What follows belongs to an exercise in optimizing a design on an open flow for small area, a short achievable clock period and few clock cycles; a production flow would make more cautious choices.
The RTL was checked by simulation tests, not by an equivalence proof against the original design.
The series may have gaps, and a smaller design here may also do less where the tests do not look.

Run 1, routing congestion:
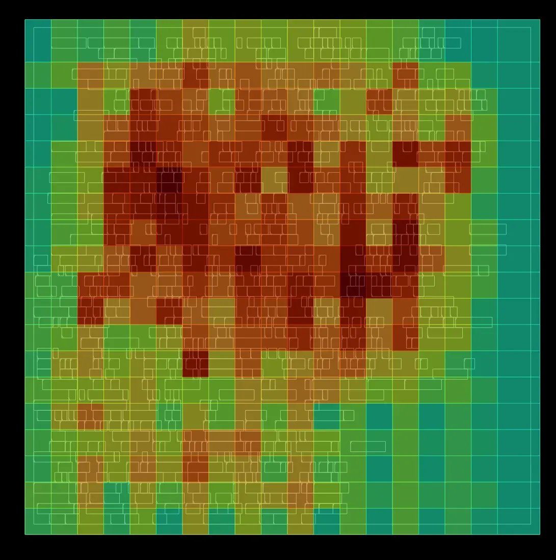
Run 1, drive-strength map:
(3 px per um)
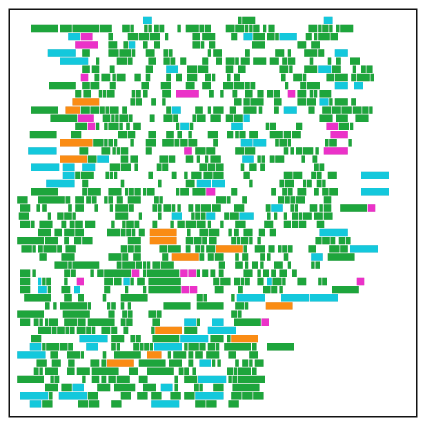
Run 1, nets reached from selected ports:
(3 px per um)
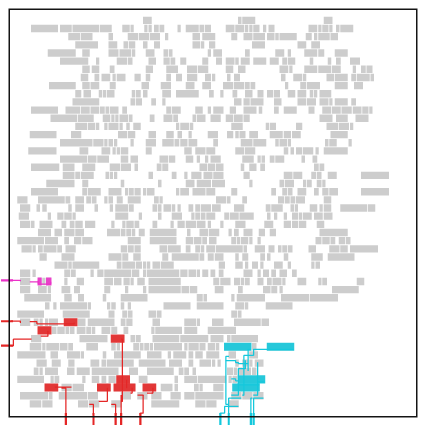
## flow/run.sh

```bash
#!/bin/bash
# synth_recipe.tcl (not shown) runs the flow's synth.tcl, then flattens the netlist and writes it again
# the make line also repeats each setting of config.mk as NAME=value (left out here)
make -C /OpenROAD-flow-scripts/flow DESIGN_CONFIG=/design/flow/config.mk WORK_HOME=/design/flow/orfs CLKGATE_MAP_FILE= SYNTH_SCRIPT=/design/flow/synth_recipe.tcl finish
```

## flow/constraint.sdc

```tcl
create_clock -name core_clock -period 8.0 [get_ports {CLK}]
set_input_delay 1.6000 -clock core_clock [delete_from_list [all_inputs] [get_ports {CLK}]]
set_output_delay 1.6000 -clock core_clock [all_outputs]
set_load 0.01 [all_outputs]
```

## flow/design.v

```verilog
module JAM (
input CLK,
input RST,
output reg [2:0] W,
output reg [2:0] J,
input [6:0] Cost,
output reg [3:0] MatchCount,
output reg [9:0] MinCost,
output reg Valid );
reg [2:0] array [7:0]; 
reg [2:0] ChangingPoint;  
reg [2:0] minNumPosition;  
reg [9:0] tempMinCost;  
reg [2:0] CostCount;  
wire S2_cmp0 = (array[6] < array[7]);
wire S2_cmp1 = (array[5] < array[6]);
wire S2_cmp2 = (array[4] < array[5]);
wire S2_cmp3 = (array[3] < array[4]);
wire S2_cmp4 = (array[2] < array[3]);
wire S2_cmp5 = (array[1] < array[2]);
wire S2_cmp6 = (array[0] < array[1]);
wire S3_cmp0 = (array[7] > array[ChangingPoint]);
wire S3_cmp1 = (array[6] > array[ChangingPoint]);
wire S3_cmp2 = (array[5] > array[ChangingPoint]);
wire S3_cmp3 = (array[4] > array[ChangingPoint]);
wire S3_cmp4 = (array[3] > array[ChangingPoint]);
wire S3_cmp5 = (array[2] > array[ChangingPoint]);
reg [2:0] state;
parameter S0 = 3'd0,  
          S1 = 3'd1,  
          S2 = 3'd2,  
          S3 = 3'd3,  
          S4 = 3'd4;  
always @(*) begin
    case (state)
        S0: begin
            W = CostCount;
            J = array[CostCount];
        end
        default: begin
            W = 3'd0;
            J = 3'd0;
        end
    endcase
end
always @(posedge CLK or posedge RST) begin
    if (RST) begin
        state <= S0;
        MatchCount <= 0;
        MinCost <= 10'd1023;
        Valid <= 0;
        tempMinCost <= 0;
        CostCount <= 0;
        array[0] <= 3'd0;
        array[1] <= 3'd1;
        array[2] <= 3'd2;
        array[3] <= 3'd3;
        array[4] <= 3'd4;
        array[5] <= 3'd5;
        array[6] <= 3'd6;
        array[7] <= 3'd7;
    end else begin
        case (state)
            S0: begin
                tempMinCost <= tempMinCost + Cost;
                if (CostCount == 3'd7) begin
                    state <= S1;
                    CostCount <= 0;
                end else begin
                    CostCount <= CostCount + 3'd1;
                end
            end 
            S1: begin
                if (tempMinCost < MinCost) begin
                    MinCost <= tempMinCost;
                    MatchCount <= 4'd1;
                end else if (tempMinCost == MinCost) begin
                    MatchCount <= MatchCount + 4'd1;
                end else begin
                    MinCost <= MinCost;
                    MatchCount <= MatchCount;
                end 
                tempMinCost <= 0;
                state <= S2;
            end
            S2: begin  
                if (S2_cmp0) begin
                    ChangingPoint <= 3'd6;
                    state <= S3;
                end else if (S2_cmp1) begin
                    ChangingPoint <= 3'd5;
                    state <= S3;
                end else if (S2_cmp2) begin
                    ChangingPoint <= 3'd4;
                    state <= S3;
                end else if (S2_cmp3) begin
                    ChangingPoint <= 3'd3;
                    state <= S3;
                end else if (S2_cmp4) begin
                    ChangingPoint <= 3'd2;
                    state <= S3;
                end else if (S2_cmp5) begin
                    ChangingPoint <= 3'd1;
                    state <= S3;
                end else if (S2_cmp6) begin
                    ChangingPoint <= 3'd0;
                    state <= S3;
                end else begin
                    Valid <= 1'd1;
                end
            end
            S3: begin
                if (S3_cmp0) begin
                    array[7] <= array[ChangingPoint];
                    array[ChangingPoint] <= array[7];
                end else if (S3_cmp1) begin
                    array[6] <= array[ChangingPoint];
                    array[ChangingPoint] <= array[6];
                end else if (S3_cmp2) begin
                    array[5] <= array[ChangingPoint];
                    array[ChangingPoint] <= array[5];
                end else if (S3_cmp3) begin
                    array[4] <= array[ChangingPoint];
                    array[ChangingPoint] <= array[4];
                end else if (S3_cmp4) begin
                    array[3] <= array[ChangingPoint];
                    array[ChangingPoint] <= array[3];
                end else if (S3_cmp5) begin
                    array[2] <= array[ChangingPoint];
                    array[ChangingPoint] <= array[2];
                end else begin
                    array[1] <= array[ChangingPoint];
                    array[ChangingPoint] <= array[1];
                end
                state <= S4;
            end
            S4: begin
                case (ChangingPoint)
                    3'd0: begin  
                        array[1] <= array[7]; array[7] <= array[1];
                        array[2] <= array[6]; array[6] <= array[2];
                        array[3] <= array[5]; array[5] <= array[3];
                    end
                    3'd1: begin  
                        array[2] <= array[7]; array[7] <= array[2];
                        array[3] <= array[6]; array[6] <= array[3];
                        array[4] <= array[5]; array[5] <= array[4];
                    end
                    3'd2: begin
                        array[3] <= array[7]; array[7] <= array[3];
                        array[4] <= array[6]; array[6] <= array[4];
                    end
                    3'd3: begin
                        array[4] <= array[7]; array[7] <= array[4];
                        array[5] <= array[6]; array[6] <= array[5];
                    end
                    3'd4: begin
                        array[5] <= array[7]; array[7] <= array[5];
                    end
                    3'd5: begin
                        array[6] <= array[7]; array[7] <= array[6];
                    end
                    default: ;
                endcase
                    tempMinCost <= 0;
                    CostCount <= 0;
                    state <= S0;
            end
            default: state <= state;
        endcase
    end
end
endmodule
```

## flow/config.mk

```make
export PLATFORM = sky130hd
export DESIGN_NAME = JAM
export DESIGN_NICKNAME = JAM
export VERILOG_FILES = /design/flow/design.v
export SDC_FILE = /design/flow/constraint.sdc
export NUM_CORES = 4
export LEC_CHECK = 0
export CAP_MARGIN = 20
export CORE_MARGIN = 2
export CORE_UTILIZATION = 40
export SLEW_MARGIN = 20
```

==> flow_summary.ini, run 1 <==
[global_route]
antenna_found_initial = 0
grt_max_degree = 46
met2_usage_pct = 40.3

[outcome]
status = complete, no violations

[drt]
initialDrtViolationCount = 1047
drt-vias-per-instance = 6.75
wl_um = 27000
ant_nets = 0
first_pass_iters = 9
vias = 7252

[sta]
finClkSkew_ps = 12.1
fin_setup_tns_ps = 0
slew_headroom_pct = 38.8
fin_crit_sh_pct = 78.3

[floorplanning]
dieArea_um2 = 18300
die_y_um = 135

[yosys]
yosys-top-cells-area = dfrtp_1 12%, ha_1 9.8%, dfstp_2 8.4%
synthArstFlopShare_pct = 94.8

[setup_path]
cp_max_fo = 37
reg2reg_slack_ps = 1740
crit_chain = buf_4 > inv_1 > ha_1 > or3_1 > nor2_1 > a21oi_1 > a21oi_1 > ha_1 > or3b_2 > a211o_1 > o31a_1 > nand4_1 > nor3_2 > nand4_1 > a31oi_2 > mux2_1
slowest_stage = nor2_1
arrival_ps = 6480
critPathLaunchType = register

[clock_tree]
cts_tree = yes
path_clk_slew_ps = 60

[finish]
final_cell_mix = 83 x nand2_1, 60 x nor2_1, 55 x o21ai_0, 54 x ha_1, 50 x a21oi_1
antenna_cells = 0
multi_input_area_share_pct = 64.8
n_all_buffers = 42
largest_reg_flops = 24
seq_share_pct = 19.7
fin_area_um2 = 7570

[job]
maxCapViolCount = 0

[pwr]
Testbench counts for the RTL of run 1, summed over its fixed seeds: cycles 5,806,056.
-- 'routing congestion' (at the start) --
GR Layer Usage met3: 9.13%
met1 usage: 42.0%
Final Util: 44.4%

-- 'drive-strength map' (at the start) --
Orange stands for drive 6 and up, cells 13, share 1.5%, most used clkbuf_16. Magenta stands for drive 3 to 4, cells 21, share 2.5%, most used buf_4. Cyan stands for drive 2, cells 66, share 7.8%, most used dfstp_2. Green stands for drive 1 or less, cells 749, share 88%, most used nand2_1.

-- 'nets reached from selected ports' (at the start) --
Magenta stands for RST, direction input, edge west, end cells 2, buffers 1, wire 11.8 um. Cyan stands for MatchCount, direction output, edge south, end cells 4, buffers 4, wire 141 um. Red stands for Cost, direction input, edge 5 south, 2 west, end cells 8, buffers 7, wire 111 um.

## run 1: cell families after synthesis
family          count (synthesis)  synth area share [%]
mux                            52                  8.27
fa+ha+maj                      55                  10.1
flops                          58                  21.6
buf+inv                       118                  7.29
compound gates                307                  31.9
simple gates                  263                  19.5
xor+xnor                       10                  1.27
## run 1: cell usage after synthesis (11+ instances only)
library cell  instances
dfrtp_1              33
inv_1                45
nand2b_1             14
a22oi_1              13
nor3_1               13
nor2_1               60
nand3_1              16
buf_2                12
o21ai_0              55
clkbuf_1             45
nand4_1              11
a21o_1               19
nor2b_1              12
ha_1                 54
a21oi_1              50
a31oi_1              14
o22ai_1              11
a221oi_1             16
dfstp_2              22
nand2_1              83
a211oi_1             13
mux2_2               17
mux2i_1              28
## run 1: path summary, 6_finish.rpt
kind,depth (start not counted),startpoint,to
setup / recovery,16,ChangingPoint[2],array[1][1]
hold / removal,1,Valid,Valid
setup reg to reg,16,ChangingPoint[2],array[1][1]
hold reg to reg,1,Valid,Valid
max in group asynchronous,3,RST,array[5][2]
min in group asynchronous,2,RST,CostCount[2]
Run 1, gate-type map:
(3 px per um)
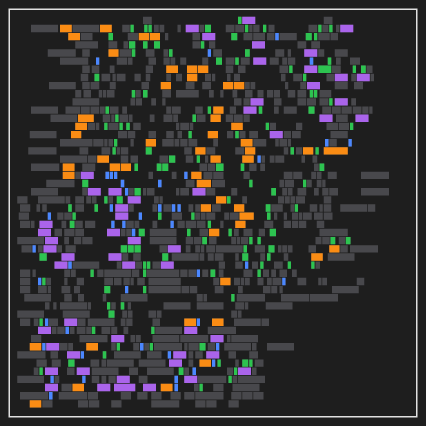

==> run 2, diff against run 1 <==
==> flow/design.v (replaced) <==
module JAM (
input CLK,
input RST,
output reg [2:0] W,
output reg [2:0] J,
input [6:0] Cost,
output reg [3:0] MatchCount,
output reg [9:0] MinCost,
output reg Valid );
localparam P_COL = 2'd0, P_ROW = 2'd1, P_DFS = 2'd2, P_DONE = 2'd3;
reg [1:0] phase;
reg [6:0] colm [0:7];    
reg [6:0] rowm [0:7];    
reg [9:0] LB0;            
reg [9:0] LB [1:7];      
reg [2:0] job [0:6];     
reg [7:0] U;             
reg       adv;           
integer k;
wire [6:0] cm  = colm[J];
wire [6:0] d2  = Cost - cm;
wire [6:0] rm  = rowm[W];
wire [6:0] nc  = (W == 3'd0 || Cost < cm) ? Cost : cm;
wire [6:0] nr  = (J == 3'd0 || d2 < rm) ? d2 : rm;
wire [9:0]  curLB = (W == 3'd0) ? LB0 : LB[W];
wire [7:0]  off   = {1'b0, rm} + {1'b0, cm};
wire [12:0] thr = {3'b000, MinCost} + 13'd1024 - {3'b000, curLB} + {5'b00000, off};
wire [12:0] cs  = {6'b000000, Cost} + 13'd1024;
wire ok   = !adv && (cs <= thr);
wire push = (phase == P_DFS) && ok && (W != 3'd7);
wire less = (cs < thr);
wire [9:0] childLB = curLB + {3'b000, Cost} - {2'b00, off};
wire [7:0] freeU = ~U;
reg  [2:0] nxt; reg has_nxt;
always @(*) begin
    has_nxt = 1'b0; nxt = 3'd0;
    for (k = 7; k >= 0; k = k - 1)
        if (freeU[k] && k > J) begin has_nxt = 1'b1; nxt = k; end
end
wire [7:0] freeP = ~(U | (8'd1 << J));
reg  [2:0] first;
always @(*) begin
    first = 3'd0;
    for (k = 7; k >= 0; k = k - 1)
        if (freeP[k]) first = k;
end
wire [2:0] pj = job[W - 3'd1];
wire [7:0] Up = U & ~(8'd1 << pj);
reg  [2:0] pnxt; reg has_pnxt;
always @(*) begin
    has_pnxt = 1'b0; pnxt = 3'd0;
    for (k = 7; k >= 0; k = k - 1)
        if (!Up[k] && k > pj) begin has_pnxt = 1'b1; pnxt = k; end
end
always @(posedge CLK) begin
    if (phase == P_COL) colm[J] <= nc;
    if (phase == P_ROW) rowm[W] <= nr;
    if (push) begin
        job[W] <= J;
        LB[W + 3'd1] <= childLB;
    end
end
always @(posedge CLK or posedge RST) begin
    if (RST) begin
        phase <= P_COL;
        W <= 3'd0;
        J <= 3'd0;
        U <= 8'd0;
        adv <= 1'b0;
        MinCost <= 10'd1023;
        MatchCount <= 4'd0;
        Valid <= 1'b0;
        LB0 <= 10'd0;
    end else begin
        case (phase)
        P_COL: begin
            if (W == 3'd7) LB0 <= LB0 + {3'b000, nc};
            {J, W} <= {J, W} + 6'd1;
            if (W == 3'd7 && J == 3'd7) phase <= P_ROW;
        end
        P_ROW: begin
            if (J == 3'd7) LB0 <= LB0 + {3'b000, nr};
            {W, J} <= {W, J} + 6'd1;
            if (W == 3'd7 && J == 3'd7) phase <= P_DFS;
        end
        P_DFS: begin
            adv <= 1'b0;
            if (W == 3'd7) begin
                if (ok) begin
                    if (less) begin
                        MinCost <= childLB;
                        MatchCount <= 4'd1;
                    end else
                        MatchCount <= MatchCount + 4'd1;
                end
            end
            if (push) begin
                U <= U | (8'd1 << J);
                W <= W + 3'd1;
                J <= first;
            end else if (has_nxt && W != 3'd7) begin
                J <= nxt;
            end else if (W == 3'd0) begin
                phase <= P_DONE;
                Valid <= 1'b1;
            end else begin
                W <= W - 3'd1;
                U <= Up;
                if (has_pnxt) J <= pnxt;
                else begin
                    J <= pj;
                    adv <= 1'b1;
                end
            end
        end
        default: ;
        endcase
    end
end
endmodule
Run 2, gate-type map:
(2 px per um)
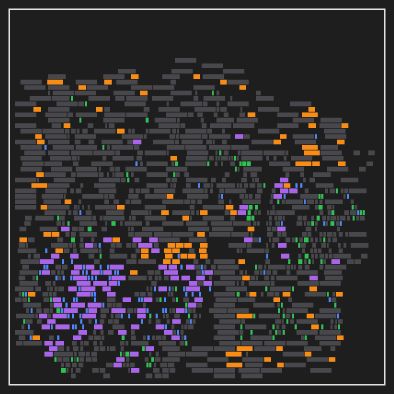
Purple stands for adder and majority cells, cells 92, most used ha_1. Blue stands for inverters, cells 95, most used inv_1. Orange stands for multiplexers, cells 84, most used mux2_2, where widely spread. Green stands for NAND gates, cells 98, most used nand2_1.

==> flow_summary.ini, run 2 <==
[global_route]
antenna_found_initial = 0

[finish]
antenna_cells = 0
drive_gt1_share_pct = 13.8
fin_util_pct = 45.7
final_cell_mix = 203 x edfxtp_1, 92 x inv_1, 77 x nor2_1, 74 x ha_1, 72 x a21oi_1

[yosys]
synth_common_cells = 203 x edfxtp_1, 93 x inv_1, 77 x nor2_1
yosysMostFrequentCell = edfxtp_1
synth_top_family_by_area = compound AO/OA/AOI/OAI gates
synthArstFlopShare_pct = 17.1
synth_fa_ha_area_share_pct = 9.60
yosys-top-cells-area = edfxtp_1 45%, ha_1 6.9%, dfrtp_1 6.0%
synth_compound_area_share_pct = 14.4
synthXorXnorAreaFrac_pct = 2.29
muxShareOfSynthArea_pct = 7.64

[setup_path]
startpoint = W[1]
crit_end = LB[2][0]
slowest_stage = clkinv_1
crit_top_cell = a21oi_1
rr_worst_depth = 23
crit_buf_inv = 3
reg2reg_slack_ps = 1060
cp_max_fo = 19
crit_chain = clkinv_1 > nor2_1 > a221o_1 > ha_1 > a21o_1 > a21oi_1 > o21bai_1 > a21oi_1 > o21bai_1 > a21oi_1 > fa_1 > inv_1 > ha_1 > a211oi_1 > nor2_1 > a21o_1 > o32ai_4 > nand2_1 > nor3_1 > o21a_4 > nand2_1 > nor3b_1 > buf_4
rr_startpoint = W[1]
arrival_ps = 7170
path_class = register to register
critPathLaunchType = register
timing.rr.end = LB[2][0]

[drt]
vias = 9209
wl_um = 33500
initialDrtViolationCount = 834
ant_nets = 0

[sta]
slew_headroom_pct = 27.9
fin_setup_tns_ps = 0
fin_crit_sh_pct = 86.7
worst_pin_slew_ps = 1080

[min_path]
worstHoldStart = LB0[9]
hold_depth = 1
hold-path-endpoint = LB0[9]

[clock_tree]
cts_tree = yes

[placement]
gp_congestion = 0.850

[floorplanning]
die_y_um = 187
dieArea_um2 = 35000

[outcome]
status = complete, no violations
Testbench counts for the RTL of run 2, summed over its fixed seeds: cycles 17,790.
Run 2, nets reached from selected ports:
(2 px per um)
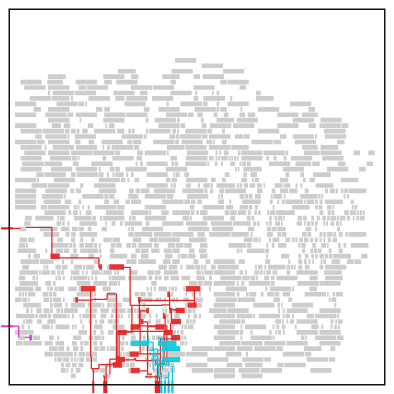
Magenta stands for RST, direction input, edge west, end cells 1, buffers 1, wire 11.8 um. Red stands for Cost, direction input, edge 6 south, 1 west, end cells 24, buffers 7, wire 630 um. Cyan stands for MatchCount, direction output, edge south, end cells 4, buffers 4, wire 135 um.

## run 2: cell types whose count changed in the layout (fill, tap and decap cells not counted), moves of 12 or more
| cell | previous run | this run |
|---|---|---|
| nand2_1 | 83 | 71 |
| fa_1 | 1 | 18 |
| mux2_2 | 17 | 46 |
| xnor2_1 | 7 | 24 |
| a21oi_1 | 50 | 72 |
| edfxtp_1 | 3 | 203 |
| buf_4 | 13 | 34 |
| inv_1 | 44 | 92 |
| clkbuf_16 | 10 | 27 |
| dfstp_2 | 22 | 10 |
| ha_1 | 54 | 74 |
| nor2_1 | 60 | 77 |
## run 2: layer usage
metal / share of wire [%] / GRT usage (%) / wire length (um) / up-vias
met5: 0 / 0 / 0 / -
met4: 3.1 / 6.50 / 1050 / 0
met3: 5.5 / 2.76 / 1850 / 59
met2: 46 / 30.0 / 15300 / 295
met1: 46 / 27.1 / 15300 / 4563
li1: - / - / - / 4292
## run 2: area by class of cell
type                    count  share of cell area, %
inverters                  95                   2.34
clock inverters            13                   1.03
clock buffers              35                   4.77
flip-flops and latches    245                   47.1
well taps                 448                   3.68
repair buffers             63                   3.59
multi-input cells         743                   37.5
Run 2, routing congestion:
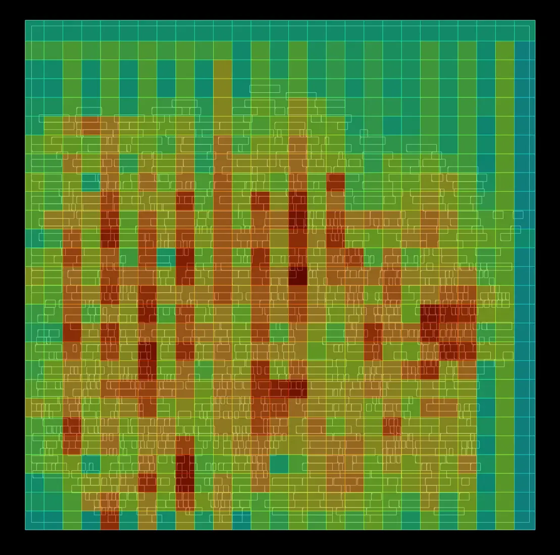

==> run 3, diff against run 2 <==
--- a/flow/design.v
+++ b/flow/design.v
@@ -11,6 +11,7 @@
 reg [1:0] phase;
 reg [6:0] colm [0:7];    
 reg [6:0] rowm [0:7];    
+reg [2:0] am [0:7];      
 reg [9:0] LB0;            
 reg [9:0] LB [1:7];      
 reg [2:0] job [0:6];     
@@ -21,7 +22,8 @@
 wire [6:0] d2  = Cost - cm;
 wire [6:0] rm  = rowm[W];
 wire [6:0] nc  = (W == 3'd0 || Cost < cm) ? Cost : cm;
-wire [6:0] nr  = (J == 3'd0 || d2 < rm) ? d2 : rm;
+wire       tr  = (J == 3'd0 || d2 <= rm);
+wire [6:0] nr  = tr ? d2 : rm;
 wire [9:0]  curLB = (W == 3'd0) ? LB0 : LB[W];
 wire [7:0]  off   = {1'b0, rm} + {1'b0, cm};
 wire [12:0] thr = {3'b000, MinCost} + 13'd1024 - {3'b000, curLB} + {5'b00000, off};
@@ -30,31 +32,42 @@
 wire push = (phase == P_DFS) && ok && (W != 3'd7);
 wire less = (cs < thr);
 wire [9:0] childLB = curLB + {3'b000, Cost} - {2'b00, off};
-wire [7:0] freeU = ~U;
+wire [2:0] ca   = am[W];
+wire [7:0] freeU = ~U & ~(8'd1 << ca);
+wire [7:0] aboveJ = (J == ca) ? 8'hff : (8'hfe << J);
+wire [7:0] candN = freeU & aboveJ;
 reg  [2:0] nxt; reg has_nxt;
 always @(*) begin
     has_nxt = 1'b0; nxt = 3'd0;
     for (k = 7; k >= 0; k = k - 1)
-        if (freeU[k] && k > J) begin has_nxt = 1'b1; nxt = k; end
+        if (candN[k]) begin has_nxt = 1'b1; nxt = k; end
 end
-wire [7:0] freeP = ~(U | (8'd1 << J));
+wire [7:0] Uc  = U | (8'd1 << J);
+wire [2:0] na  = am[W + 3'd1];
+wire [7:0] freeP = ~Uc;
 reg  [2:0] first;
 always @(*) begin
     first = 3'd0;
     for (k = 7; k >= 0; k = k - 1)
         if (freeP[k]) first = k;
+    if (freeP[na]) first = na;
 end
 wire [2:0] pj = job[W - 3'd1];
+wire [2:0] pa = am[W - 3'd1];
 wire [7:0] Up = U & ~(8'd1 << pj);
+wire [7:0] candP = ~Up & ~(8'd1 << pa) & ((pj == pa) ? 8'hff : (8'hfe << pj));
 reg  [2:0] pnxt; reg has_pnxt;
 always @(*) begin
     has_pnxt = 1'b0; pnxt = 3'd0;
     for (k = 7; k >= 0; k = k - 1)
-        if (!Up[k] && k > pj) begin has_pnxt = 1'b1; pnxt = k; end
+        if (candP[k]) begin has_pnxt = 1'b1; pnxt = k; end
 end
 always @(posedge CLK) begin
     if (phase == P_COL) colm[J] <= nc;
-    if (phase == P_ROW) rowm[W] <= nr;
+    if (phase == P_ROW) begin
+        rowm[W] <= nr;
+        if (tr) am[W] <= J;
+    end
     if (push) begin
         job[W] <= J;
         LB[W + 3'd1] <= childLB;
@@ -81,7 +94,10 @@
         P_ROW: begin
             if (J == 3'd7) LB0 <= LB0 + {3'b000, nr};
             {W, J} <= {W, J} + 6'd1;
-            if (W == 3'd7 && J == 3'd7) phase <= P_DFS;
+            if (W == 3'd7 && J == 3'd7) begin
+                phase <= P_DFS;
+                J <= am[0];
+            end
         end
         P_DFS: begin
             adv <= 1'b0;
Run 3, routing congestion:
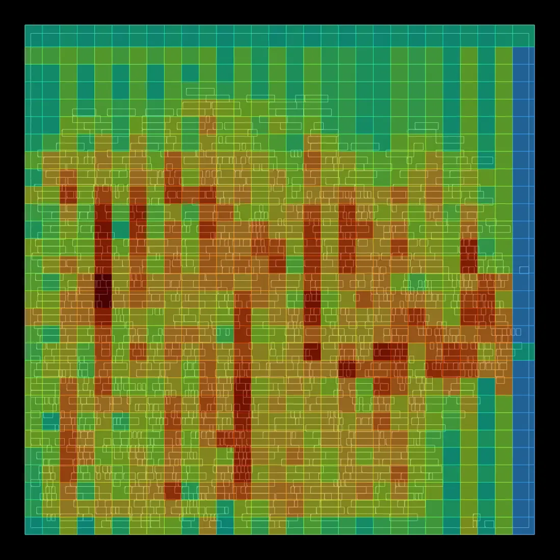
busiest grt layer: met2
Routed WL per cell: 22.1 um
Final Util: 45.8%

==> flow_summary.ini, run 3 <==
[setup_path]
timing.rr.end = LB[7][6]
rr_startpoint = W[2]
crit_top_cell = a21oi_1
rr_worst_depth = 24
crit_buf_inv = 3
reg2reg_slack_ps = 1040

[finish]
buffer_area_share_pct = 3.17
multi_input_area_share_pct = 40.6
fin_area_um2 = 17700
n_clock_buffer = 36
inverters = 93
antenna_cells = 0

[drt]
drt-vias-per-instance = 5.72
met2_length_um = 19900
initialDrtViolationCount = 954
top_layer_used = met5
ant_nets = 0
vias = 10700

[global_route]
antenna_found_initial = 2
grt_use_met3_pct = 2.56
grt_max_degree = 43

[yosys]
synth_compound_area_share_pct = 14.4
synth_common_cells = 227 x edfxtp_1, 88 x inv_1, 88 x nand2_1
muxShareOfSynthArea_pct = 10.6
yosys-top-cells-area = edfxtp_1 44%, ha_1 6.1%, dfrtp_1 5.1%
synth_top_family_by_area = compound AO/OA/AOI/OAI gates

[clock_tree]
path_clk_slew_ps = 60

[floorplanning]
dieArea_um2 = 40800

[sta]
worst_pin_slew_ps = 1080
fin_crit_sh_pct = 86.9

[job]
maxCapViolCount = 0

[outcome]
status = complete, no violations
Testbench counts for the RTL of run 3, summed over its fixed seeds: cycles 8,896.
Run 3, nets reached from selected ports:
(2 px per um)
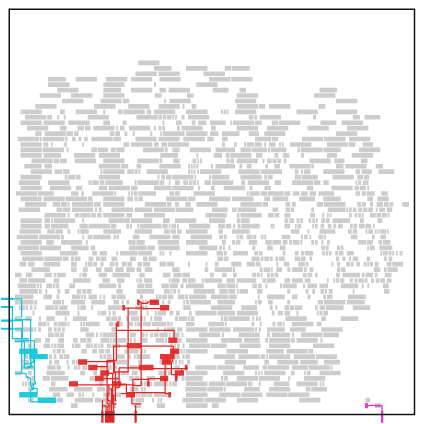
Magenta stands for RST, direction input, edge south, end cells 1, buffers 1, wire 15.4 um. Red stands for Cost, direction input, edge south, end cells 24, buffers 7, wire 551 um. Cyan stands for MatchCount, direction output, edge west, end cells 4, buffers 4, wire 234 um.

==> run 3: cell count changes after synthesis, moves of 8 or more <==
cell	previous run	this run
edfxtp_1	203	227
mux4_2	9	30
mux2i_1	28	45
nand2_1	71	88
a21oi_1	72	61
o31ai_1	2	12
or3_1	0	10
a22o_1	11	2
nand2b_1	6	15
nor3_1	20	29
and2_1	7	15
mux2_2	46	38
==> run 3: worst min path at each step <==
stage                        from       endpoint  slack [ps]
finish                     LB0[9]         LB0[9]         520
global route               LB0[9]         LB0[9]         550
CTS                        LB0[9]         LB0[9]         530
detailed placement         LB0[9]         LB0[9]         520
global placement    MatchCount[2]  MatchCount[2]         520
floorplan                  LB0[9]         LB0[9]         440
==> run 3: metrics by stage <==
stage          hold WS [ps]  setup WS, ps
2_1_floorplan           445           516
3_3_place_gp            521           719
3_5_place_dp            521           699
4_1_cts                 532          1020
5_1_grt                 548           458
6_report                518          1040
Run 3, gate-type map:
(2 px per um)
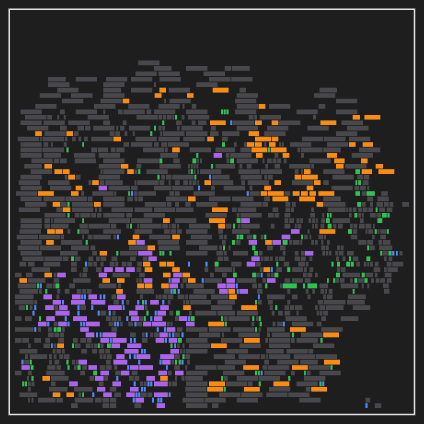

==> run 4, diff against run 3 <==
==> flow/design.v (replaced) <==
module JAM (
input CLK,
input RST,
output reg [2:0] W,
output reg [2:0] J,
input [6:0] Cost,
output reg [3:0] MatchCount,
output reg [9:0] MinCost,
output reg Valid );
localparam P_COL = 2'd0, P_ROW = 2'd1, P_INIT = 2'd2, P_DFS = 2'd3;
reg [1:0]  phase;
reg        done;
reg [6:0]  colm [0:7];    
reg [6:0]  rowm [0:7];    
reg [2:0]  am [0:7];      
reg [10:0] P0;            
reg [10:0] P [1:6];       
reg [2:0]  job [0:6];     
reg [7:0]  U;             
reg        adv;           
reg [11:0] thr;           
integer k;
wire [6:0] cm  = colm[J];
wire [6:0] d2  = Cost - cm;
wire [6:0] rm  = rowm[W];
wire [6:0] nc  = (W == 3'd0 || Cost < cm) ? Cost : cm;
wire       tr  = (J == 3'd0 || d2 <= rm);
wire [6:0] nr  = tr ? d2 : rm;
wire thr_neg = thr[11];
wire thr_big = |thr[10:7];
wire ok   = !adv && !thr_neg && (thr_big || Cost <= thr[6:0]);
wire less = !thr_neg && (thr_big || Cost < thr[6:0]);
wire leaf = (W == 3'd7);
wire push = ok && !leaf;
wire better = leaf && ok && less;
wire [2:0] ca     = am[W];
wire [7:0] candN  = ~U & ~(8'd1 << ca) & ((J == ca) ? 8'hff : (8'hfe << J));
reg  [2:0] nxt; reg has_nxt;
always @(*) begin
    has_nxt = 1'b0; nxt = 3'd0;
    for (k = 7; k >= 0; k = k - 1)
        if (candN[k]) begin has_nxt = 1'b1; nxt = k; end
end
wire [2:0] W1    = W + 3'd1;
wire [7:0] freeP = ~(U | (8'd1 << J));
wire [2:0] na    = am[W1];
reg  [2:0] first;
always @(*) begin
    first = 3'd0;
    for (k = 7; k >= 0; k = k - 1)
        if (freeP[k]) first = k;
    if (freeP[na]) first = na;
end
wire [2:0] Wm    = W - 3'd1;
wire [2:0] pj    = job[Wm];
wire [2:0] pa    = am[Wm];
wire [7:0] Up    = U & ~(8'd1 << pj);
wire [7:0] candP = ~Up & ~(8'd1 << pa) & ((pj == pa) ? 8'hff : (8'hfe << pj));
reg  [2:0] pnxt; reg has_pnxt;
always @(*) begin
    has_pnxt = 1'b0; pnxt = 3'd0;
    for (k = 7; k >= 0; k = k - 1)
        if (candP[k]) begin has_pnxt = 1'b1; pnxt = k; end
end
wire [2:0] pc = has_pnxt ? pnxt : pj;
wire [11:0] costx   = {5'd0, Cost};
wire [11:0] rm1     = {5'd0, rowm[W1]};
wire [11:0] a_push  = thr + rm1 + {5'd0, colm[first]};
wire [11:0] thr_push = a_push - costx;
wire [11:0] p_push  = thr + rm1 - {2'd0, MinCost} - costx;
wire [11:0] thr_next = thr - {5'd0, cm} + {5'd0, colm[nxt]};
wire [10:0] Pm      = (Wm == 3'd0) ? P0 : P[Wm];
wire [11:0] b_pop   = {Pm[10], Pm} + {5'd0, colm[pc]};
wire [11:0] thr_pop_same = b_pop + {2'd0, MinCost};
wire [11:0] thr_pop_better = b_pop + {2'd0, MinCost} - thr + costx;
wire [9:0]  leafcost = MinCost - thr[9:0] + {3'd0, Cost};
always @(posedge CLK) begin
    if (phase == P_COL) colm[J] <= nc;
    if (phase == P_ROW) begin
        rowm[W] <= nr;
        if (tr) am[W] <= J;
    end
    if (phase == P_DFS && push) begin
        job[W] <= J;
        if (W1 != 3'd7) P[W1] <= p_push[10:0];
    end
end
always @(posedge CLK or posedge RST) begin
    if (RST) begin
        phase <= P_COL;
        done <= 1'b0;
        W <= 3'd0;
        J <= 3'd0;
        U <= 8'd0;
        adv <= 1'b0;
        thr <= 12'd0;
        P0 <= 11'd0;
        MinCost <= 10'd1023;
        MatchCount <= 4'd0;
        Valid <= 1'b0;
    end else begin
        case (phase)
        P_COL: begin
            if (W == 3'd7) P0 <= P0 - {4'd0, nc};
            {J, W} <= {J, W} + 6'd1;
            if (W == 3'd7 && J == 3'd7) phase <= P_ROW;
        end
        P_ROW: begin
            if (J == 3'd7 && W != 3'd0) P0 <= P0 - {4'd0, nr};
            {W, J} <= {W, J} + 6'd1;
            if (W == 3'd7 && J == 3'd7) phase <= P_INIT;
        end
        P_INIT: begin
            thr <= 12'd1023 + {P0[10], P0} + {5'd0, colm[am[0]]};
            J <= am[0];
            phase <= P_DFS;
        end
        P_DFS: if (!done) begin
            adv <= 1'b0;
            if (better) begin
                MinCost <= leafcost;
                MatchCount <= 4'd1;
            end else if (leaf && ok)
                MatchCount <= MatchCount + 4'd1;
            if (push) begin
                U <= U | (8'd1 << J);
                W <= W1;
                J <= first;
                thr <= thr_push;
            end else if (has_nxt && !leaf) begin
                J <= nxt;
                thr <= thr_next;
            end else if (W == 3'd0) begin
                done <= 1'b1;
                Valid <= 1'b1;
            end else begin
                W <= Wm;
                U <= Up;
                J <= pc;
                adv <= !has_pnxt;
                thr <= better ? thr_pop_better : thr_pop_same;
            end
        end
        endcase
    end
end
endmodule
Run 4, gate-type map:
(2 px per um)
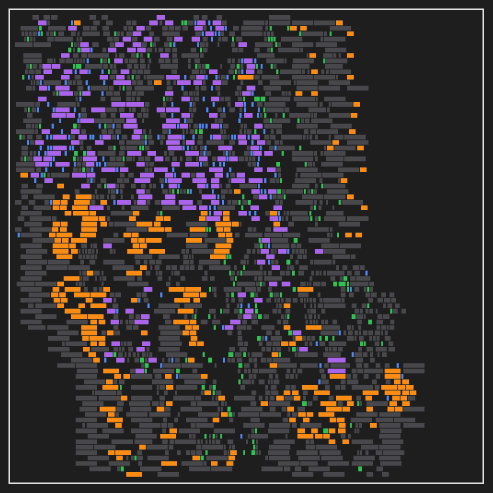
Orange stands for multiplexers, cells 239, most used mux2i_1. Blue stands for inverters, cells 180, most used inv_1. Green stands for NAND gates, cells 185, most used nand2_1. Purple stands for adder and majority cells, cells 204, most used ha_1.

==> flow_summary.ini, run 4 <==
[global_route]
grt_use_met3_pct = 4.14
grt_max_degree = 64
top_usage_layer = met2
antenna_found_initial = 2
met2_usage_pct = 38.0

[finish]
largest_reg_flops = 66
fin_area_um2 = 24700
drive_gt1_share_pct = 17.0
final_cell_mix = 223 x edfxtp_1, 174 x inv_1, 167 x nor2_1, 150 x ha_1, 143 x mux2i_1
antenna_cells = 0

[setup_path]
slowest_stage = mux4_2
rr_startpoint = W[0]
crit_end = thr[11]
reg2reg_slack_ps = 310
critPathLaunchType = register
timing.rr.end = thr[11]
path_class = register to register
startpoint = W[0]
arrival_ps = 8110
crit_top_cell = a21oi_2
rr_worst_depth = 34

[outcome]
status = complete, no violations

[min_path]
worstHoldStart = Valid
hold-path-endpoint = Valid
hold_depth = 1

[sta]
whs_ps = 493
worst_pin_slew_ps = 1150
fin_ws_ps = 310
fin_setup_tns_ps = 0
finClkSkew_ps = 34.6

[floorplanning]
dieArea_um2 = 55800

[drt]
drt-vias-per-instance = 5.93
vias = 17000
initialDrtViolationCount = 1543
top_layer_used = met5
wl_per_cell_um = 23.4
wl_um = 67000
route.met3.wl_um = 4930
wl_met1_um = 28900
met2_length_um = 29700
first_pass_iters = 7

[clock_tree]
cts_tree = yes
path_clk_slew_ps = 70

[placement]
post-place-ws_ps = -274
placed_cells = 2805

[yosys]
synth_common_cells = 223 x edfxtp_1, 177 x inv_1, 171 x nor2_1
yosys-top-cells-area = edfxtp_1 31%, ha_1 9.1%, mux4_2 6.8%
synthArstFlopShare_pct = 20.1

[job]
maxCapViolCount = 0
Testbench counts for the RTL of run 4, summed over its fixed seeds: cycles 8,908.
Run 4, nets reached from selected ports:
(1.5 px per um)
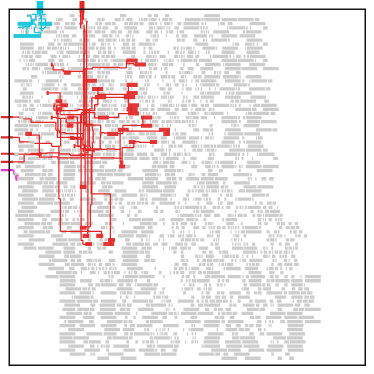
Magenta stands for RST, direction input, edge west, end cells 1, buffers 1, wire 8.80 um. Red stands for Cost, direction input, edge 4 west, 3 north, end cells 48, buffers 14, wire 1650 um. Cyan stands for MatchCount, direction output, edge north, end cells 4, buffers 4, wire 111 um.

## run 4: worst max-delay path, delay by kind of cell (launching register included)
kind / cells / cell delay, ps
flops: 1 / 480
xor+xnor: 5 / 880
fa+ha+maj: 5 / 1710
compound gates: 13 / 2110
simple gates: 6 / 1280
mux: 1 / 620
buf+inv: 4 / 450
## run 4: kinds of logic after synthesis
group / Yosys count / synth area share, %
AOI/OAI and AO/OA: 492 / 14.9
and+or+nand+nor: 459 / 9.70
DFF: 279 / 37.6
buffers and inverters: 275 / 5.23
muxes: 239 / 15.1
adders and majority gates: 204 / 13.5
xor gates and xnor gates: 96 / 4.02
## run 4: cell type report
type | count | area share (%)
clock inverter | 21 | 0.956
multi-input combinational | 1490 | 51.0
tap | 696 | 3.52
sequential | 279 | 32.8
inverter | 180 | 2.73
clock buffer | 41 | 3.71
timing repair buffer | 161 | 5.24
Run 4, drive-strength map:
(1.5 px per um)
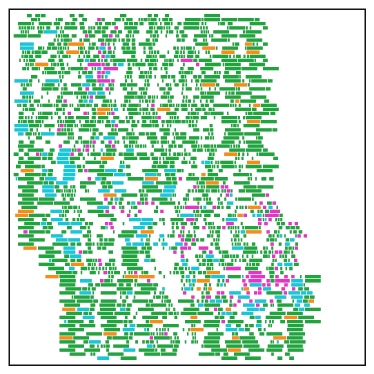

==> run 5, diff against run 4 <==
--- a/flow/config.mk
+++ b/flow/config.mk
@@ -5,7 +5,9 @@
 export SDC_FILE = /design/flow/constraint.sdc
 export NUM_CORES = 4
 export LEC_CHECK = 0
+export ABC_CLOCK_PERIOD_IN_PS = 3500
 export CAP_MARGIN = 20
 export CORE_MARGIN = 2
 export CORE_UTILIZATION = 40
+export SETUP_SLACK_MARGIN = 4.5
 export SLEW_MARGIN = 20
Run 5, drive-strength map:
(1.5 px per um)
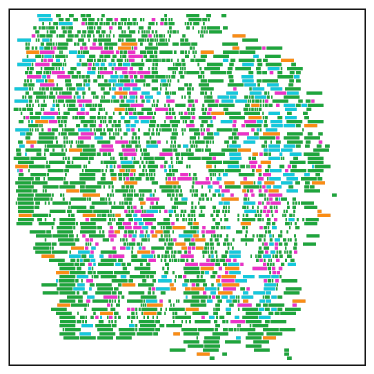
Orange stands for drive 6 and up, cells 80, share 3.6%, most used clkbuf_16. Green stands for drive 1 or less, cells 1688, share 76%, most used edfxtp_1. Magenta stands for drive 3 to 4, cells 229, share 10%, most used buf_4. Cyan stands for drive 2, cells 224, share 10%, most used mux4_2.

Run 5, gate-type map:
(2 px per um)
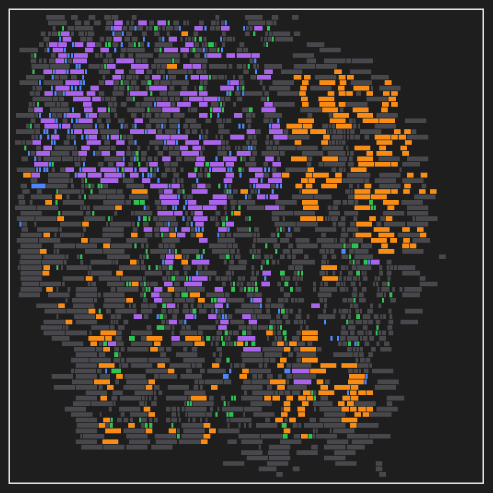
Green stands for NAND gates, cells 185, most used nand2_1. Blue stands for inverters, cells 180, most used inv_1. Purple stands for adder and majority cells, cells 204, most used ha_1. Orange stands for multiplexers, cells 239, most used mux2i_1, where widely spread.

==> flow_summary.ini, run 5 <==
[sta]
fin_ws_ps = 236
worst_pin_slew_ps = 1160
fin_setup_tns_ps = 0

[global_route]
grt_max_degree = 66
met1_usage_pct = 32.1
met2_usage_pct = 41.0
top_usage_layer = met2

[yosys]
synthArstFlopShare_pct = 20.1
muxShareOfSynthArea_pct = 15.1
synth_compound_area_share_pct = 14.9
yosys-top-cells-area = edfxtp_1 31%, ha_1 9.1%, mux4_2 6.8%
yosysMostFrequentCell = edfxtp_1
synth_fa_ha_area_share_pct = 13.5

[finish]
fin_util_pct = 49.2
drive_gt1_share_pct = 24.0

[outcome]
status = complete, no violations

[drt]
drt-vias-per-instance = 5.94
initialDrtViolationCount = 1496
first_pass_iters = 6
vias = 17300

[setup_path]
startpoint = W[0]
path_class = register to register
slowest_stage = mux4_2

[placement]
post-place-ws_ps = 8.15

[clock_tree]
path_clk_slew_ps = 70
cts_tree = yes

[floorplanning]
dieArea_um2 = 55800

[job]
maxCapViolCount = 0

[min_path]
worstHoldStart = MatchCount[2]
==> run 5: changes by cell type in the layout (fill, tap and decap cells not counted), moves of 8 or more <==
cell / before / now
a21oi_1: 118 / 99
ha_4: 4 / 23
buf_4: 128 / 146
ha_1: 150 / 132
xnor2_1: 60 / 46
buf_6: 4 / 17
a21oi_2: 6 / 18
o21ai_0: 106 / 96
xnor2_4: 0 / 8
==> run 5: layer usage <==
layer	vias to the layer above	part of all wire (%)
met3	138	7.1
met4	2	3.3
met1	8646	42
met2	696	48
li1	7841	-
met5	-	0.016
==> run 5: final cells by class <==
| type | instances | area (um2) |
|---|---|---|
| clock buffer | 42 | 891 |
| clock inverter | 19 | 190 |
| fill | 4841 | 27200 |
| inverter | 180 | 704 |
| multi-input combinational | 1490 | 13600 |
| sequential | 279 | 8120 |
| tap | 696 | 871 |
| timing repair buffer | 211 | 2020 |
==> run 5: repair_timing <==
action / CTS / global route
pin swaps: 40 / 60
gates cloned: 5 / 2
endpoints found under the setup margin: 348 / 343
buffers inserted: 38 / 37
hold buffers: 0 / 0
resized for setup: 100 / 116
Run 5, power grid:
(2 px per um) Pins as bars on the die edge.
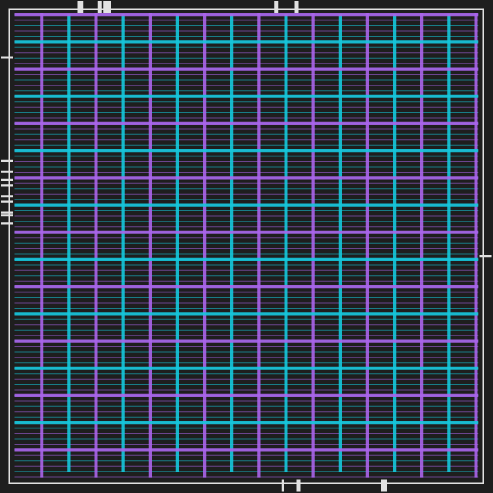

--- run 6 (changed files replaced; the others as in run 5) ---
==> flow/design.v <==
module JAM (
input CLK,
input RST,
output reg [2:0] W,
output reg [2:0] J,
input [6:0] Cost,
output reg [3:0] MatchCount,
output reg [9:0] MinCost,
output reg Valid );
localparam P_COL = 3'd0, P_ROW = 3'd1, P_INS = 3'd2, P_INIT = 3'd3, P_DFS = 3'd4, P_DONE = 3'd5;
reg [2:0]  phase;
reg [6:0]  colm [0:7];    
reg [2:0]  lid  [0:7];    
reg [6:0]  lrm  [0:7];    
reg [2:0]  lam  [0:7];    
reg [2:0]  lkey [0:7];    
reg [6:0]  crm;
reg [2:0]  cam;
reg [2:0]  ckey;
reg [2:0]  L;             
reg [10:0] P0;            
reg [10:0] P [1:6];       
reg [2:0]  job [0:6];     
reg [7:0]  U;             
reg        adv;           
reg [11:0] G;             
reg [6:0]  cmJ;           
integer k;
wire [6:0] cm  = colm[J];
wire [6:0] d2  = Cost - cm;
wire [6:0] nc  = (W == 3'd0 || Cost < cm) ? Cost : cm;
wire       lt2 = (J == 3'd0 || d2 < crm);
wire       eq2 = (d2 == crm);
wire [2:0] ins_id = W - 3'd1;
wire [2:0] ins_n  = W - 3'd1;
reg  [7:0] gt;
always @(*) begin
    for (k = 0; k < 8; k = k + 1)
        gt[k] = (k >= ins_n) || (lkey[k] > ckey);
end
wire do_ins = (phase == P_ROW && J == 3'd0 && W != 3'd0) || (phase == P_INS);
wire [11:0] thr = G + {5'd0, cmJ};
wire thr_neg = thr[11];
wire thr_big = |thr[10:7];
wire ok   = !adv && !thr_neg && (thr_big || Cost <= thr[6:0]);
wire less = !thr_neg && (thr_big || Cost < thr[6:0]);
wire leaf = (L == 3'd7);
wire push = ok && !leaf;
wire better = leaf && ok && less;
wire [2:0] ca     = lam[L];
wire [7:0] candN  = ~U & ~(8'd1 << ca) & ((J == ca) ? 8'hff : (8'hfe << J));
reg  [2:0] nxt; reg has_nxt;
always @(*) begin
    has_nxt = 1'b0; nxt = 3'd0;
    for (k = 7; k >= 0; k = k - 1)
        if (candN[k]) begin has_nxt = 1'b1; nxt = k; end
end
wire [2:0] L1    = L + 3'd1;
wire [7:0] freeP = ~(U | (8'd1 << J));
wire [2:0] na    = lam[L1];
reg  [2:0] first;
always @(*) begin
    first = 3'd0;
    for (k = 7; k >= 0; k = k - 1)
        if (freeP[k]) first = k;
    if (freeP[na]) first = na;
end
wire [2:0] Lm    = L - 3'd1;
wire [2:0] pj    = job[Lm];
wire [2:0] pa    = lam[Lm];
wire [7:0] Up    = U & ~(8'd1 << pj);
wire [7:0] candP = ~Up & ~(8'd1 << pa) & ((pj == pa) ? 8'hff : (8'hfe << pj));
reg  [2:0] pnxt; reg has_pnxt;
always @(*) begin
    has_pnxt = 1'b0; pnxt = 3'd0;
    for (k = 7; k >= 0; k = k - 1)
        if (candP[k]) begin has_pnxt = 1'b1; pnxt = k; end
end
wire [2:0] pc = has_pnxt ? pnxt : pj;
wire [11:0] costx   = {5'd0, Cost};
wire [11:0] rm1     = {5'd0, lrm[L1]};
wire [11:0] a_push  = thr + rm1;
wire [11:0] g_push  = a_push - costx;
wire [11:0] p_push  = a_push - {2'd0, MinCost} - costx;
wire [10:0] Pm      = (Lm == 3'd0) ? P0 : P[Lm];
wire [11:0] g_pop_same = {Pm[10], Pm} + {2'd0, MinCost};
wire [11:0] g_pop_better = {Pm[10], Pm} + {2'd0, MinCost} - thr + costx;
wire [9:0]  leafcost = MinCost - thr[9:0] + {3'd0, Cost};
always @(posedge CLK) begin
    if (phase == P_COL) colm[J] <= nc;
    if (phase == P_ROW) begin
        if (lt2) begin
            crm <= d2;
            cam <= J;
            ckey <= 3'd0;
        end else if (eq2) begin
            cam <= J;
            ckey <= ckey + 3'd1;
        end
    end
    if (do_ins) begin
        for (k = 0; k < 8; k = k + 1)
            if (gt[k]) begin
                if (k > 0 && gt[k - 1]) begin
                    lid[k]  <= lid[k - 1];
                    lrm[k]  <= lrm[k - 1];
                    lam[k]  <= lam[k - 1];
                    lkey[k] <= lkey[k - 1];
                end else begin
                    lid[k]  <= ins_id;
                    lrm[k]  <= crm;
                    lam[k]  <= cam;
                    lkey[k] <= ckey;
                end
            end
    end
    if (phase == P_DFS && push) begin
        job[L] <= J;
        if (L1 != 3'd7) P[L1] <= p_push[10:0];
    end
end
always @(posedge CLK or posedge RST) begin
    if (RST) begin
        phase <= P_COL;
        W <= 3'd0;
        J <= 3'd0;
        L <= 3'd0;
        U <= 8'd0;
        adv <= 1'b0;
        G <= 12'd0;
        cmJ <= 7'd0;
        P0 <= 11'd0;
        MinCost <= 10'd1023;
        MatchCount <= 4'd0;
        Valid <= 1'b0;
    end else begin
        case (phase)
        P_COL: begin
            if (W == 3'd7) P0 <= P0 - {4'd0, nc};
            {J, W} <= {J, W} + 6'd1;
            if (W == 3'd7 && J == 3'd7) phase <= P_ROW;
        end
        P_ROW: begin
            if (J == 3'd0 && W != 3'd0) P0 <= P0 - {4'd0, crm};
            {W, J} <= {W, J} + 6'd1;
            if (W == 3'd7 && J == 3'd7) phase <= P_INS;
        end
        P_INS: begin
            P0 <= P0 - {4'd0, crm};
            phase <= P_INIT;
        end
        P_INIT: begin
            P0 <= P0 + {4'd0, lrm[0]};
            G <= 12'd1023 + {P0[10], P0} + {5'd0, lrm[0]};
            cmJ <= colm[lam[0]];
            W <= lid[0];
            J <= lam[0];
            phase <= P_DFS;
        end
        P_DFS: begin
            adv <= 1'b0;
            if (better) begin
                MinCost <= leafcost;
                MatchCount <= 4'd1;
            end else if (leaf && ok)
                MatchCount <= MatchCount + 4'd1;
            if (push) begin
                U <= U | (8'd1 << J);
                L <= L1;
                W <= lid[L1];
                J <= first;
                G <= g_push;
                cmJ <= colm[first];
            end else if (has_nxt && !leaf) begin
                J <= nxt;
                cmJ <= colm[nxt];
            end else if (L == 3'd0) begin
                phase <= P_DONE;
                Valid <= 1'b1;
            end else begin
                L <= Lm;
                W <= lid[Lm];
                U <= Up;
                J <= pc;
                adv <= !has_pnxt;
                G <= better ? g_pop_better : g_pop_same;
                cmJ <= colm[pc];
            end
        end
        default: ;
        endcase
    end
end
endmodule
==> flow/config.mk <==
export PLATFORM = sky130hd
export DESIGN_NAME = JAM
export DESIGN_NICKNAME = JAM
export VERILOG_FILES = /design/flow/design.v
export SDC_FILE = /design/flow/constraint.sdc
export NUM_CORES = 4
export LEC_CHECK = 0
export CAP_MARGIN = 20
export CORE_MARGIN = 2
export CORE_UTILIZATION = 40
export SLEW_MARGIN = 20
Run 6, power grid:
(2 px per um) Pins as bars on the die edge.
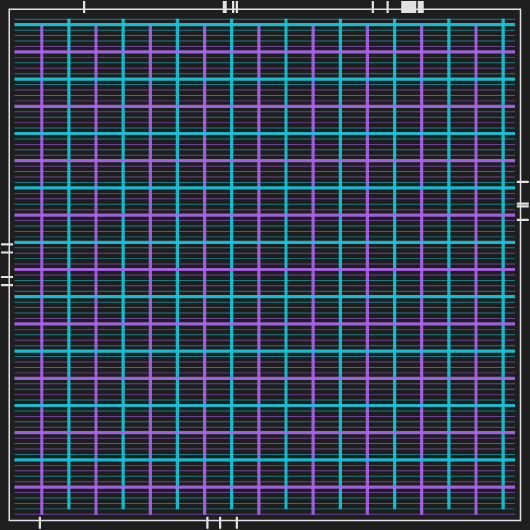
Cyan stands for VDD. Purple stands for VSS.
30 signal pins sit on the boundary. The core has 91 rows. 18 straps on met4. 18 straps on met5.

==> flow_summary.ini, run 6 <==
[setup_path]
rr_startpoint = J[2]
startpoint = J[2]
cp_num_cells = 31
arrival_ps = 7730
critPathLaunchType = register
timing.rr.end = P0[10]
cp_top_family = compound AO/OA/AOI/OAI gates
slowest_stage = dfrtp_1
crit_top_cell = a21oi_1
path_class = register to register
crit_end = P0[10]
rr_worst_depth = 31
cp_max_fo = 16
reg2reg_slack_ps = 760
crit_buf_inv = 3

[min_path]
hold-path-endpoint = Valid
hold_depth = 1
worstHoldStart = Valid

[finish]
drive_gt1_share_pct = 12.0
largest_reg_flops = 66
fin_area_um2 = 28000
antenna_cells = 0
final_cell_mix = 281 x edfxtp_1, 193 x inv_1, 190 x nand2_1, 180 x a21oi_1, 169 x nor2_1
layout_commonest_cell = edfxtp_1
final.fill_count = 5872

[sta]
finClkSkew_ps = 25.9
slew_headroom_pct = 20.9
whs_ps = 479
final_max_slew_viol_count = 0
fin_setup_tns_ps = 0
worst_pin_slew_ps = 1180

[global_route]
antenna_found_initial = 0

[clock_tree]
cts_setup_buffers = 0
cts.repair.resized = 0
cts_tree = yes
cts_hold_buf = 0
path_clk_slew_ps = 60

[yosys]
yosys-top-cells-area = edfxtp_1 34%, ha_1 8.2%, mux2i_1 6.1%
synth_common_cells = 281 x edfxtp_1, 194 x inv_1, 190 x nand2_1
yosysMostFrequentCell = edfxtp_1
synthArstFlopShare_pct = 18.9

[placement]
post-place-ws_ps = 618

[drt]
ant_nets = 0
initialDrtViolationCount = 2254
wl_um = 79700
drt-vias-per-instance = 6.05
first_pass_iters = 9

[outcome]
status = complete, no violations

[job]
maxCapViolCount = 0

[floorplanning]
die_y_um = 255
dieArea_um2 = 65000
Testbench counts for the RTL of run 6, summed over its fixed seeds: cycles 5,256.
Run 6, routing congestion:
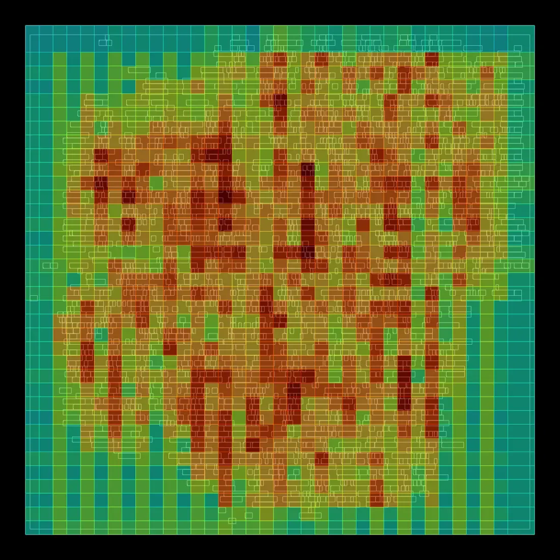
met2 usage: 39.5%
Final Util: 45.1%
GR Layer Usage met3: 3.86%
Routed WL per cell: 23.8 um
met1 usage: 33.4%

run 6: cell families after synthesis:
logic type / count (synthesis) / share of synthesized area (%)
AND/OR/NAND/NOR: 556 / 10.2
buffers and inverters: 325 / 5.29
AO/OA/AOI/OAI: 669 / 17.8
adder cells (fa/ha/maj): 194 / 10.5
flip-flops: 350 / 40.4
XOR/XNOR: 110 / 4.07
multiplexers: 260 / 11.8
run 6: final cells by class:
type	count	area (um2)	area share, %
Sequential cell	350	10200	36.3
Clock inverter	19	287	1.02
Timing Repair Buffer	99	836	2.99
Tap cell	837	1050	3.74
Inverter	196	737	2.64
Multi-Input combinational cell	1789	13800	49.3
Clock buffer	55	1100	3.93
run 6: per-layer routing:
metal	wire, um	up-vias	global-route usage, %
met4	3040	0	9.36
met3	5770	185	3.86
met5	0	-	0
met1	34400	10000	33.4
met2	36500	863	39.5
li1	-	9155	-
Run 6, nets reached from selected ports:
(1.5 px per um)
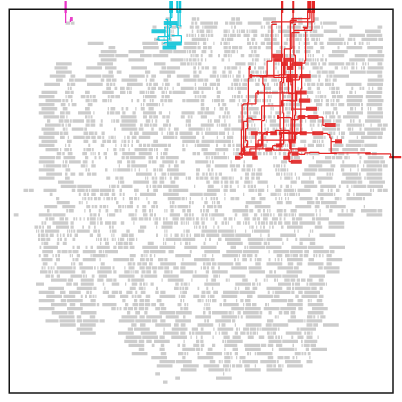

--- run 7 (changed files replaced; the others as in run 6) ---
==> flow/design.v <==
module JAM (
input CLK,
input RST,
output reg [2:0] W,
output reg [2:0] J,
input [6:0] Cost,
output reg [3:0] MatchCount,
output reg [9:0] MinCost,
output reg Valid );
localparam P_COL = 3'd0, P_ROW = 3'd1, P_INS = 3'd2, P_INIT = 3'd3, P_DFS = 3'd4, P_DONE = 3'd5;
reg [2:0]  phase;
reg [6:0]  colm [0:7];    
reg [2:0]  lid  [0:7];    
reg [6:0]  lrm  [0:7];    
reg [2:0]  lam  [0:7];    
reg [2:0]  lkey [0:7];    
reg [6:0]  crm;
reg [2:0]  cam;
reg [2:0]  ckey;
reg [7:0]  Lh;            
reg [10:0] P0;            
reg [10:0] P [1:6];       
reg [2:0]  job [0:6];     
reg [7:0]  U;             
reg        adv;           
reg [11:0] G;             
reg [6:0]  cmJ;           
integer k;
wire [6:0] cm  = colm[J];
wire [6:0] d2  = Cost - cm;
wire [6:0] nc  = (W == 3'd0 || Cost < cm) ? Cost : cm;
wire       lt2 = (J == 3'd0 || d2 < crm);
wire       eq2 = (d2 == crm);
wire [2:0] ins_id = W - 3'd1;
reg  [7:0] gt;
always @(*) begin
    for (k = 0; k < 8; k = k + 1)
        gt[k] = (k >= ins_id) || (lkey[k] > ckey);
end
wire do_ins = (phase == P_ROW && J == 3'd0 && W != 3'd0) || (phase == P_INS);
wire [7:0] Lup = {Lh[6:0], 1'b0};      
wire [7:0] Ldn = {1'b0, Lh[7:1]};      
reg  [6:0] rm1;                        
reg  [2:0] na, ca, pa, pj, wup, wdn;   
reg  [10:0] Pm;                        
always @(*) begin
    rm1 = 7'd0; na = 3'd0; ca = 3'd0; pa = 3'd0; pj = 3'd0; wup = 3'd0; wdn = 3'd0; Pm = 11'd0;
    for (k = 0; k < 8; k = k + 1) begin
        rm1 = rm1 | ({7{Lup[k]}} & lrm[k]);
        na  = na  | ({3{Lup[k]}} & lam[k]);
        wup = wup | ({3{Lup[k]}} & lid[k]);
        ca  = ca  | ({3{Lh[k]}}  & lam[k]);
        pa  = pa  | ({3{Ldn[k]}} & lam[k]);
        wdn = wdn | ({3{Ldn[k]}} & lid[k]);
    end
    for (k = 0; k < 7; k = k + 1)
        pj = pj | ({3{Ldn[k]}} & job[k]);
    Pm = {11{Ldn[0]}} & P0;
    for (k = 1; k < 7; k = k + 1)
        Pm = Pm | ({11{Ldn[k]}} & P[k]);
end
wire [11:0] thr = G + {5'd0, cmJ};
wire thr_neg = thr[11];
wire thr_big = |thr[10:7];
wire ok   = !adv && !thr_neg && (thr_big || Cost <= thr[6:0]);
wire less = !thr_neg && (thr_big || Cost < thr[6:0]);
wire leaf = Lh[7];
wire push = ok && !leaf;
wire better = leaf && ok && less;
wire [7:0] candN  = ~U & ~(8'd1 << ca) & ((J == ca) ? 8'hff : (8'hfe << J));
reg  [2:0] nxt; reg has_nxt;
always @(*) begin
    has_nxt = 1'b0; nxt = 3'd0;
    for (k = 7; k >= 0; k = k - 1)
        if (candN[k]) begin has_nxt = 1'b1; nxt = k; end
end
wire [7:0] freeP = ~(U | (8'd1 << J));
reg  [2:0] first;
always @(*) begin
    first = 3'd0;
    for (k = 7; k >= 0; k = k - 1)
        if (freeP[k]) first = k;
    if (freeP[na]) first = na;
end
wire [7:0] Up    = U & ~(8'd1 << pj);
wire [7:0] candP = ~Up & ~(8'd1 << pa) & ((pj == pa) ? 8'hff : (8'hfe << pj));
reg  [2:0] pnxt; reg has_pnxt;
always @(*) begin
    has_pnxt = 1'b0; pnxt = 3'd0;
    for (k = 7; k >= 0; k = k - 1)
        if (candP[k]) begin has_pnxt = 1'b1; pnxt = k; end
end
wire [11:0] g_push  = thr + {5'd0, rm1} - {5'd0, Cost};
wire [11:0] p_push  = thr + {5'd0, rm1} - {2'd0, MinCost} - {5'd0, Cost};
wire [11:0] g_pop   = {Pm[10], Pm} + {2'd0, MinCost};
wire [11:0] g_better = {Pm[10], Pm} + {2'd0, MinCost} - thr + {5'd0, Cost};
wire [9:0]  leafcost = MinCost - thr[9:0] + {3'd0, Cost};
always @(posedge CLK) begin
    if (phase == P_COL) colm[J] <= nc;
    if (phase == P_ROW) begin
        if (lt2) begin
            crm <= d2;
            cam <= J;
            ckey <= 3'd0;
        end else if (eq2) begin
            cam <= J;
            ckey <= ckey + 3'd1;
        end
    end
    if (do_ins) begin
        for (k = 0; k < 8; k = k + 1)
            if (gt[k]) begin
                if (k > 0 && gt[k - 1]) begin
                    lid[k]  <= lid[k - 1];
                    lrm[k]  <= lrm[k - 1];
                    lam[k]  <= lam[k - 1];
                    lkey[k] <= lkey[k - 1];
                end else begin
                    lid[k]  <= ins_id;
                    lrm[k]  <= crm;
                    lam[k]  <= cam;
                    lkey[k] <= ckey;
                end
            end
    end
    if (phase == P_DFS && push) begin
        for (k = 0; k < 7; k = k + 1)
            if (Lh[k]) job[k] <= J;
        for (k = 1; k < 7; k = k + 1)
            if (Lup[k]) P[k] <= p_push[10:0];
    end
end
always @(posedge CLK or posedge RST) begin
    if (RST) begin
        phase <= P_COL;
        W <= 3'd0;
        J <= 3'd0;
        Lh <= 8'd1;
        U <= 8'd0;
        adv <= 1'b0;
        G <= 12'd0;
        cmJ <= 7'd0;
        P0 <= 11'd0;
        MinCost <= 10'd1023;
        MatchCount <= 4'd0;
        Valid <= 1'b0;
    end else begin
        case (phase)
        P_COL: begin
            {J, W} <= {J, W} + 6'd1;
            if (W == 3'd7 && J == 3'd7) phase <= P_ROW;
        end
        P_ROW: begin
            if (W == 3'd0) P0 <= P0 - {4'd0, cm};
            else if (J == 3'd0) P0 <= P0 - {4'd0, crm};
            {W, J} <= {W, J} + 6'd1;
            if (W == 3'd7 && J == 3'd7) phase <= P_INS;
        end
        P_INS: begin
            P0 <= P0 - {4'd0, crm};
            phase <= P_INIT;
        end
        P_INIT: begin
            P0 <= P0 + {4'd0, lrm[0]};
            G <= 12'd1023 + {P0[10], P0} + {5'd0, lrm[0]};
            cmJ <= colm[lam[0]];
            W <= lid[0];
            J <= lam[0];
            phase <= P_DFS;
        end
        P_DFS: begin
            adv <= 1'b0;
            if (better) begin
                MinCost <= leafcost;
                MatchCount <= 4'd1;
            end else if (leaf && ok)
                MatchCount <= MatchCount + 4'd1;
            if (push) begin
                U <= U | (8'd1 << J);
                Lh <= Lup;
                W <= wup;
                J <= first;
                G <= g_push;
                cmJ <= colm[first];
            end else if (has_nxt && !leaf) begin
                J <= nxt;
                cmJ <= colm[nxt];
            end else if (Lh[0]) begin
                phase <= P_DONE;
                Valid <= 1'b1;
            end else begin
                Lh <= Ldn;
                W <= wdn;
                U <= Up;
                if (better) begin
                    J <= pj;
                    adv <= 1'b1;
                    G <= g_better;
                end else begin
                    J <= has_pnxt ? pnxt : pj;
                    adv <= !has_pnxt;
                    G <= g_pop;
                    cmJ <= colm[has_pnxt ? pnxt : pj];
                end
            end
        end
        default: ;
        endcase
    end
end
endmodule
==> flow/config.mk <==
export PLATFORM = sky130hd
export DESIGN_NAME = JAM
export DESIGN_NICKNAME = JAM
export VERILOG_FILES = /design/flow/design.v
export SDC_FILE = /design/flow/constraint.sdc
export NUM_CORES = 4
export LEC_CHECK = 0
export CAP_MARGIN = 20
export CORE_MARGIN = 2
export CORE_UTILIZATION = 40
export SETUP_SLACK_MARGIN = 3
export SLEW_MARGIN = 20
Run 7, nets reached from selected ports:
(1.5 px per um)
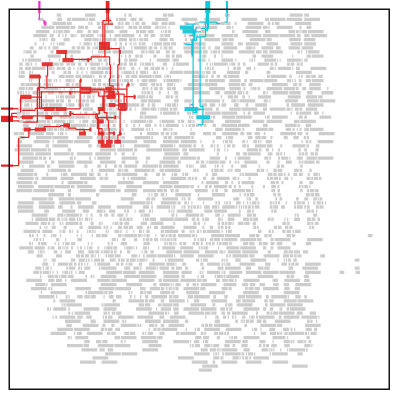
Magenta stands for RST, direction input, edge north, end cells 1, buffers 1, wire 8.60 um. Cyan stands for MatchCount, direction output, edge north, end cells 4, buffers 4, wire 268 um. Red stands for Cost, direction input, edge 5 west, 2 north, end cells 42, buffers 7, wire 819 um.

Run 7, power grid:
(2 px per um) Pins as bars on the die edge.
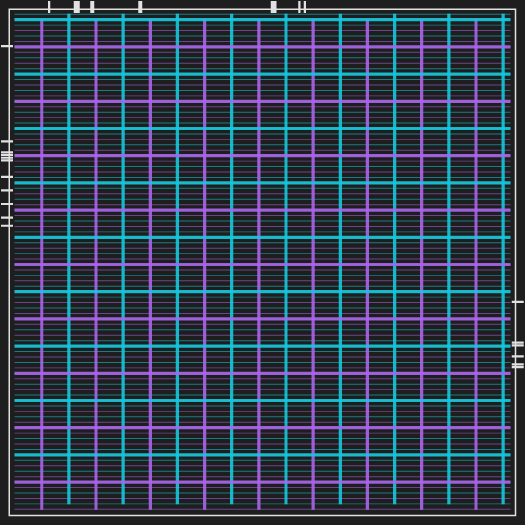
Purple stands for VSS. Cyan stands for VDD.
18 straps on met5. 18 straps on met4. 30 signal pins sit on the boundary.

==> flow_summary.ini, run 7 <==
[outcome]
status = complete, no violations

[clock_tree]
cts_hold_buf = 0
path_clk_slew_ps = 60

[setup_path]
reg2reg_slack_ps = 3100
cp_max_fo = 6
critPathLaunchType = register
rr_startpoint = Lh[3]
path_class = register to register
timing.rr.end = G[11]
slowest_stage = fa_2
crit_chain = buf_12 > buf_4 > buf_4 > a222oi_1 > nand3_1 > ha_1 > inv_1 > o21ai_2 > a21o_1 > a21o_1 > xnor2_2 > fa_2 > inv_2 > ha_4 > and2_4 > o21ai_2 > o21ai_2 > o41ai_2 > xor2_1 > a211oi_2 > nor3b_2 > o31ai_1 > a21oi_1
rr_worst_depth = 23
crit_end = G[11]

[floorplanning]
taps = 790

[finish]
fin_area_um2 = 28400
n_clock_buffer = 58
final_cell_mix = 281 x edfxtp_1, 185 x inv_1, 159 x ha_1, 153 x nand2_1, 121 x o21ai_0
n_all_buffers = 136
nFlopsAndLatches = 355
drive_gt1_share_pct = 19.6
largest_reg_flops = 66
clk_share_pct = 4.46
inverters = 195
antenna_cells = 0
layout_commonest_cell = edfxtp_1
comb.multi_input.count = 1662

[drt]
wl_per_cell_um = 25.5
met2_length_um = 38200
initialDrtViolationCount = 2258
first_pass_iters = 8
vias = 20100
drt-vias-per-instance = 6.26

[global_route]
top_usage_layer = met2
grt_use_met3_pct = 3.22
grt_max_degree = 50
met2_usage_pct = 40.3

[job]
maxCapViolCount = 0

[sta]
worst_pin_slew_ps = 1150
slew_headroom_pct = 23.2
final_max_slew_viol_count = 0
fin_ws_ps = 3100
whs_ps = 536

[yosys]
synthArstFlopShare_pct = 20.0
yosysMostFrequentCell = edfxtp_1
Testbench counts for the RTL of run 7, summed over its fixed seeds: cycles 5,296.
## run 7: kinds of logic (layout without fill, tap and decap cells)
logic type | Yosys count | in the layout | synth area share [%]
compound gates | 647 | 647 | 17.5
simple gates | 525 | 525 | 10.2
flops | 355 | 355 | 41.7
buf+inv | 319 | 401 | 5.34
fa+ha+maj | 203 | 203 | 11.2
mux | 188 | 188 | 10.5
xor+xnor | 99 | 99 | 3.51
## run 7: worst min-delay path by stage
stage | cells after the start | endpoint | start | slack (ps)
after global placement | 1 | Valid | Valid | 520
after floorplan | 2 | G[0] | G[0] | 500
after CTS | 2 | MinCost[8] | MinCost[8] | 530
after global routing | 2 | MinCost[8] | MinCost[8] | 540
after detailed placement | 2 | MinCost[8] | MinCost[8] | 530
final | 1 | MatchCount[3] | MatchCount[3] | 540
## run 7: worst max-delay path, delay by kind of cell, from the launching register on
family	cells	cell delay, ps
AO/OA/AOI/OAI	10	1730
XOR/XNOR	2	450
adder cells (fa/ha/maj)	3	1080
buffers and inverters	5	560
flip-flops	1	460
AND/OR/NAND/NOR	3	540
Run 7, routing congestion:
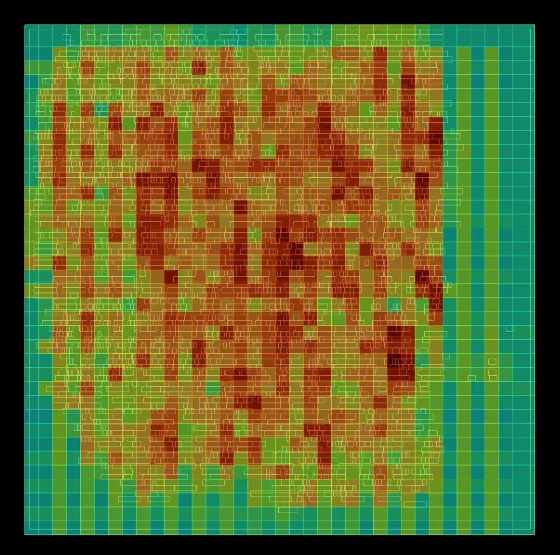

==> run 8, diff against run 7 <==
--- a/flow/config.mk
+++ b/flow/config.mk
@@ -8,5 +8,4 @@
 export CAP_MARGIN = 20
 export CORE_MARGIN = 2
 export CORE_UTILIZATION = 40
-export SETUP_SLACK_MARGIN = 3
 export SLEW_MARGIN = 20
Run 8, routing congestion:
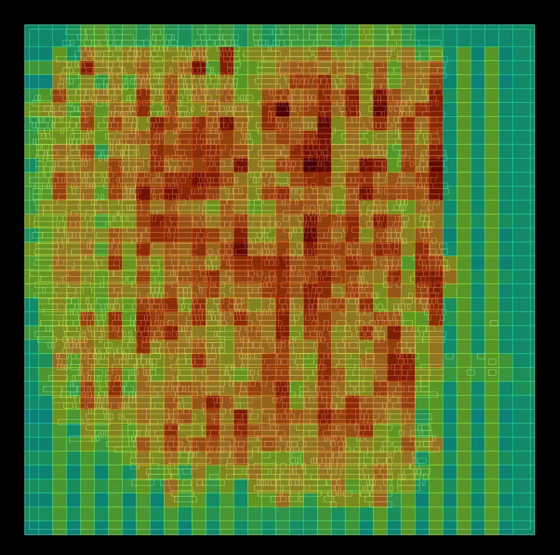
GR Layer Usage met3: 3.41%
All-Layer GR Usage: 24.6%
met2 usage: 40.3%

==> flow_summary.ini, run 8 <==
[outcome]
status = complete, no violations

[yosys]
synthArstFlopShare_pct = 20.0
synth_common_cells = 281 x edfxtp_1, 195 x inv_1, 173 x ha_1
synthXorXnorAreaFrac_pct = 3.51
synth_top_family_by_area = compound AO/OA/AOI/OAI gates
yosys-top-cells-area = edfxtp_1 34%, ha_1 8.8%, dfrtp_1 6.1%

[clock_tree]
cts.repair.resized = 0
cts_tree = yes

[drt]
wl_um = 78600
top_layer_used = met4
first_pass_iters = 6
wl_per_cell_um = 24.9

[sta]
fin_crit_sh_pct = 71.9
worst_pin_slew_ps = 1210

[min_path]
hold-path-endpoint = MinCost[7]

[setup_path]
slowest_stage = dfstp_2
critPathLaunchType = register
rr_worst_depth = 21

[finish]
layout_commonest_cell = edfxtp_1
drive_gt1_share_pct = 12.4

[placement]
gp_congestion = 0.925

[floorplanning]
die_y_um = 252
Run 8, drive-strength map:
(1.5 px per um)
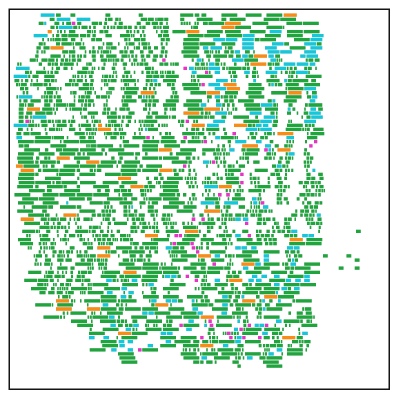
Green stands for drive 1 or less, cells 2069, share 88%, most used edfxtp_1. Orange stands for drive 6 and up, cells 54, share 2.3%, most used clkbuf_16. Magenta stands for drive 3 to 4, cells 46, share 1.9%, most used buf_4. Cyan stands for drive 2, cells 193, share 8.2%, most used mux2_2.

run 8: cell type report:
class,count,share of cell area (%)
multi-input combinational,1662,48.2
clock buffer,54,4.14
clock inverter,22,1.16
sequential,355,37.8
tap,790,3.63
timing repair buffer,74,2.30
inverter,195,2.70
run 8: metrics by stage:
step           hold WS, ps  setup WS, ps  std cells  instance area [um2]
2_1_floorplan          502          2990       2336                24700
3_3_place_gp           517          2190       3075                25700
3_5_place_dp           515          2070       3076                25700
4_1_cts                525          2260       3152                27200
5_1_grt                555          1880       3152                27200
6_report               526          2250       3152                27200
run 8: cell families (layout without fill, tap and decap cells):
kind of cell	Yosys count	in the layout
compound gates	647	647
simple gates	525	525
flops	355	355
buf+inv	319	345
fa+ha+maj	203	203
mux	188	188
xor+xnor	99	99
run 8: worst max path at each step:
| stage | to | cells after the start | slack (ps) |
|---|---|---|---|
| after floorplan | P[1][10] | 24 | 2990 |
| after global placement | G[11] | 16 | 2190 |
| after detailed placement | G[11] | 16 | 2070 |
| after CTS | crm[2] | 16 | 2260 |
| after global routing | P[6][10] | 21 | 1880 |
| final | P[3][10] | 21 | 2250 |
Run 8, gate-type map:
(2 px per um)
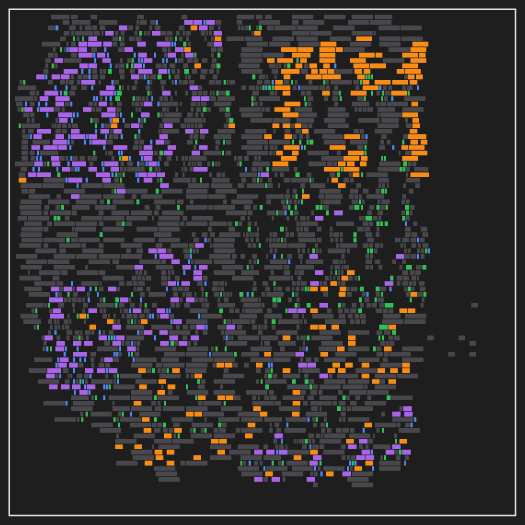

--- run 9 (changed files replaced; the others as in run 8) ---
==> flow/design.v <==
module JAM (
input CLK,
input RST,
output reg [2:0] W,
output reg [2:0] J,
input [6:0] Cost,
output reg [3:0] MatchCount,
output reg [9:0] MinCost,
output reg Valid );
localparam P_COL = 3'd0, P_ROW = 3'd1, P_INS = 3'd2, P_INIT = 3'd3, P_DFS = 3'd4, P_DONE = 3'd5;
reg [2:0]  phase;
reg [6:0]  colm [0:7];    
reg [2:0]  lid  [0:7];    
reg [6:0]  lrm  [0:7];    
reg [2:0]  lam  [0:7];    
reg [2:0]  lkey [0:7];    
reg [6:0]  crm;
reg [2:0]  cam;
reg [2:0]  ckey;
reg [7:0]  Lh;            
reg [10:0] P0;            
reg [10:0] P [1:6];       
reg [2:0]  job [0:6];     
reg [7:0]  U;             
reg [6:0]  hm;            
reg        adv;           
reg [11:0] G;             
reg [6:0]  cmJ;           
integer k;
wire [6:0] cm  = colm[J];
wire [6:0] d2  = Cost - cm;
wire [6:0] nc  = (W == 3'd0 || Cost < cm) ? Cost : cm;
wire       lt2 = (J == 3'd0 || d2 < crm);
wire       eq2 = (d2 == crm);
wire [2:0] ins_id = W - 3'd1;
reg  [7:0] gt;
always @(*) begin
    for (k = 0; k < 8; k = k + 1)
        gt[k] = (k >= ins_id) || (lkey[k] > ckey);
end
wire do_ins = (phase == P_ROW && J == 3'd0 && W != 3'd0) || (phase == P_INS);
wire [7:0] Lup = {Lh[6:0], 1'b0};      
reg  [6:0] rm1;                        
reg  [2:0] na, ca, wup;                
always @(*) begin
    rm1 = 7'd0; na = 3'd0; ca = 3'd0; wup = 3'd0;
    for (k = 0; k < 8; k = k + 1) begin
        rm1 = rm1 | ({7{Lup[k]}} & lrm[k]);
        na  = na  | ({3{Lup[k]}} & lam[k]);
        wup = wup | ({3{Lup[k]}} & lid[k]);
        ca  = ca  | ({3{Lh[k]}}  & lam[k]);
    end
end
wire [11:0] thr = G + {5'd0, cmJ};
wire thr_neg = thr[11];
wire thr_big = |thr[10:7];
wire ok   = !adv && !thr_neg && (thr_big || Cost <= thr[6:0]);
wire less = !thr_neg && (thr_big || Cost < thr[6:0]);
wire leaf = Lh[7];
wire push = ok && !leaf;
wire better = leaf && ok && less;
wire [7:0] candN  = ~U & ~(8'd1 << ca) & ((J == ca) ? 8'hff : (8'hfe << J));
reg  [2:0] nxt; reg has_nxt;
always @(*) begin
    has_nxt = 1'b0; nxt = 3'd0;
    for (k = 7; k >= 0; k = k - 1)
        if (candN[k]) begin has_nxt = 1'b1; nxt = k; end
end
wire [7:0] freeP = ~(U | (8'd1 << J));
reg  [2:0] first;
always @(*) begin
    first = 3'd0;
    for (k = 7; k >= 0; k = k - 1)
        if (freeP[k]) first = k;
    if (freeP[na]) first = na;
end
reg  [7:0] below;      
reg  [6:0] T;          
reg  [6:0] lowerT;     
reg        any;
always @(*) begin
    for (k = 0; k < 8; k = k + 1) begin
        below[k] = 1'b0;
        if (k < 7) below[k] = |(Lh >> (k + 1));
    end
    T = 7'd0; any = 1'b0;
    for (k = 0; k < 7; k = k + 1)
        if (hm[k] && below[k]) begin T = 7'd1 << k; any = 1'b1; end
    for (k = 0; k < 7; k = k + 1)
        lowerT[k] = (k < 6) ? |(T >> (k + 1)) : 1'b0;
end
reg  [2:0] tj, ta, tw;    
reg  [10:0] Pt;           
reg  [7:0] Ut;            
always @(*) begin
    tj = 3'd0; ta = 3'd0; tw = 3'd0; Ut = 8'd0;
    for (k = 0; k < 7; k = k + 1) begin
        tj = tj | ({3{T[k]}} & job[k]);
        ta = ta | ({3{T[k]}} & lam[k]);
        tw = tw | ({3{T[k]}} & lid[k]);
        Ut = Ut | ({8{lowerT[k]}} & (8'd1 << job[k]));
    end
    Pt = {11{T[0]}} & P0;
    for (k = 1; k < 7; k = k + 1)
        Pt = Pt | ({11{T[k]}} & P[k]);
end
wire [7:0] candP = ~Ut & ~(8'd1 << ta) & ((tj == ta) ? 8'hff : (8'hfe << tj));
reg  [2:0] pnxt;
always @(*) begin
    pnxt = 3'd0;
    for (k = 7; k >= 0; k = k - 1)
        if (candP[k]) pnxt = k;
end
wire [11:0] g_push  = thr + {5'd0, rm1} - {5'd0, Cost};
wire [11:0] p_push  = thr + {5'd0, rm1} - {2'd0, MinCost} - {5'd0, Cost};
wire [11:0] g_pop   = {Pt[10], Pt} + {2'd0, MinCost};
wire [11:0] g_better = {Pt[10], Pt} + {2'd0, MinCost} - thr + {5'd0, Cost};
wire [9:0]  leafcost = MinCost - thr[9:0] + {3'd0, Cost};
always @(posedge CLK) begin
    if (phase == P_COL) colm[J] <= nc;
    if (phase == P_ROW) begin
        if (lt2) begin
            crm <= d2;
            cam <= J;
            ckey <= 3'd0;
        end else if (eq2) begin
            cam <= J;
            ckey <= ckey + 3'd1;
        end
    end
    if (do_ins) begin
        for (k = 0; k < 8; k = k + 1)
            if (gt[k]) begin
                if (k > 0 && gt[k - 1]) begin
                    lid[k]  <= lid[k - 1];
                    lrm[k]  <= lrm[k - 1];
                    lam[k]  <= lam[k - 1];
                    lkey[k] <= lkey[k - 1];
                end else begin
                    lid[k]  <= ins_id;
                    lrm[k]  <= crm;
                    lam[k]  <= cam;
                    lkey[k] <= ckey;
                end
            end
    end
    if (phase == P_DFS && push) begin
        for (k = 0; k < 7; k = k + 1)
            if (Lh[k]) begin
                job[k] <= J;
                hm[k] <= has_nxt;
            end
        for (k = 1; k < 7; k = k + 1)
            if (Lup[k]) P[k] <= p_push[10:0];
    end
end
always @(posedge CLK or posedge RST) begin
    if (RST) begin
        phase <= P_COL;
        W <= 3'd0;
        J <= 3'd0;
        Lh <= 8'd1;
        U <= 8'd0;
        adv <= 1'b0;
        G <= 12'd0;
        cmJ <= 7'd0;
        P0 <= 11'd0;
        MinCost <= 10'd1023;
        MatchCount <= 4'd0;
        Valid <= 1'b0;
    end else begin
        case (phase)
        P_COL: begin
            {J, W} <= {J, W} + 6'd1;
            if (W == 3'd7 && J == 3'd7) phase <= P_ROW;
        end
        P_ROW: begin
            if (W == 3'd0) P0 <= P0 - {4'd0, cm};
            else if (J == 3'd0) P0 <= P0 - {4'd0, crm};
            {W, J} <= {W, J} + 6'd1;
            if (W == 3'd7 && J == 3'd7) phase <= P_INS;
        end
        P_INS: begin
            P0 <= P0 - {4'd0, crm};
            phase <= P_INIT;
        end
        P_INIT: begin
            P0 <= P0 + {4'd0, lrm[0]};
            G <= 12'd1023 + {P0[10], P0} + {5'd0, lrm[0]};
            cmJ <= colm[lam[0]];
            W <= lid[0];
            J <= lam[0];
            phase <= P_DFS;
        end
        P_DFS: begin
            adv <= 1'b0;
            if (better) begin
                MinCost <= leafcost;
                MatchCount <= 4'd1;
            end else if (leaf && ok)
                MatchCount <= MatchCount + 4'd1;
            if (push) begin
                U <= U | (8'd1 << J);
                Lh <= Lup;
                W <= wup;
                J <= first;
                G <= g_push;
                cmJ <= colm[first];
            end else if (has_nxt && !leaf) begin
                J <= nxt;
                cmJ <= colm[nxt];
            end else if (!any) begin
                phase <= P_DONE;
                Valid <= 1'b1;
            end else begin
                Lh <= {1'b0, T};
                W <= tw;
                U <= Ut;
                if (better) begin
                    J <= tj;
                    adv <= 1'b1;
                    G <= g_better;
                end else begin
                    J <= pnxt;
                    G <= g_pop;
                    cmJ <= colm[pnxt];
                end
            end
        end
        default: ;
        endcase
    end
end
endmodule
==> flow/config.mk <==
export PLATFORM = sky130hd
export DESIGN_NAME = JAM
export DESIGN_NICKNAME = JAM
export VERILOG_FILES = /design/flow/design.v
export SDC_FILE = /design/flow/constraint.sdc
export NUM_CORES = 4
export LEC_CHECK = 0
export CAP_MARGIN = 20
export CORE_MARGIN = 2
export CORE_UTILIZATION = 40
export SETUP_SLACK_MARGIN = 3.5
export SLEW_MARGIN = 20
Run 9, gate-type map:
(2 px per um)
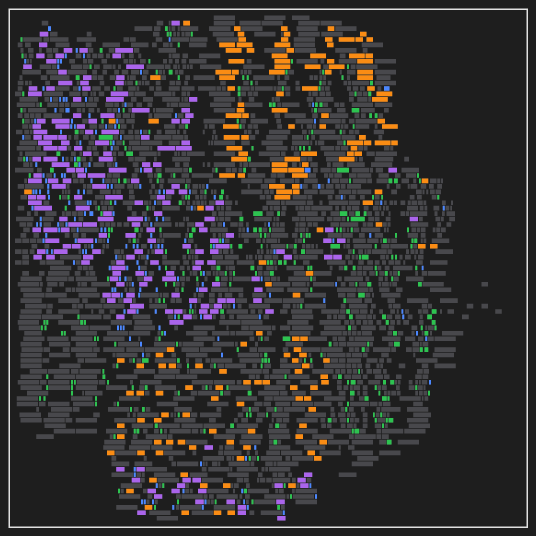
Purple stands for adder and majority cells, cells 201, most used ha_1. Blue stands for inverters, cells 199, most used inv_1. Green stands for NAND gates, cells 328, most used nand2_1. Orange stands for multiplexers, cells 168, most used mux2_2.

==> flow_summary.ini, run 9 <==
[placement]
placed_cells = 3314

[finish]
drive_gt1_share_pct = 26.1
layout_commonest_cell = edfxtp_1
antenna_cells = 0
finalNonFillerCells = 3560
fin_util_pct = 49.6

[clock_tree]
cts.repair.resized = 179
path_clk_slew_ps = 60
cts_hold_buf = 0
cts_tree = yes

[job]
maxCapViolCount = 0

[sta]
whs_ps = 483
worst_pin_slew_ps = 1140
fin_crit_sh_pct = 70.7
slew_headroom_pct = 23.4

[min_path]
worstHoldStart = Valid
hold-path-endpoint = Valid

[floorplanning]
die_y_um = 258
dieArea_um2 = 66700

[setup_path]
crit_top_cell = o21ai_2
slowest_stage = or4_4
crit_buf_inv = 4
rr_startpoint = Lh[7]
timing.rr.end = G[11]
critPathLaunchType = register
arrival_ps = 6140
cp_max_fo = 5
cp_top_family = compound AO/OA/AOI/OAI gates

[yosys]
synth_fa_ha_area_share_pct = 10.6
muxShareOfSynthArea_pct = 8.89
synthXorXnorAreaFrac_pct = 3.25
synthArstFlopShare_pct = 19.6
synth_common_cells = 288 x edfxtp_1, 221 x nand2_1, 196 x inv_1
synth_top_family_by_area = compound AO/OA/AOI/OAI gates
yosys-top-cells-area = edfxtp_1 33%, ha_1 8.3%, dfrtp_1 5.8%

[drt]
ant_nets = 0
initialDrtViolationCount = 2636
route.met3.wl_um = 9380
drt-vias-per-instance = 6.30
wl_um = 92700

[outcome]
status = complete, no violations

[global_route]
antenna_found_initial = 2
grt_max_degree = 60
Testbench counts for the RTL of run 9, summed over its fixed seeds: cycles 4,969.
Run 9, routing congestion:
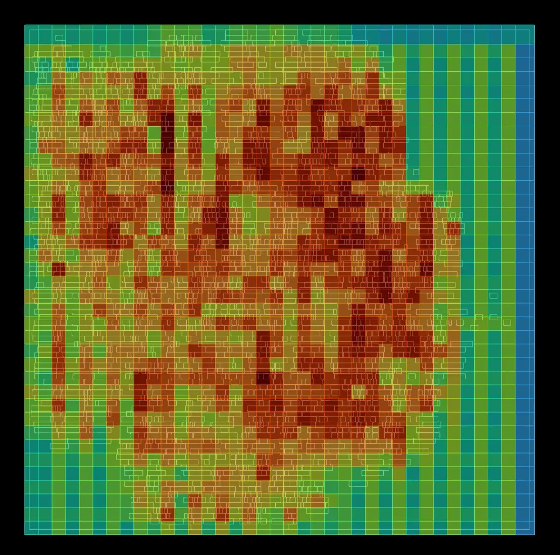
GR Layer Usage met3: 5.48%
All-Layer GR Usage: 26.7%
met2 usage: 43.8%

==> run 9: cell count changes in the layout (fill, tap and decap cells not counted), sizes merged, moves of 11 or more <==
cell | before | now
mux2i | 46 | 35
a221oi | 4 | 27
a22oi | 80 | 47
buf | 45 | 207
a31o | 4 | 17
a21oi | 134 | 146
o211ai | 14 | 35
nand2 | 157 | 221
o21ai | 138 | 160
==> run 9: worst reg2reg max path: cells and delay by family (launching register included) <==
family	cells	cell delay, ps
compound gates	12	2110
fa+ha+maj	3	1270
xor+xnor	1	140
simple gates	2	1180
buf+inv	4	380
flops	1	450
==> run 9: cell type report <==
type / instances / area [um2] / share of cell area [%]
clock buffers: 53 / 1130 / 3.57
clock inverters: 26 / 319 / 1.00
inverters: 199 / 764 / 2.40
multi-input cells: 1825 / 15600 / 49.1
flip-flops and latches: 362 / 10500 / 33.1
well taps: 855 / 1070 / 3.36
repair buffers: 240 / 2380 / 7.48
==> run 9: worst max-delay path by stage <==
stage,from,endpoint,slack (ps),depth (start not counted)
floorplan,Lh[5],G[11],2360,26
global placement,Lh[7],G[11],1590,26
detailed placement,Lh[7],G[11],1480,26
CTS,Lh[7],G[11],2360,26
global route,Lh[7],G[11],2170,28
finish,Lh[7],G[11],2340,22
Run 9, power grid:
(2 px per um) Pins as bars on the die edge.
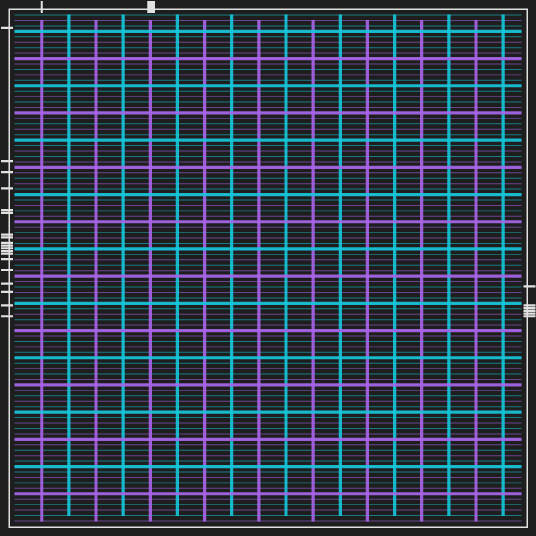

==> run 10, diff against run 9 <==
--- a/flow/config.mk
+++ b/flow/config.mk
@@ -8,5 +8,5 @@
 export CAP_MARGIN = 20
 export CORE_MARGIN = 2
 export CORE_UTILIZATION = 40
-export SETUP_SLACK_MARGIN = 3.5
+export SETUP_SLACK_MARGIN = 4.0
 export SLEW_MARGIN = 20
Run 10, power grid:
(2 px per um) Pins as bars on the die edge.
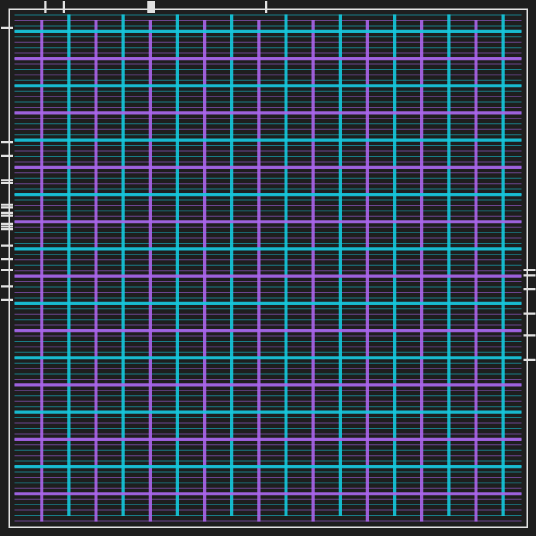
Purple stands for VSS. Cyan stands for VDD.
18 straps on met4. 18 straps on met5. 30 signal pins sit on the boundary. The core has 93 rows.

Run 10, routing congestion:
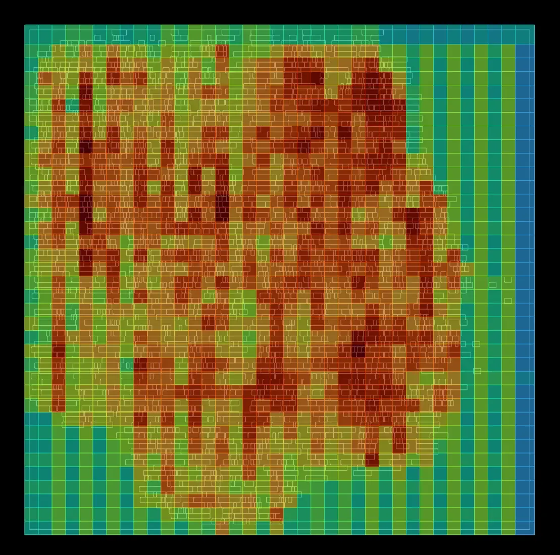
All-Layer GR Usage: 27.5%
Final Util: 50.5%
GR Layer Usage met3: 5.03%
met1 usage: 35.0%

==> flow_summary.ini, run 10 <==
[clock_tree]
path_clk_slew_ps = 60
cts.repair.resized = 315

[finish]
inverters = 199
n_all_buffers = 261
layout_commonest_cell = edfxtp_1
fin_area_um2 = 32400
finalNonFillerCells = 3588
clk_share_pct = 4.46
multi_input_area_um2 = 16100
multi_input_area_share_pct = 49.7
final.fill_count = 5575
seq_share_pct = 32.5
seq_area_um2 = 10500
antenna_cells = 1

[setup_path]
slowest_stage = or4_4
cp_max_fo = 5
arrival_ps = 6330

[placement]
placed_cells = 3312
post-place-ws_ps = 1620
gp_congestion = 0.961

[drt]
ant_nets = 0
vias = 22700
wl_um = 93900
drt-vias-per-instance = 6.33
wl_met1_um = 36300

[job]
maxCapViolCount = 0

[outcome]
status = complete, no violations

[sta]
worst_pin_slew_ps = 1120
whs_ps = 522
fin_setup_tns_ps = 0
slew_headroom_pct = 24.5

[floorplanning]
dieArea_um2 = 66700
die_y_um = 258

[yosys]
synth_common_cells = 288 x edfxtp_1, 221 x nand2_1, 196 x inv_1
synthArstFlopShare_pct = 19.6
-- run 10: changes by cell type in the layout (fill, tap and decap cells not counted), moves of 6 or more --
| cell | before | now |
|---|---|---|
| nand2_2 | 3 | 9 |
| and3_4 | 7 | 14 |
| buf_4 | 155 | 170 |
| inv_1 | 190 | 184 |
| buf_12 | 25 | 17 |
| inv_2 | 3 | 9 |
| a21oi_2 | 34 | 40 |
| buf_6 | 22 | 38 |
| a21oi_1 | 103 | 93 |
-- run 10: logic make-up (layout without fill, tap and decap cells) --
logic type	count (synthesis)	in the layout	synth area share (%)
fa+ha+maj	201	201	10.6
xor+xnor	96	96	3.25
compound gates	730	730	20.0
mux	168	168	8.89
flops	362	362	40.6
simple gates	624	637	11.6
other cells	0	1	0
buf+inv	318	538	4.98
-- run 10: final timing paths --
path / to / startpoint / slack, ps / depth (start not counted)
worst max-delay path: G[11] / Lh[7] / 2150 / 26
worst min-delay path: MinCost[7] / MinCost[7] / 520 / 2
worst max register to register: G[11] / Lh[7] / 2150 / 26
worst min register to register: MinCost[7] / MinCost[7] / 520 / 2
max in group asynchronous: J[1] / RST / 5390 / 3
min in group asynchronous: MinCost[8] / RST / 1440 / 2
Run 10, gate-type map:
(2 px per um)
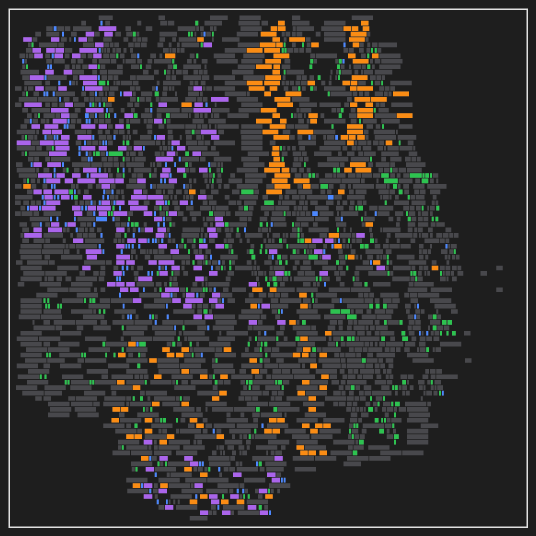

==> run 11, diff against run 10 <==
--- a/flow/design.v
+++ b/flow/design.v
@@ -23,6 +23,7 @@
 reg [2:0]  job [0:6];     
 reg [7:0]  U;             
 reg [6:0]  hm;            
+reg [6:0]  T;             
 reg        adv;           
 reg [11:0] G;             
 reg [6:0]  cmJ;           
@@ -74,21 +75,16 @@
         if (freeP[k]) first = k;
     if (freeP[na]) first = na;
 end
-reg  [7:0] below;      
-reg  [6:0] T;          
 reg  [6:0] lowerT;     
-reg        any;
-always @(*) begin
-    for (k = 0; k < 8; k = k + 1) begin
-        below[k] = 1'b0;
-        if (k < 7) below[k] = |(Lh >> (k + 1));
-    end
-    T = 7'd0; any = 1'b0;
-    for (k = 0; k < 7; k = k + 1)
-        if (hm[k] && below[k]) begin T = 7'd1 << k; any = 1'b1; end
+reg  [6:0] Tn;         
+always @(*) begin
     for (k = 0; k < 7; k = k + 1)
         lowerT[k] = (k < 6) ? |(T >> (k + 1)) : 1'b0;
-end
+    Tn = 7'd0;
+    for (k = 0; k < 7; k = k + 1)
+        if (hm[k] && lowerT[k]) Tn = 7'd1 << k;
+end
+wire any = |T;
 reg  [2:0] tj, ta, tw;    
 reg  [10:0] Pt;           
 reg  [7:0] Ut;            
@@ -111,11 +107,34 @@
     for (k = 7; k >= 0; k = k - 1)
         if (candP[k]) pnxt = k;
 end
-wire [11:0] g_push  = thr + {5'd0, rm1} - {5'd0, Cost};
-wire [11:0] p_push  = thr + {5'd0, rm1} - {2'd0, MinCost} - {5'd0, Cost};
+function [23:0] csa;    
+    input [11:0] x, y, z;
+    begin
+        csa[11:0]  = x ^ y ^ z;
+        csa[23:12] = {(x[10:0] & y[10:0]) | (x[10:0] & z[10:0]) | (y[10:0] & z[10:0]), 1'b0};
+    end
+endfunction
+wire [11:0] e_cm   = {5'd0, cmJ};
+wire [11:0] e_rm1  = {5'd0, rm1};
+wire [11:0] n_cost = ~{5'd0, Cost};
+wire [11:0] n_min  = ~{2'd0, MinCost};
+wire [23:0] gp1 = csa(G, e_cm, e_rm1);
+wire [23:0] gp2 = csa(gp1[11:0], gp1[23:12], n_cost);
+wire [11:0] g_push = gp2[11:0] + gp2[23:12] + 12'd1;
+wire [23:0] pp3 = csa(gp2[11:0], gp2[23:12], n_min);
+wire [11:0] p_push = pp3[11:0] + pp3[23:12] + 12'd2;
+wire [23:0] lc1 = csa({2'd0, MinCost}, ~G, ~e_cm);
+wire [23:0] lc2 = csa(lc1[11:0], lc1[23:12], {5'd0, Cost});
+wire [11:0] leafsum = lc2[11:0] + lc2[23:12] + 12'd2;
+wire [9:0]  leafcost = leafsum[9:0];
 wire [11:0] g_pop   = {Pt[10], Pt} + {2'd0, MinCost};
-wire [11:0] g_better = {Pt[10], Pt} + {2'd0, MinCost} - thr + {5'd0, Cost};
-wire [9:0]  leafcost = MinCost - thr[9:0] + {3'd0, Cost};
+reg  [10:0] Pc;
+always @(*) begin
+    Pc = {11{Lh[0]}} & P0;
+    for (k = 1; k < 7; k = k + 1)
+        Pc = Pc | ({11{Lh[k]}} & P[k]);
+end
+wire [11:0] g_adv   = {Pc[10], Pc} + {2'd0, MinCost};
 always @(posedge CLK) begin
     if (phase == P_COL) colm[J] <= nc;
     if (phase == P_ROW) begin
@@ -160,6 +179,7 @@
         W <= 3'd0;
         J <= 3'd0;
         Lh <= 8'd1;
+        T <= 7'd0;
         U <= 8'd0;
         adv <= 1'b0;
         G <= 12'd0;
@@ -202,6 +222,7 @@
             if (push) begin
                 U <= U | (8'd1 << J);
                 Lh <= Lup;
+                if (has_nxt) T <= Lh[6:0];
                 W <= wup;
                 J <= first;
                 G <= g_push;
@@ -209,17 +230,18 @@
             end else if (has_nxt && !leaf) begin
                 J <= nxt;
                 cmJ <= colm[nxt];
+                if (adv) G <= g_adv;
             end else if (!any) begin
                 phase <= P_DONE;
                 Valid <= 1'b1;
             end else begin
                 Lh <= {1'b0, T};
+                T <= Tn;
                 W <= tw;
                 U <= Ut;
                 if (better) begin
                     J <= tj;
                     adv <= 1'b1;
-                    G <= g_better;
                 end else begin
                     J <= pnxt;
                     G <= g_pop;
--- a/flow/config.mk
+++ b/flow/config.mk
@@ -8,5 +8,5 @@
 export CAP_MARGIN = 20
 export CORE_MARGIN = 2
 export CORE_UTILIZATION = 40
-export SETUP_SLACK_MARGIN = 4.0
+export SETUP_SLACK_MARGIN = 3.0
 export SLEW_MARGIN = 20
Run 11, gate-type map:
(2 px per um)
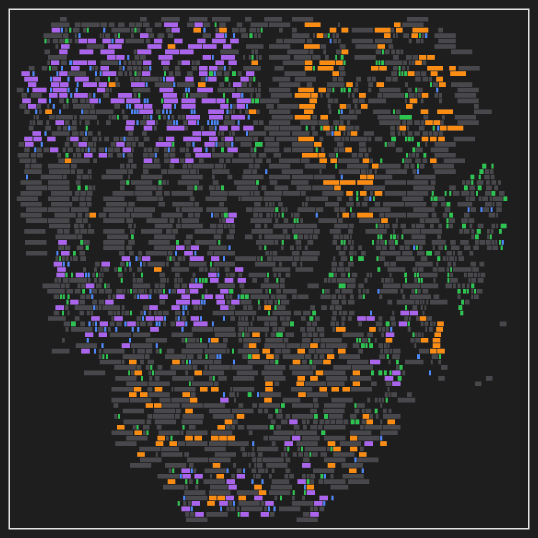
Purple stands for adder and majority cells, cells 225, most used ha_1. Orange stands for multiplexers, cells 183, most used mux2_2. Green stands for NAND gates, cells 280, most used nand2_1, where widely spread. Blue stands for inverters, cells 188, most used inv_1.

==> flow_summary.ini, run 11 <==
[setup_path]
arrival_ps = 5680
critPathLaunchType = register
path_class = register to register

[yosys]
yosysMostFrequentCell = edfxtp_1
synth_common_cells = 287 x edfxtp_1, 186 x inv_1, 180 x ha_1

[drt]
top_layer_used = met4
wl_um = 91700
wl_met1_um = 37100
met2_length_um = 41200
vias = 22300
ant_nets = 0

[placement]
gp_congestion = 0.931
post-place-ws_ps = 1560

[outcome]
status = complete, no violations

[floorplanning]
die_y_um = 259
taps = 855

[finish]
largest_class = multi-input combinational cells
multi_input_area_share_pct = 48.6
finalNonFillerCells = 3473
largest_reg_flops = 66
n_clock_buffer = 49
final_cell_mix = 287 x edfxtp_1, 182 x inv_1, 178 x nand2_1, 174 x ha_1, 147 x nor2_1
seq_share_pct = 35.5
inverters = 188
drive_gt1_share_pct = 18.5
nFlopsAndLatches = 368

[sta]
whs_ps = 477
fin_ws_ps = 2830
slew_headroom_pct = 24.6

[clock_tree]
path_clk_slew_ps = 70

[global_route]
antenna_found_initial = 1
met1_usage_pct = 35.8
grt_usage_pct = 26.8
Testbench counts for the RTL of run 11, summed over its fixed seeds: cycles 4,969.
Run 11, power grid:
(2 px per um) Pins as bars on the die edge.
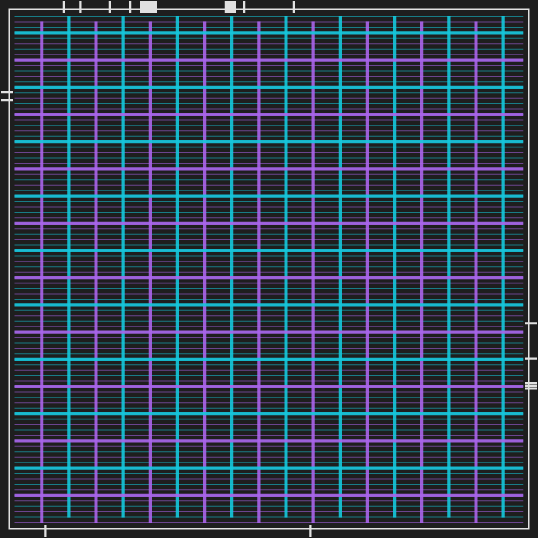
Purple stands for VSS. Cyan stands for VDD.
The core has 93 rows. 18 straps on met4. 94 met1 rails follow the rows. 18 straps on met5. 30 signal pins sit on the boundary.

-- run 11: cell count changes after synthesis, sizes merged, moves of 15 or more --
cell    change
nand2      -42
nor2       +38
a22oi      +30
mux2i      +29
mux4       -20
a21oi      -18
o211ai     -18
a222oi     +17
a31o       -15
fa         +15
-- run 11: cells by family after synthesis --
kind of cell / after synthesis / synth area share (%)
buf+inv: 329 / 5.05
simple gates: 600 / 11.1
compound gates: 733 / 19.7
xor+xnor: 78 / 2.63
mux: 183 / 8.48
fa+ha+maj: 225 / 12.1
flops: 368 / 40.9
-- run 11: path summary, 6_finish.rpt --
path,start,end,slack (ps),cells past startpoint
max,Lh[3],G[10],2830,27
min,Valid,Valid,480,1
max reg2reg,Lh[3],G[10],2830,27
min reg2reg,Valid,Valid,480,1
max in group asynchronous,RST,Lh[4],5270,3
min in group asynchronous,RST,G[5],1400,2
-- run 11: timing repair --
| action | CTS | global route |
|---|---|---|
| cloned | 1 | 2 |
| resized for setup | 83 | 67 |
| hold endpoints to repair | 0 | 0 |
| buffers inserted | 41 | 28 |
| endpoints found under the setup margin | 209 | 201 |
| pin swaps | 22 | 56 |
Run 11, routing congestion:
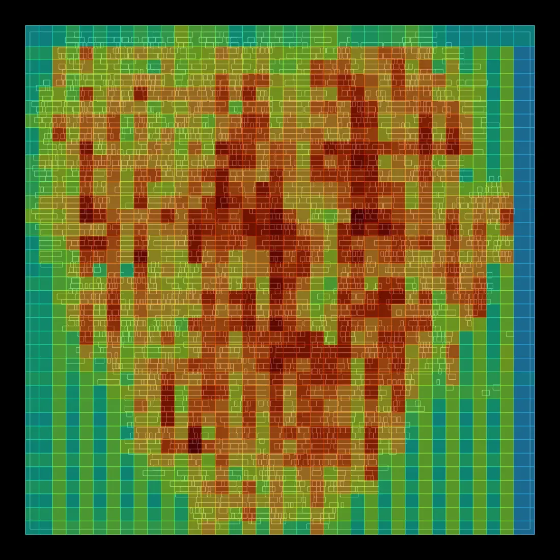

==> run 12, diff against run 11 <==
--- a/flow/config.mk
+++ b/flow/config.mk
@@ -8,5 +8,5 @@
 export CAP_MARGIN = 20
 export CORE_MARGIN = 2
 export CORE_UTILIZATION = 40
-export SETUP_SLACK_MARGIN = 3.0
+export SETUP_SLACK_MARGIN = 3.5
 export SLEW_MARGIN = 20
Run 12, routing congestion:
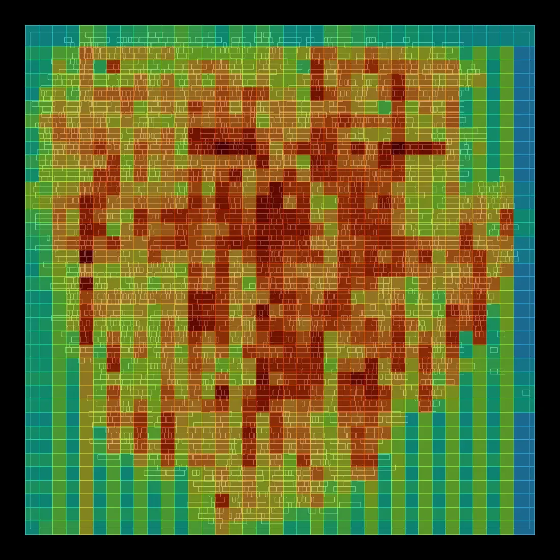
GR Layer Usage met3: 4.87%
Routed WL per cell: 26.5 um
met2 usage: 42.7%

Run 12, gate-type map:
(2 px per um)
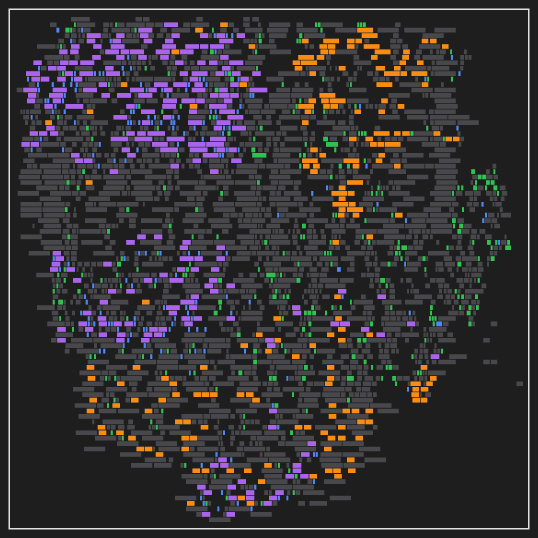
Purple stands for adder and majority cells, cells 225, most used ha_1. Green stands for NAND gates, cells 280, most used nand2_1. Blue stands for inverters, cells 188, most used inv_1. Orange stands for multiplexers, cells 183, most used mux2_2.

==> flow_summary.ini, run 12 <==
[job]
maxCapViolCount = 0

[sta]
fin_ws_ps = 2950
slew_headroom_pct = 15.7
finClkSkew_ps = 40.4
worst_pin_slew_ps = 1260
fin_crit_sh_pct = 63.1

[outcome]
status = complete, no violations

[drt]
first_pass_iters = 8
drt-vias-per-instance = 6.39

[finish]
fin_util_pct = 48.5
fin_area_um2 = 31200
largest_reg_flops = 66
drive_gt1_share_pct = 22.7

[setup_path]
startpoint = Lh[1]
reg2reg_slack_ps = 2950
rr_startpoint = Lh[1]
cp_top_family = compound AO/OA/AOI/OAI gates

[placement]
post-place-ws_ps = 1970

[yosys]
synthSimpleGateAreaFrac_pct = 11.1
synthArstFlopShare_pct = 21.2

[clock_tree]
cts_tree = yes
path_clk_slew_ps = 60

[min_path]
worstHoldStart = MinCost[7]
## run 12: cell counts after synthesis
No cell type changed its count.
## run 12: final cells by class
class                   instances  area (um2)
flip-flops and latches        368       10700
clock buffers                  47        1090
repair buffers                219        2180
inverters                     188         714
multi-input cells            1821       15200
diodes                          1        2.50
fillers                      5735       33100
clock inverters                32         330
well taps                     855        1070
## run 12: layer usage
metal	global-route usage [%]	part of all wire, %	wire length, um
met5	0	0.11	99
met4	11.4	5.1	4780
met3	4.87	9.3	8700
met2	42.7	45	42500
met1	35.9	40	37300
## run 12: final timing paths
check | endpoint | depth (start not counted)
worst min-delay path | MinCost[7] | 2
min in group asynchronous | G[5] | 2
worst max-delay path | G[10] | 25
max in group asynchronous | J[1] | 3
worst min register to register | MinCost[7] | 2
worst max register to register | G[10] | 25
Run 12, nets reached from selected ports:
(1.5 px per um)
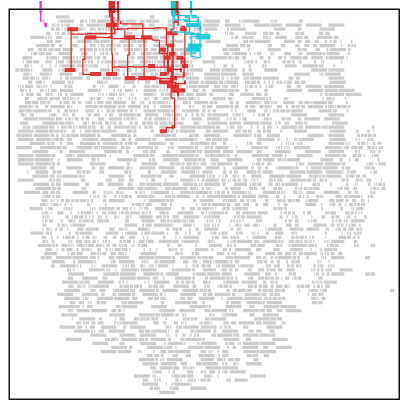

==> run 13: too many edits to list; what changed since run 12 <==
flow/design.v: 256 -> 277 lines; modules unchanged: 0
  JAM: edited, 256 -> 277 lines
Run 13, nets reached from selected ports:
(1.5 px per um)
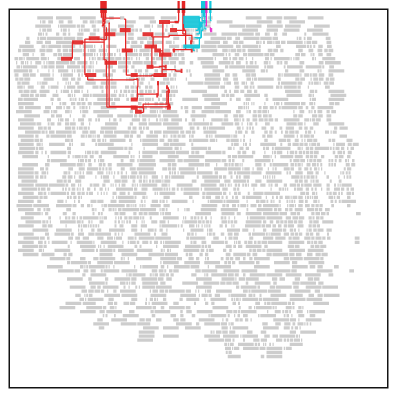
Magenta stands for RST, direction input, edge north, end cells 1, buffers 1, wire 12.9 um. Cyan stands for MatchCount, direction output, edge north, end cells 4, buffers 4, wire 108 um. Red stands for Cost, direction input, edge north, end cells 32, buffers 7, wire 690 um.

==> flow_summary.ini, run 13 <==
[min_path]
hold-path-endpoint = lkey[6][2]

[sta]
whs_ps = 559
fin_crit_sh_pct = 61.1
worst_pin_slew_ps = 1120
final_max_slew_viol_count = 0

[yosys]
synth_compound_area_share_pct = 18.2

[global_route]
met1_usage_pct = 34.4
grt_use_met3_pct = 4.42
met2_usage_pct = 40.9

[setup_path]
startpoint = Lh[3]
cp_max_fo = 7
path_class = register to register

[clock_tree]
cts_tree = yes
path_clk_slew_ps = 70

[floorplanning]
die_y_um = 251

[drt]
wl_met1_um = 34400
initialDrtViolationCount = 2637
vias = 20100
route.met3.wl_um = 6960
wl_per_cell_um = 25.2

[placement]
placed_cells = 3036
dpl_cell_area_um2 = 25800
gp_congestion = 0.958

[outcome]
status = complete, no violations

[finish]
layout_commonest_cell = edfxtp_1
Testbench counts for the RTL of run 13, summed over its fixed seeds: cycles 5,308.
Run 13, gate-type map:
(2 px per um)
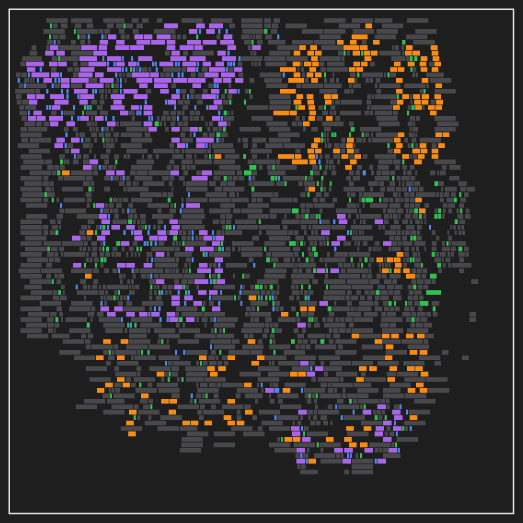
Blue stands for inverters, cells 189, most used inv_1. Purple stands for adder and majority cells, cells 224, most used ha_1. Orange stands for multiplexers, cells 199, most used mux2i_1. Green stands for NAND gates, cells 226, most used nand2_1.

[run 13: worst max-delay path: stages, from the launching register on]
cell and delay (ps):
edfxtp_1 420, buf_6 160, buf_6 110, a22oi_2 230
nand4_4 210, xnor2_4 240, o211ai_1 180, a21oi_1 230
and4bb_4 240, a31oi_4 310, a31oi_1 140, ha_2 210
fa_2 340, a21o_1 210, a21oi_2 160, o21bai_1 110
a21oi_2 180, o21bai_1 100, a21oi_2 180, o21bai_1 80
a21oi_1 170, xnor2_1 100, a211oi_1 200, o21ai_1 90
[run 13: what timing repair did]
item / in CTS / in global routing
gates resized for setup: 134 / 70
cloned: 12 / 1
endpoints found under the setup margin: 240 / 159
setup buffers: 87 / 52
pin swaps: 57 / 68
[run 13: cell families after synthesis]
logic type	after synthesis
AO/OA/AOI/OAI	656
XOR/XNOR	85
adder cells (fa/ha/maj)	224
buffers and inverters	308
flip-flops	352
multiplexers	199
AND/OR/NAND/NOR	476
[run 13: cell type report]
class                           count  share of cell area (%)
Clock buffer                       47                    3.72
Clock inverter                     23                   0.858
Inverter                          189                    2.45
Multi-Input combinational cell   1644                    46.4
Sequential cell                   352                    35.9
Tap cell                          782                    3.34
Timing Repair Buffer              221                    7.29
Run 13, power grid:
(2 px per um) Pins as bars on the die edge.
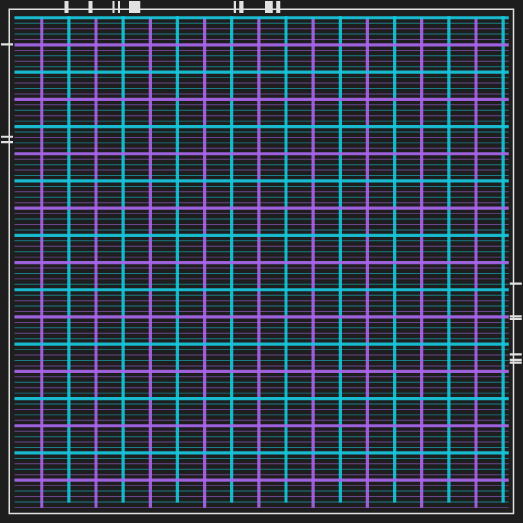

==> run 14, diff against run 13 <==
--- a/flow/config.mk
+++ b/flow/config.mk
@@ -8,5 +8,5 @@
 export CAP_MARGIN = 20
 export CORE_MARGIN = 2
 export CORE_UTILIZATION = 40
-export SETUP_SLACK_MARGIN = 3.5
+export SETUP_SLACK_MARGIN = 3.0
 export SLEW_MARGIN = 20
Run 14, power grid:
(2 px per um) Pins as bars on the die edge.
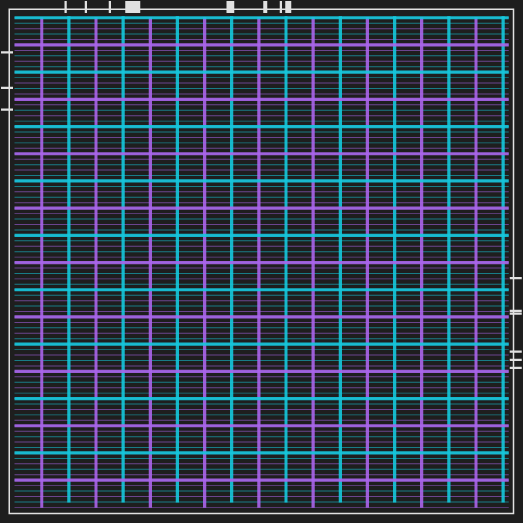
Cyan stands for VDD. Purple stands for VSS.
The core has 90 rows. 18 straps on met4. 91 met1 rails follow the rows. 30 signal pins sit on the boundary. 18 straps on met5.

==> flow_summary.ini, run 14 <==
[setup_path]
crit_chain = buf_6 > buf_16 > a222oi_1 > and3_4 > fa_1 > fa_2 > fa_1 > inv_2 > ha_4 > ha_4 > fa_2 > a21oi_2 > nor2_1 > nor2_1 > o21bai_1 > a21oi_2 > o21bai_1 > a21oi_2 > xnor2_2
cp_top_family = adder cells
critPathLaunchType = register
crit_top_cell = a21oi_2
cp_max_fo = 6
slowest_delay_ps = 600
arrival_ps = 5420
slowest_stage = fa_2

[drt]
initialDrtViolationCount = 2400
met2_length_um = 37300
vias = 19600
drt-vias-per-instance = 6.18
top_layer_used = met5
wl_um = 79600

[finish]
drive_gt1_share_pct = 16.5
antenna_cells = 0
final_cell_mix = 342 x edfxtp_1, 182 x inv_1, 173 x ha_1, 143 x nor2_1, 141 x nand2_1
fin_util_pct = 46.6
multi_input_area_um2 = 13300
layout_commonest_cell = edfxtp_1

[placement]
post-place-ws_ps = 1500
dpl_cell_area_um2 = 25700

[global_route]
grt_usage_pct = 24.5
met1_usage_pct = 32.8
grt_max_degree = 41
top_usage_layer = met2

[floorplanning]
die_y_um = 251

[clock_tree]
cts_tree = yes
cts_hold_buf = 0
cts_setup_buffers = 35

[sta]
finClkSkew_ps = 32.5
worst_pin_slew_ps = 1120
fin_setup_tns_ps = 0
final_max_slew_viol_count = 0
slew_headroom_pct = 24.8
fin_ws_ps = 2860

[yosys]
synthSimpleGateAreaFrac_pct = 8.95
yosysMostFrequentCell = edfxtp_1
synthArstFlopShare_pct = 2.84
yosys-top-cells-area = edfxtp_1 42%, ha_1 9.1%, mux2i_1 4.6%
synthXorXnorAreaFrac_pct = 3.07
synth_compound_area_share_pct = 18.2

[outcome]
status = complete, no violations
Run 14, nets reached from selected ports:
(1.5 px per um)
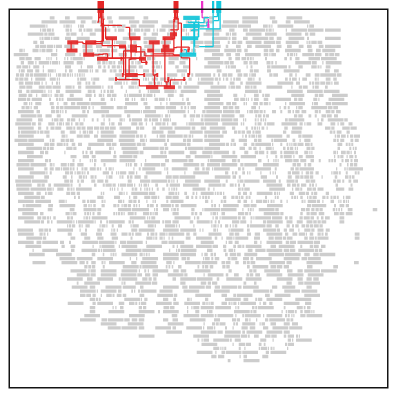
Magenta stands for RST, direction input, edge north, end cells 1, buffers 1, wire 10.3 um. Cyan stands for MatchCount, direction output, edge north, end cells 4, buffers 4, wire 176 um. Red stands for Cost, direction input, edge north, end cells 32, buffers 7, wire 624 um.

## run 14: per-stage QoR
stage	hold slack [ps]	cells
finish	566	3181
global placement	544	3037
CTS	567	3151
floorplan	504	2300
global route	591	3181
detailed placement	554	3037
## run 14: cells by family (layout without fill, tap and decap cells)
family	Yosys count	after routing
xor+xnor	85	85
fa+ha+maj	224	224
simple gates	476	477
buf+inv	308	405
flops	352	352
mux	199	199
compound gates	656	657
## run 14: worst paths after layout
| kind | from | to | slack, ps | cells past startpoint |
|---|---|---|---|---|
| setup / recovery | Lh[4] | P[3][10] | 2860 | 19 |
| hold / removal | lkey[5][2] | lkey[6][2] | 570 | 2 |
| setup reg to reg | Lh[4] | P[3][10] | 2860 | 19 |
| hold reg to reg | lkey[5][2] | lkey[6][2] | 570 | 2 |
| max in group asynchronous | RST | J[1] | 6180 | 2 |
| min in group asynchronous | RST | J[0] | 1380 | 2 |
## run 14: layout make-up
type	count	share of cell area, %
multi-input combinational	1642	47.2
sequential	352	37.3
timing repair buffer	140	4.81
clock buffer	56	4.02
tap	782	3.47
inverter	189	2.55
clock inverter	20	0.586

==> notes/layouts.md <==
Pictures saved along the way, in no particular order.

Nets reached from selected ports.
(1.5 px per um)
panel A
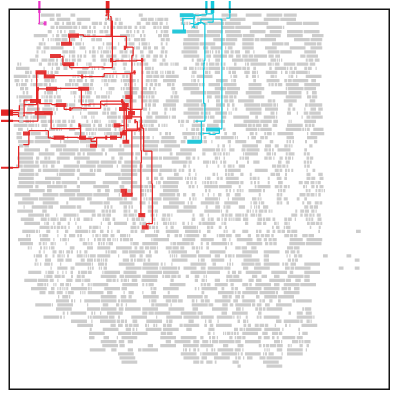
panel B
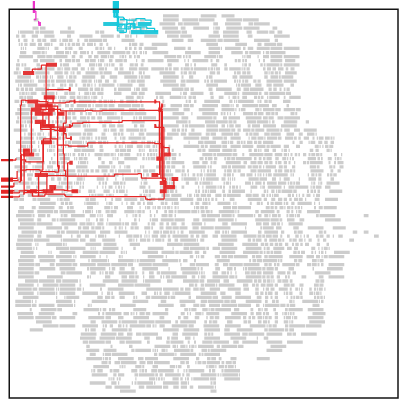
panel C
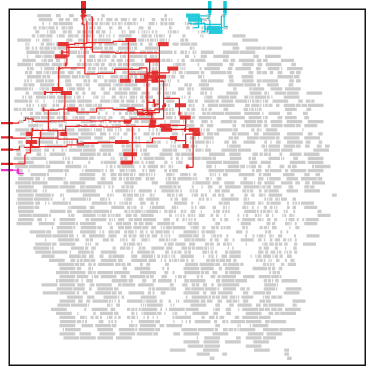
panel D
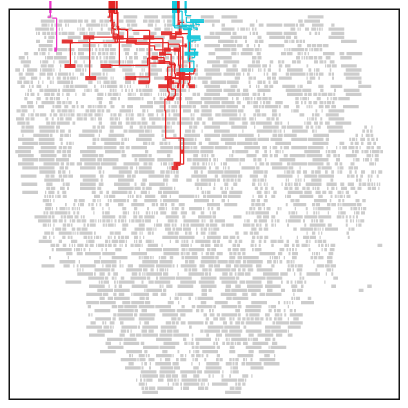
| picture | from |
|---|---|
| panel D | run 11 |
| panel A | run 8 |
| panel C | run 5 |
| panel B | run 9 |

Key to panel B:
Red stands for Cost, direction input, edge west, end cells 42, buffers 8, wire 1410 um. Magenta stands for RST, direction input, edge north, end cells 1, buffers 1, wire 11.0 um. Cyan stands for MatchCount, direction output, edge north, end cells 4, buffers 4, wire 178 um.


==> layout pictures side by side <==
Drive-strength map.
image #1
(1.5 px per um)
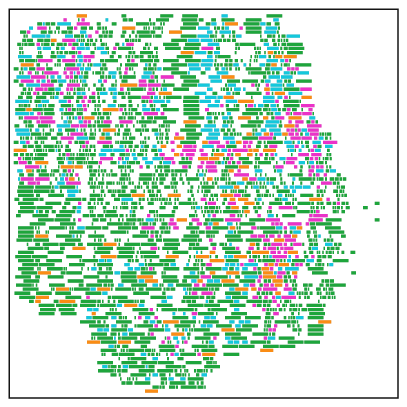
image #2
(1.5 px per um)
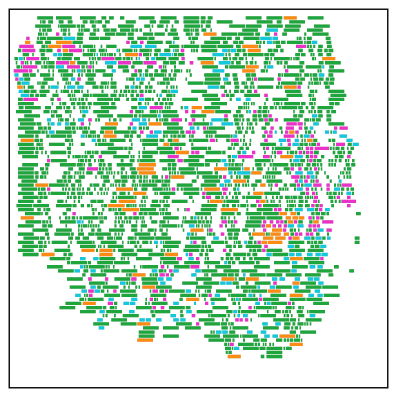
image #3
(2 px per um)
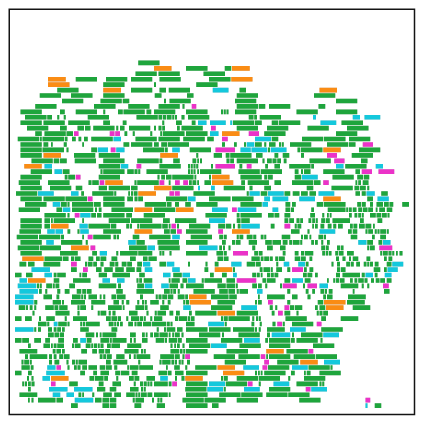
image #4
(1.5 px per um)
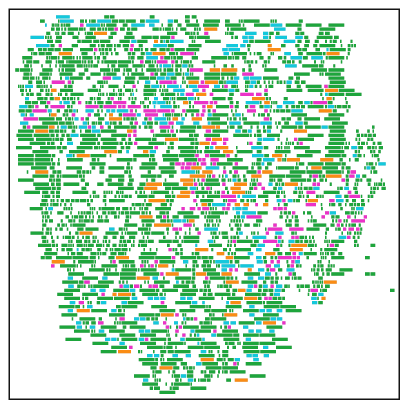
image #5
(2 px per um)
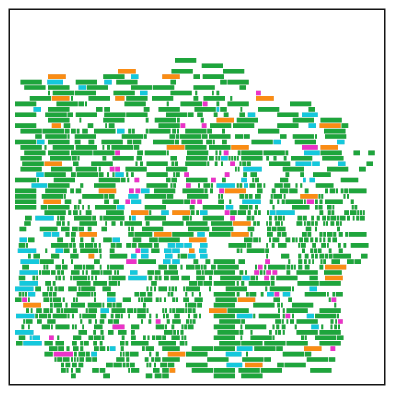
image #6
(1.5 px per um)
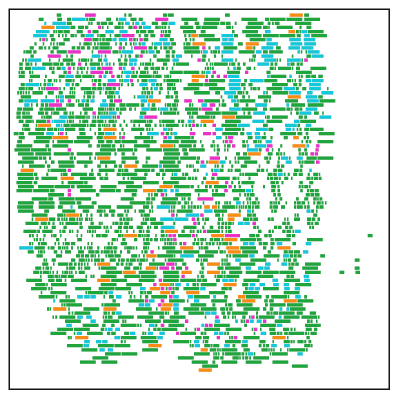
- run 3 = image #3
- run 10 = image #1
- run 2 = image #5
- run 12 = image #4
- run 7 = image #6
- run 13 = image #2

==> separate check: timing with driven ports <==
Ports are ideal in the flow. The routed layouts listed here were re-timed in OpenROAD. Step 1: set_driving_cell puts a clkbuf_16 on CLK and a buf_2 on each other input, an assumption about the parent block. Step 2 moves the port delays by t, midway between the first and last clock arrival at a register: inputs arrive t later, outputs are due t later. That takes back most of the time a late clock gives input paths. Slacks: ideal ports / drivers / drivers and shift; pairs: ideal ports / drivers.
run	shift t [ns]	setup WS [ns]	worst setup path at the end	worst data-port slew with drivers (ns)	pins driven straight from the clock port
run 1	0.381	1.738 / 1.738 / 1.738	register to register	0.03	1
run 2	0.577	1.064 / 1.064 / 0.853	input to register	0.03	1
run 3	0.599	1.045 / 1.045 / 0.694	input to register	0.03	1
run 4	0.599	0.310 / 0.310 / 0.162	input to register	0.04	1
run 5	0.613	0.236 / 0.236 / 0.236	register to register	0.03	1
run 6	0.637	0.763 / 0.763 / 0.441	input to register	0.07	1
run 7	0.625	3.097 / 3.097 / 2.579	input to register	0.04	1
run 8	0.622	2.245 / 2.245 / 2.014	input to register	0.03	1
run 9	0.657	2.342 / 2.342 / 2.342	register to register	0.03	1
run 10	0.657	2.151 / 2.151 / 2.151	register to register	0.03	1
run 11	0.655	2.833 / 2.833 / 2.567	input to register	0.04	1
run 12	0.647	2.950 / 2.950 / 2.649	input to register	0.04	1
run 13	0.633	3.114 / 3.114 / 2.810	input to register	0.03	1
run 14	0.627	2.862 / 2.862 / 2.567	input to register	0.04	1
After both steps every run listed still meets setup and hold. The setup slack of run 7, which loses most, moves by 0.000 ns with the drivers and by -0.518 ns with both steps.
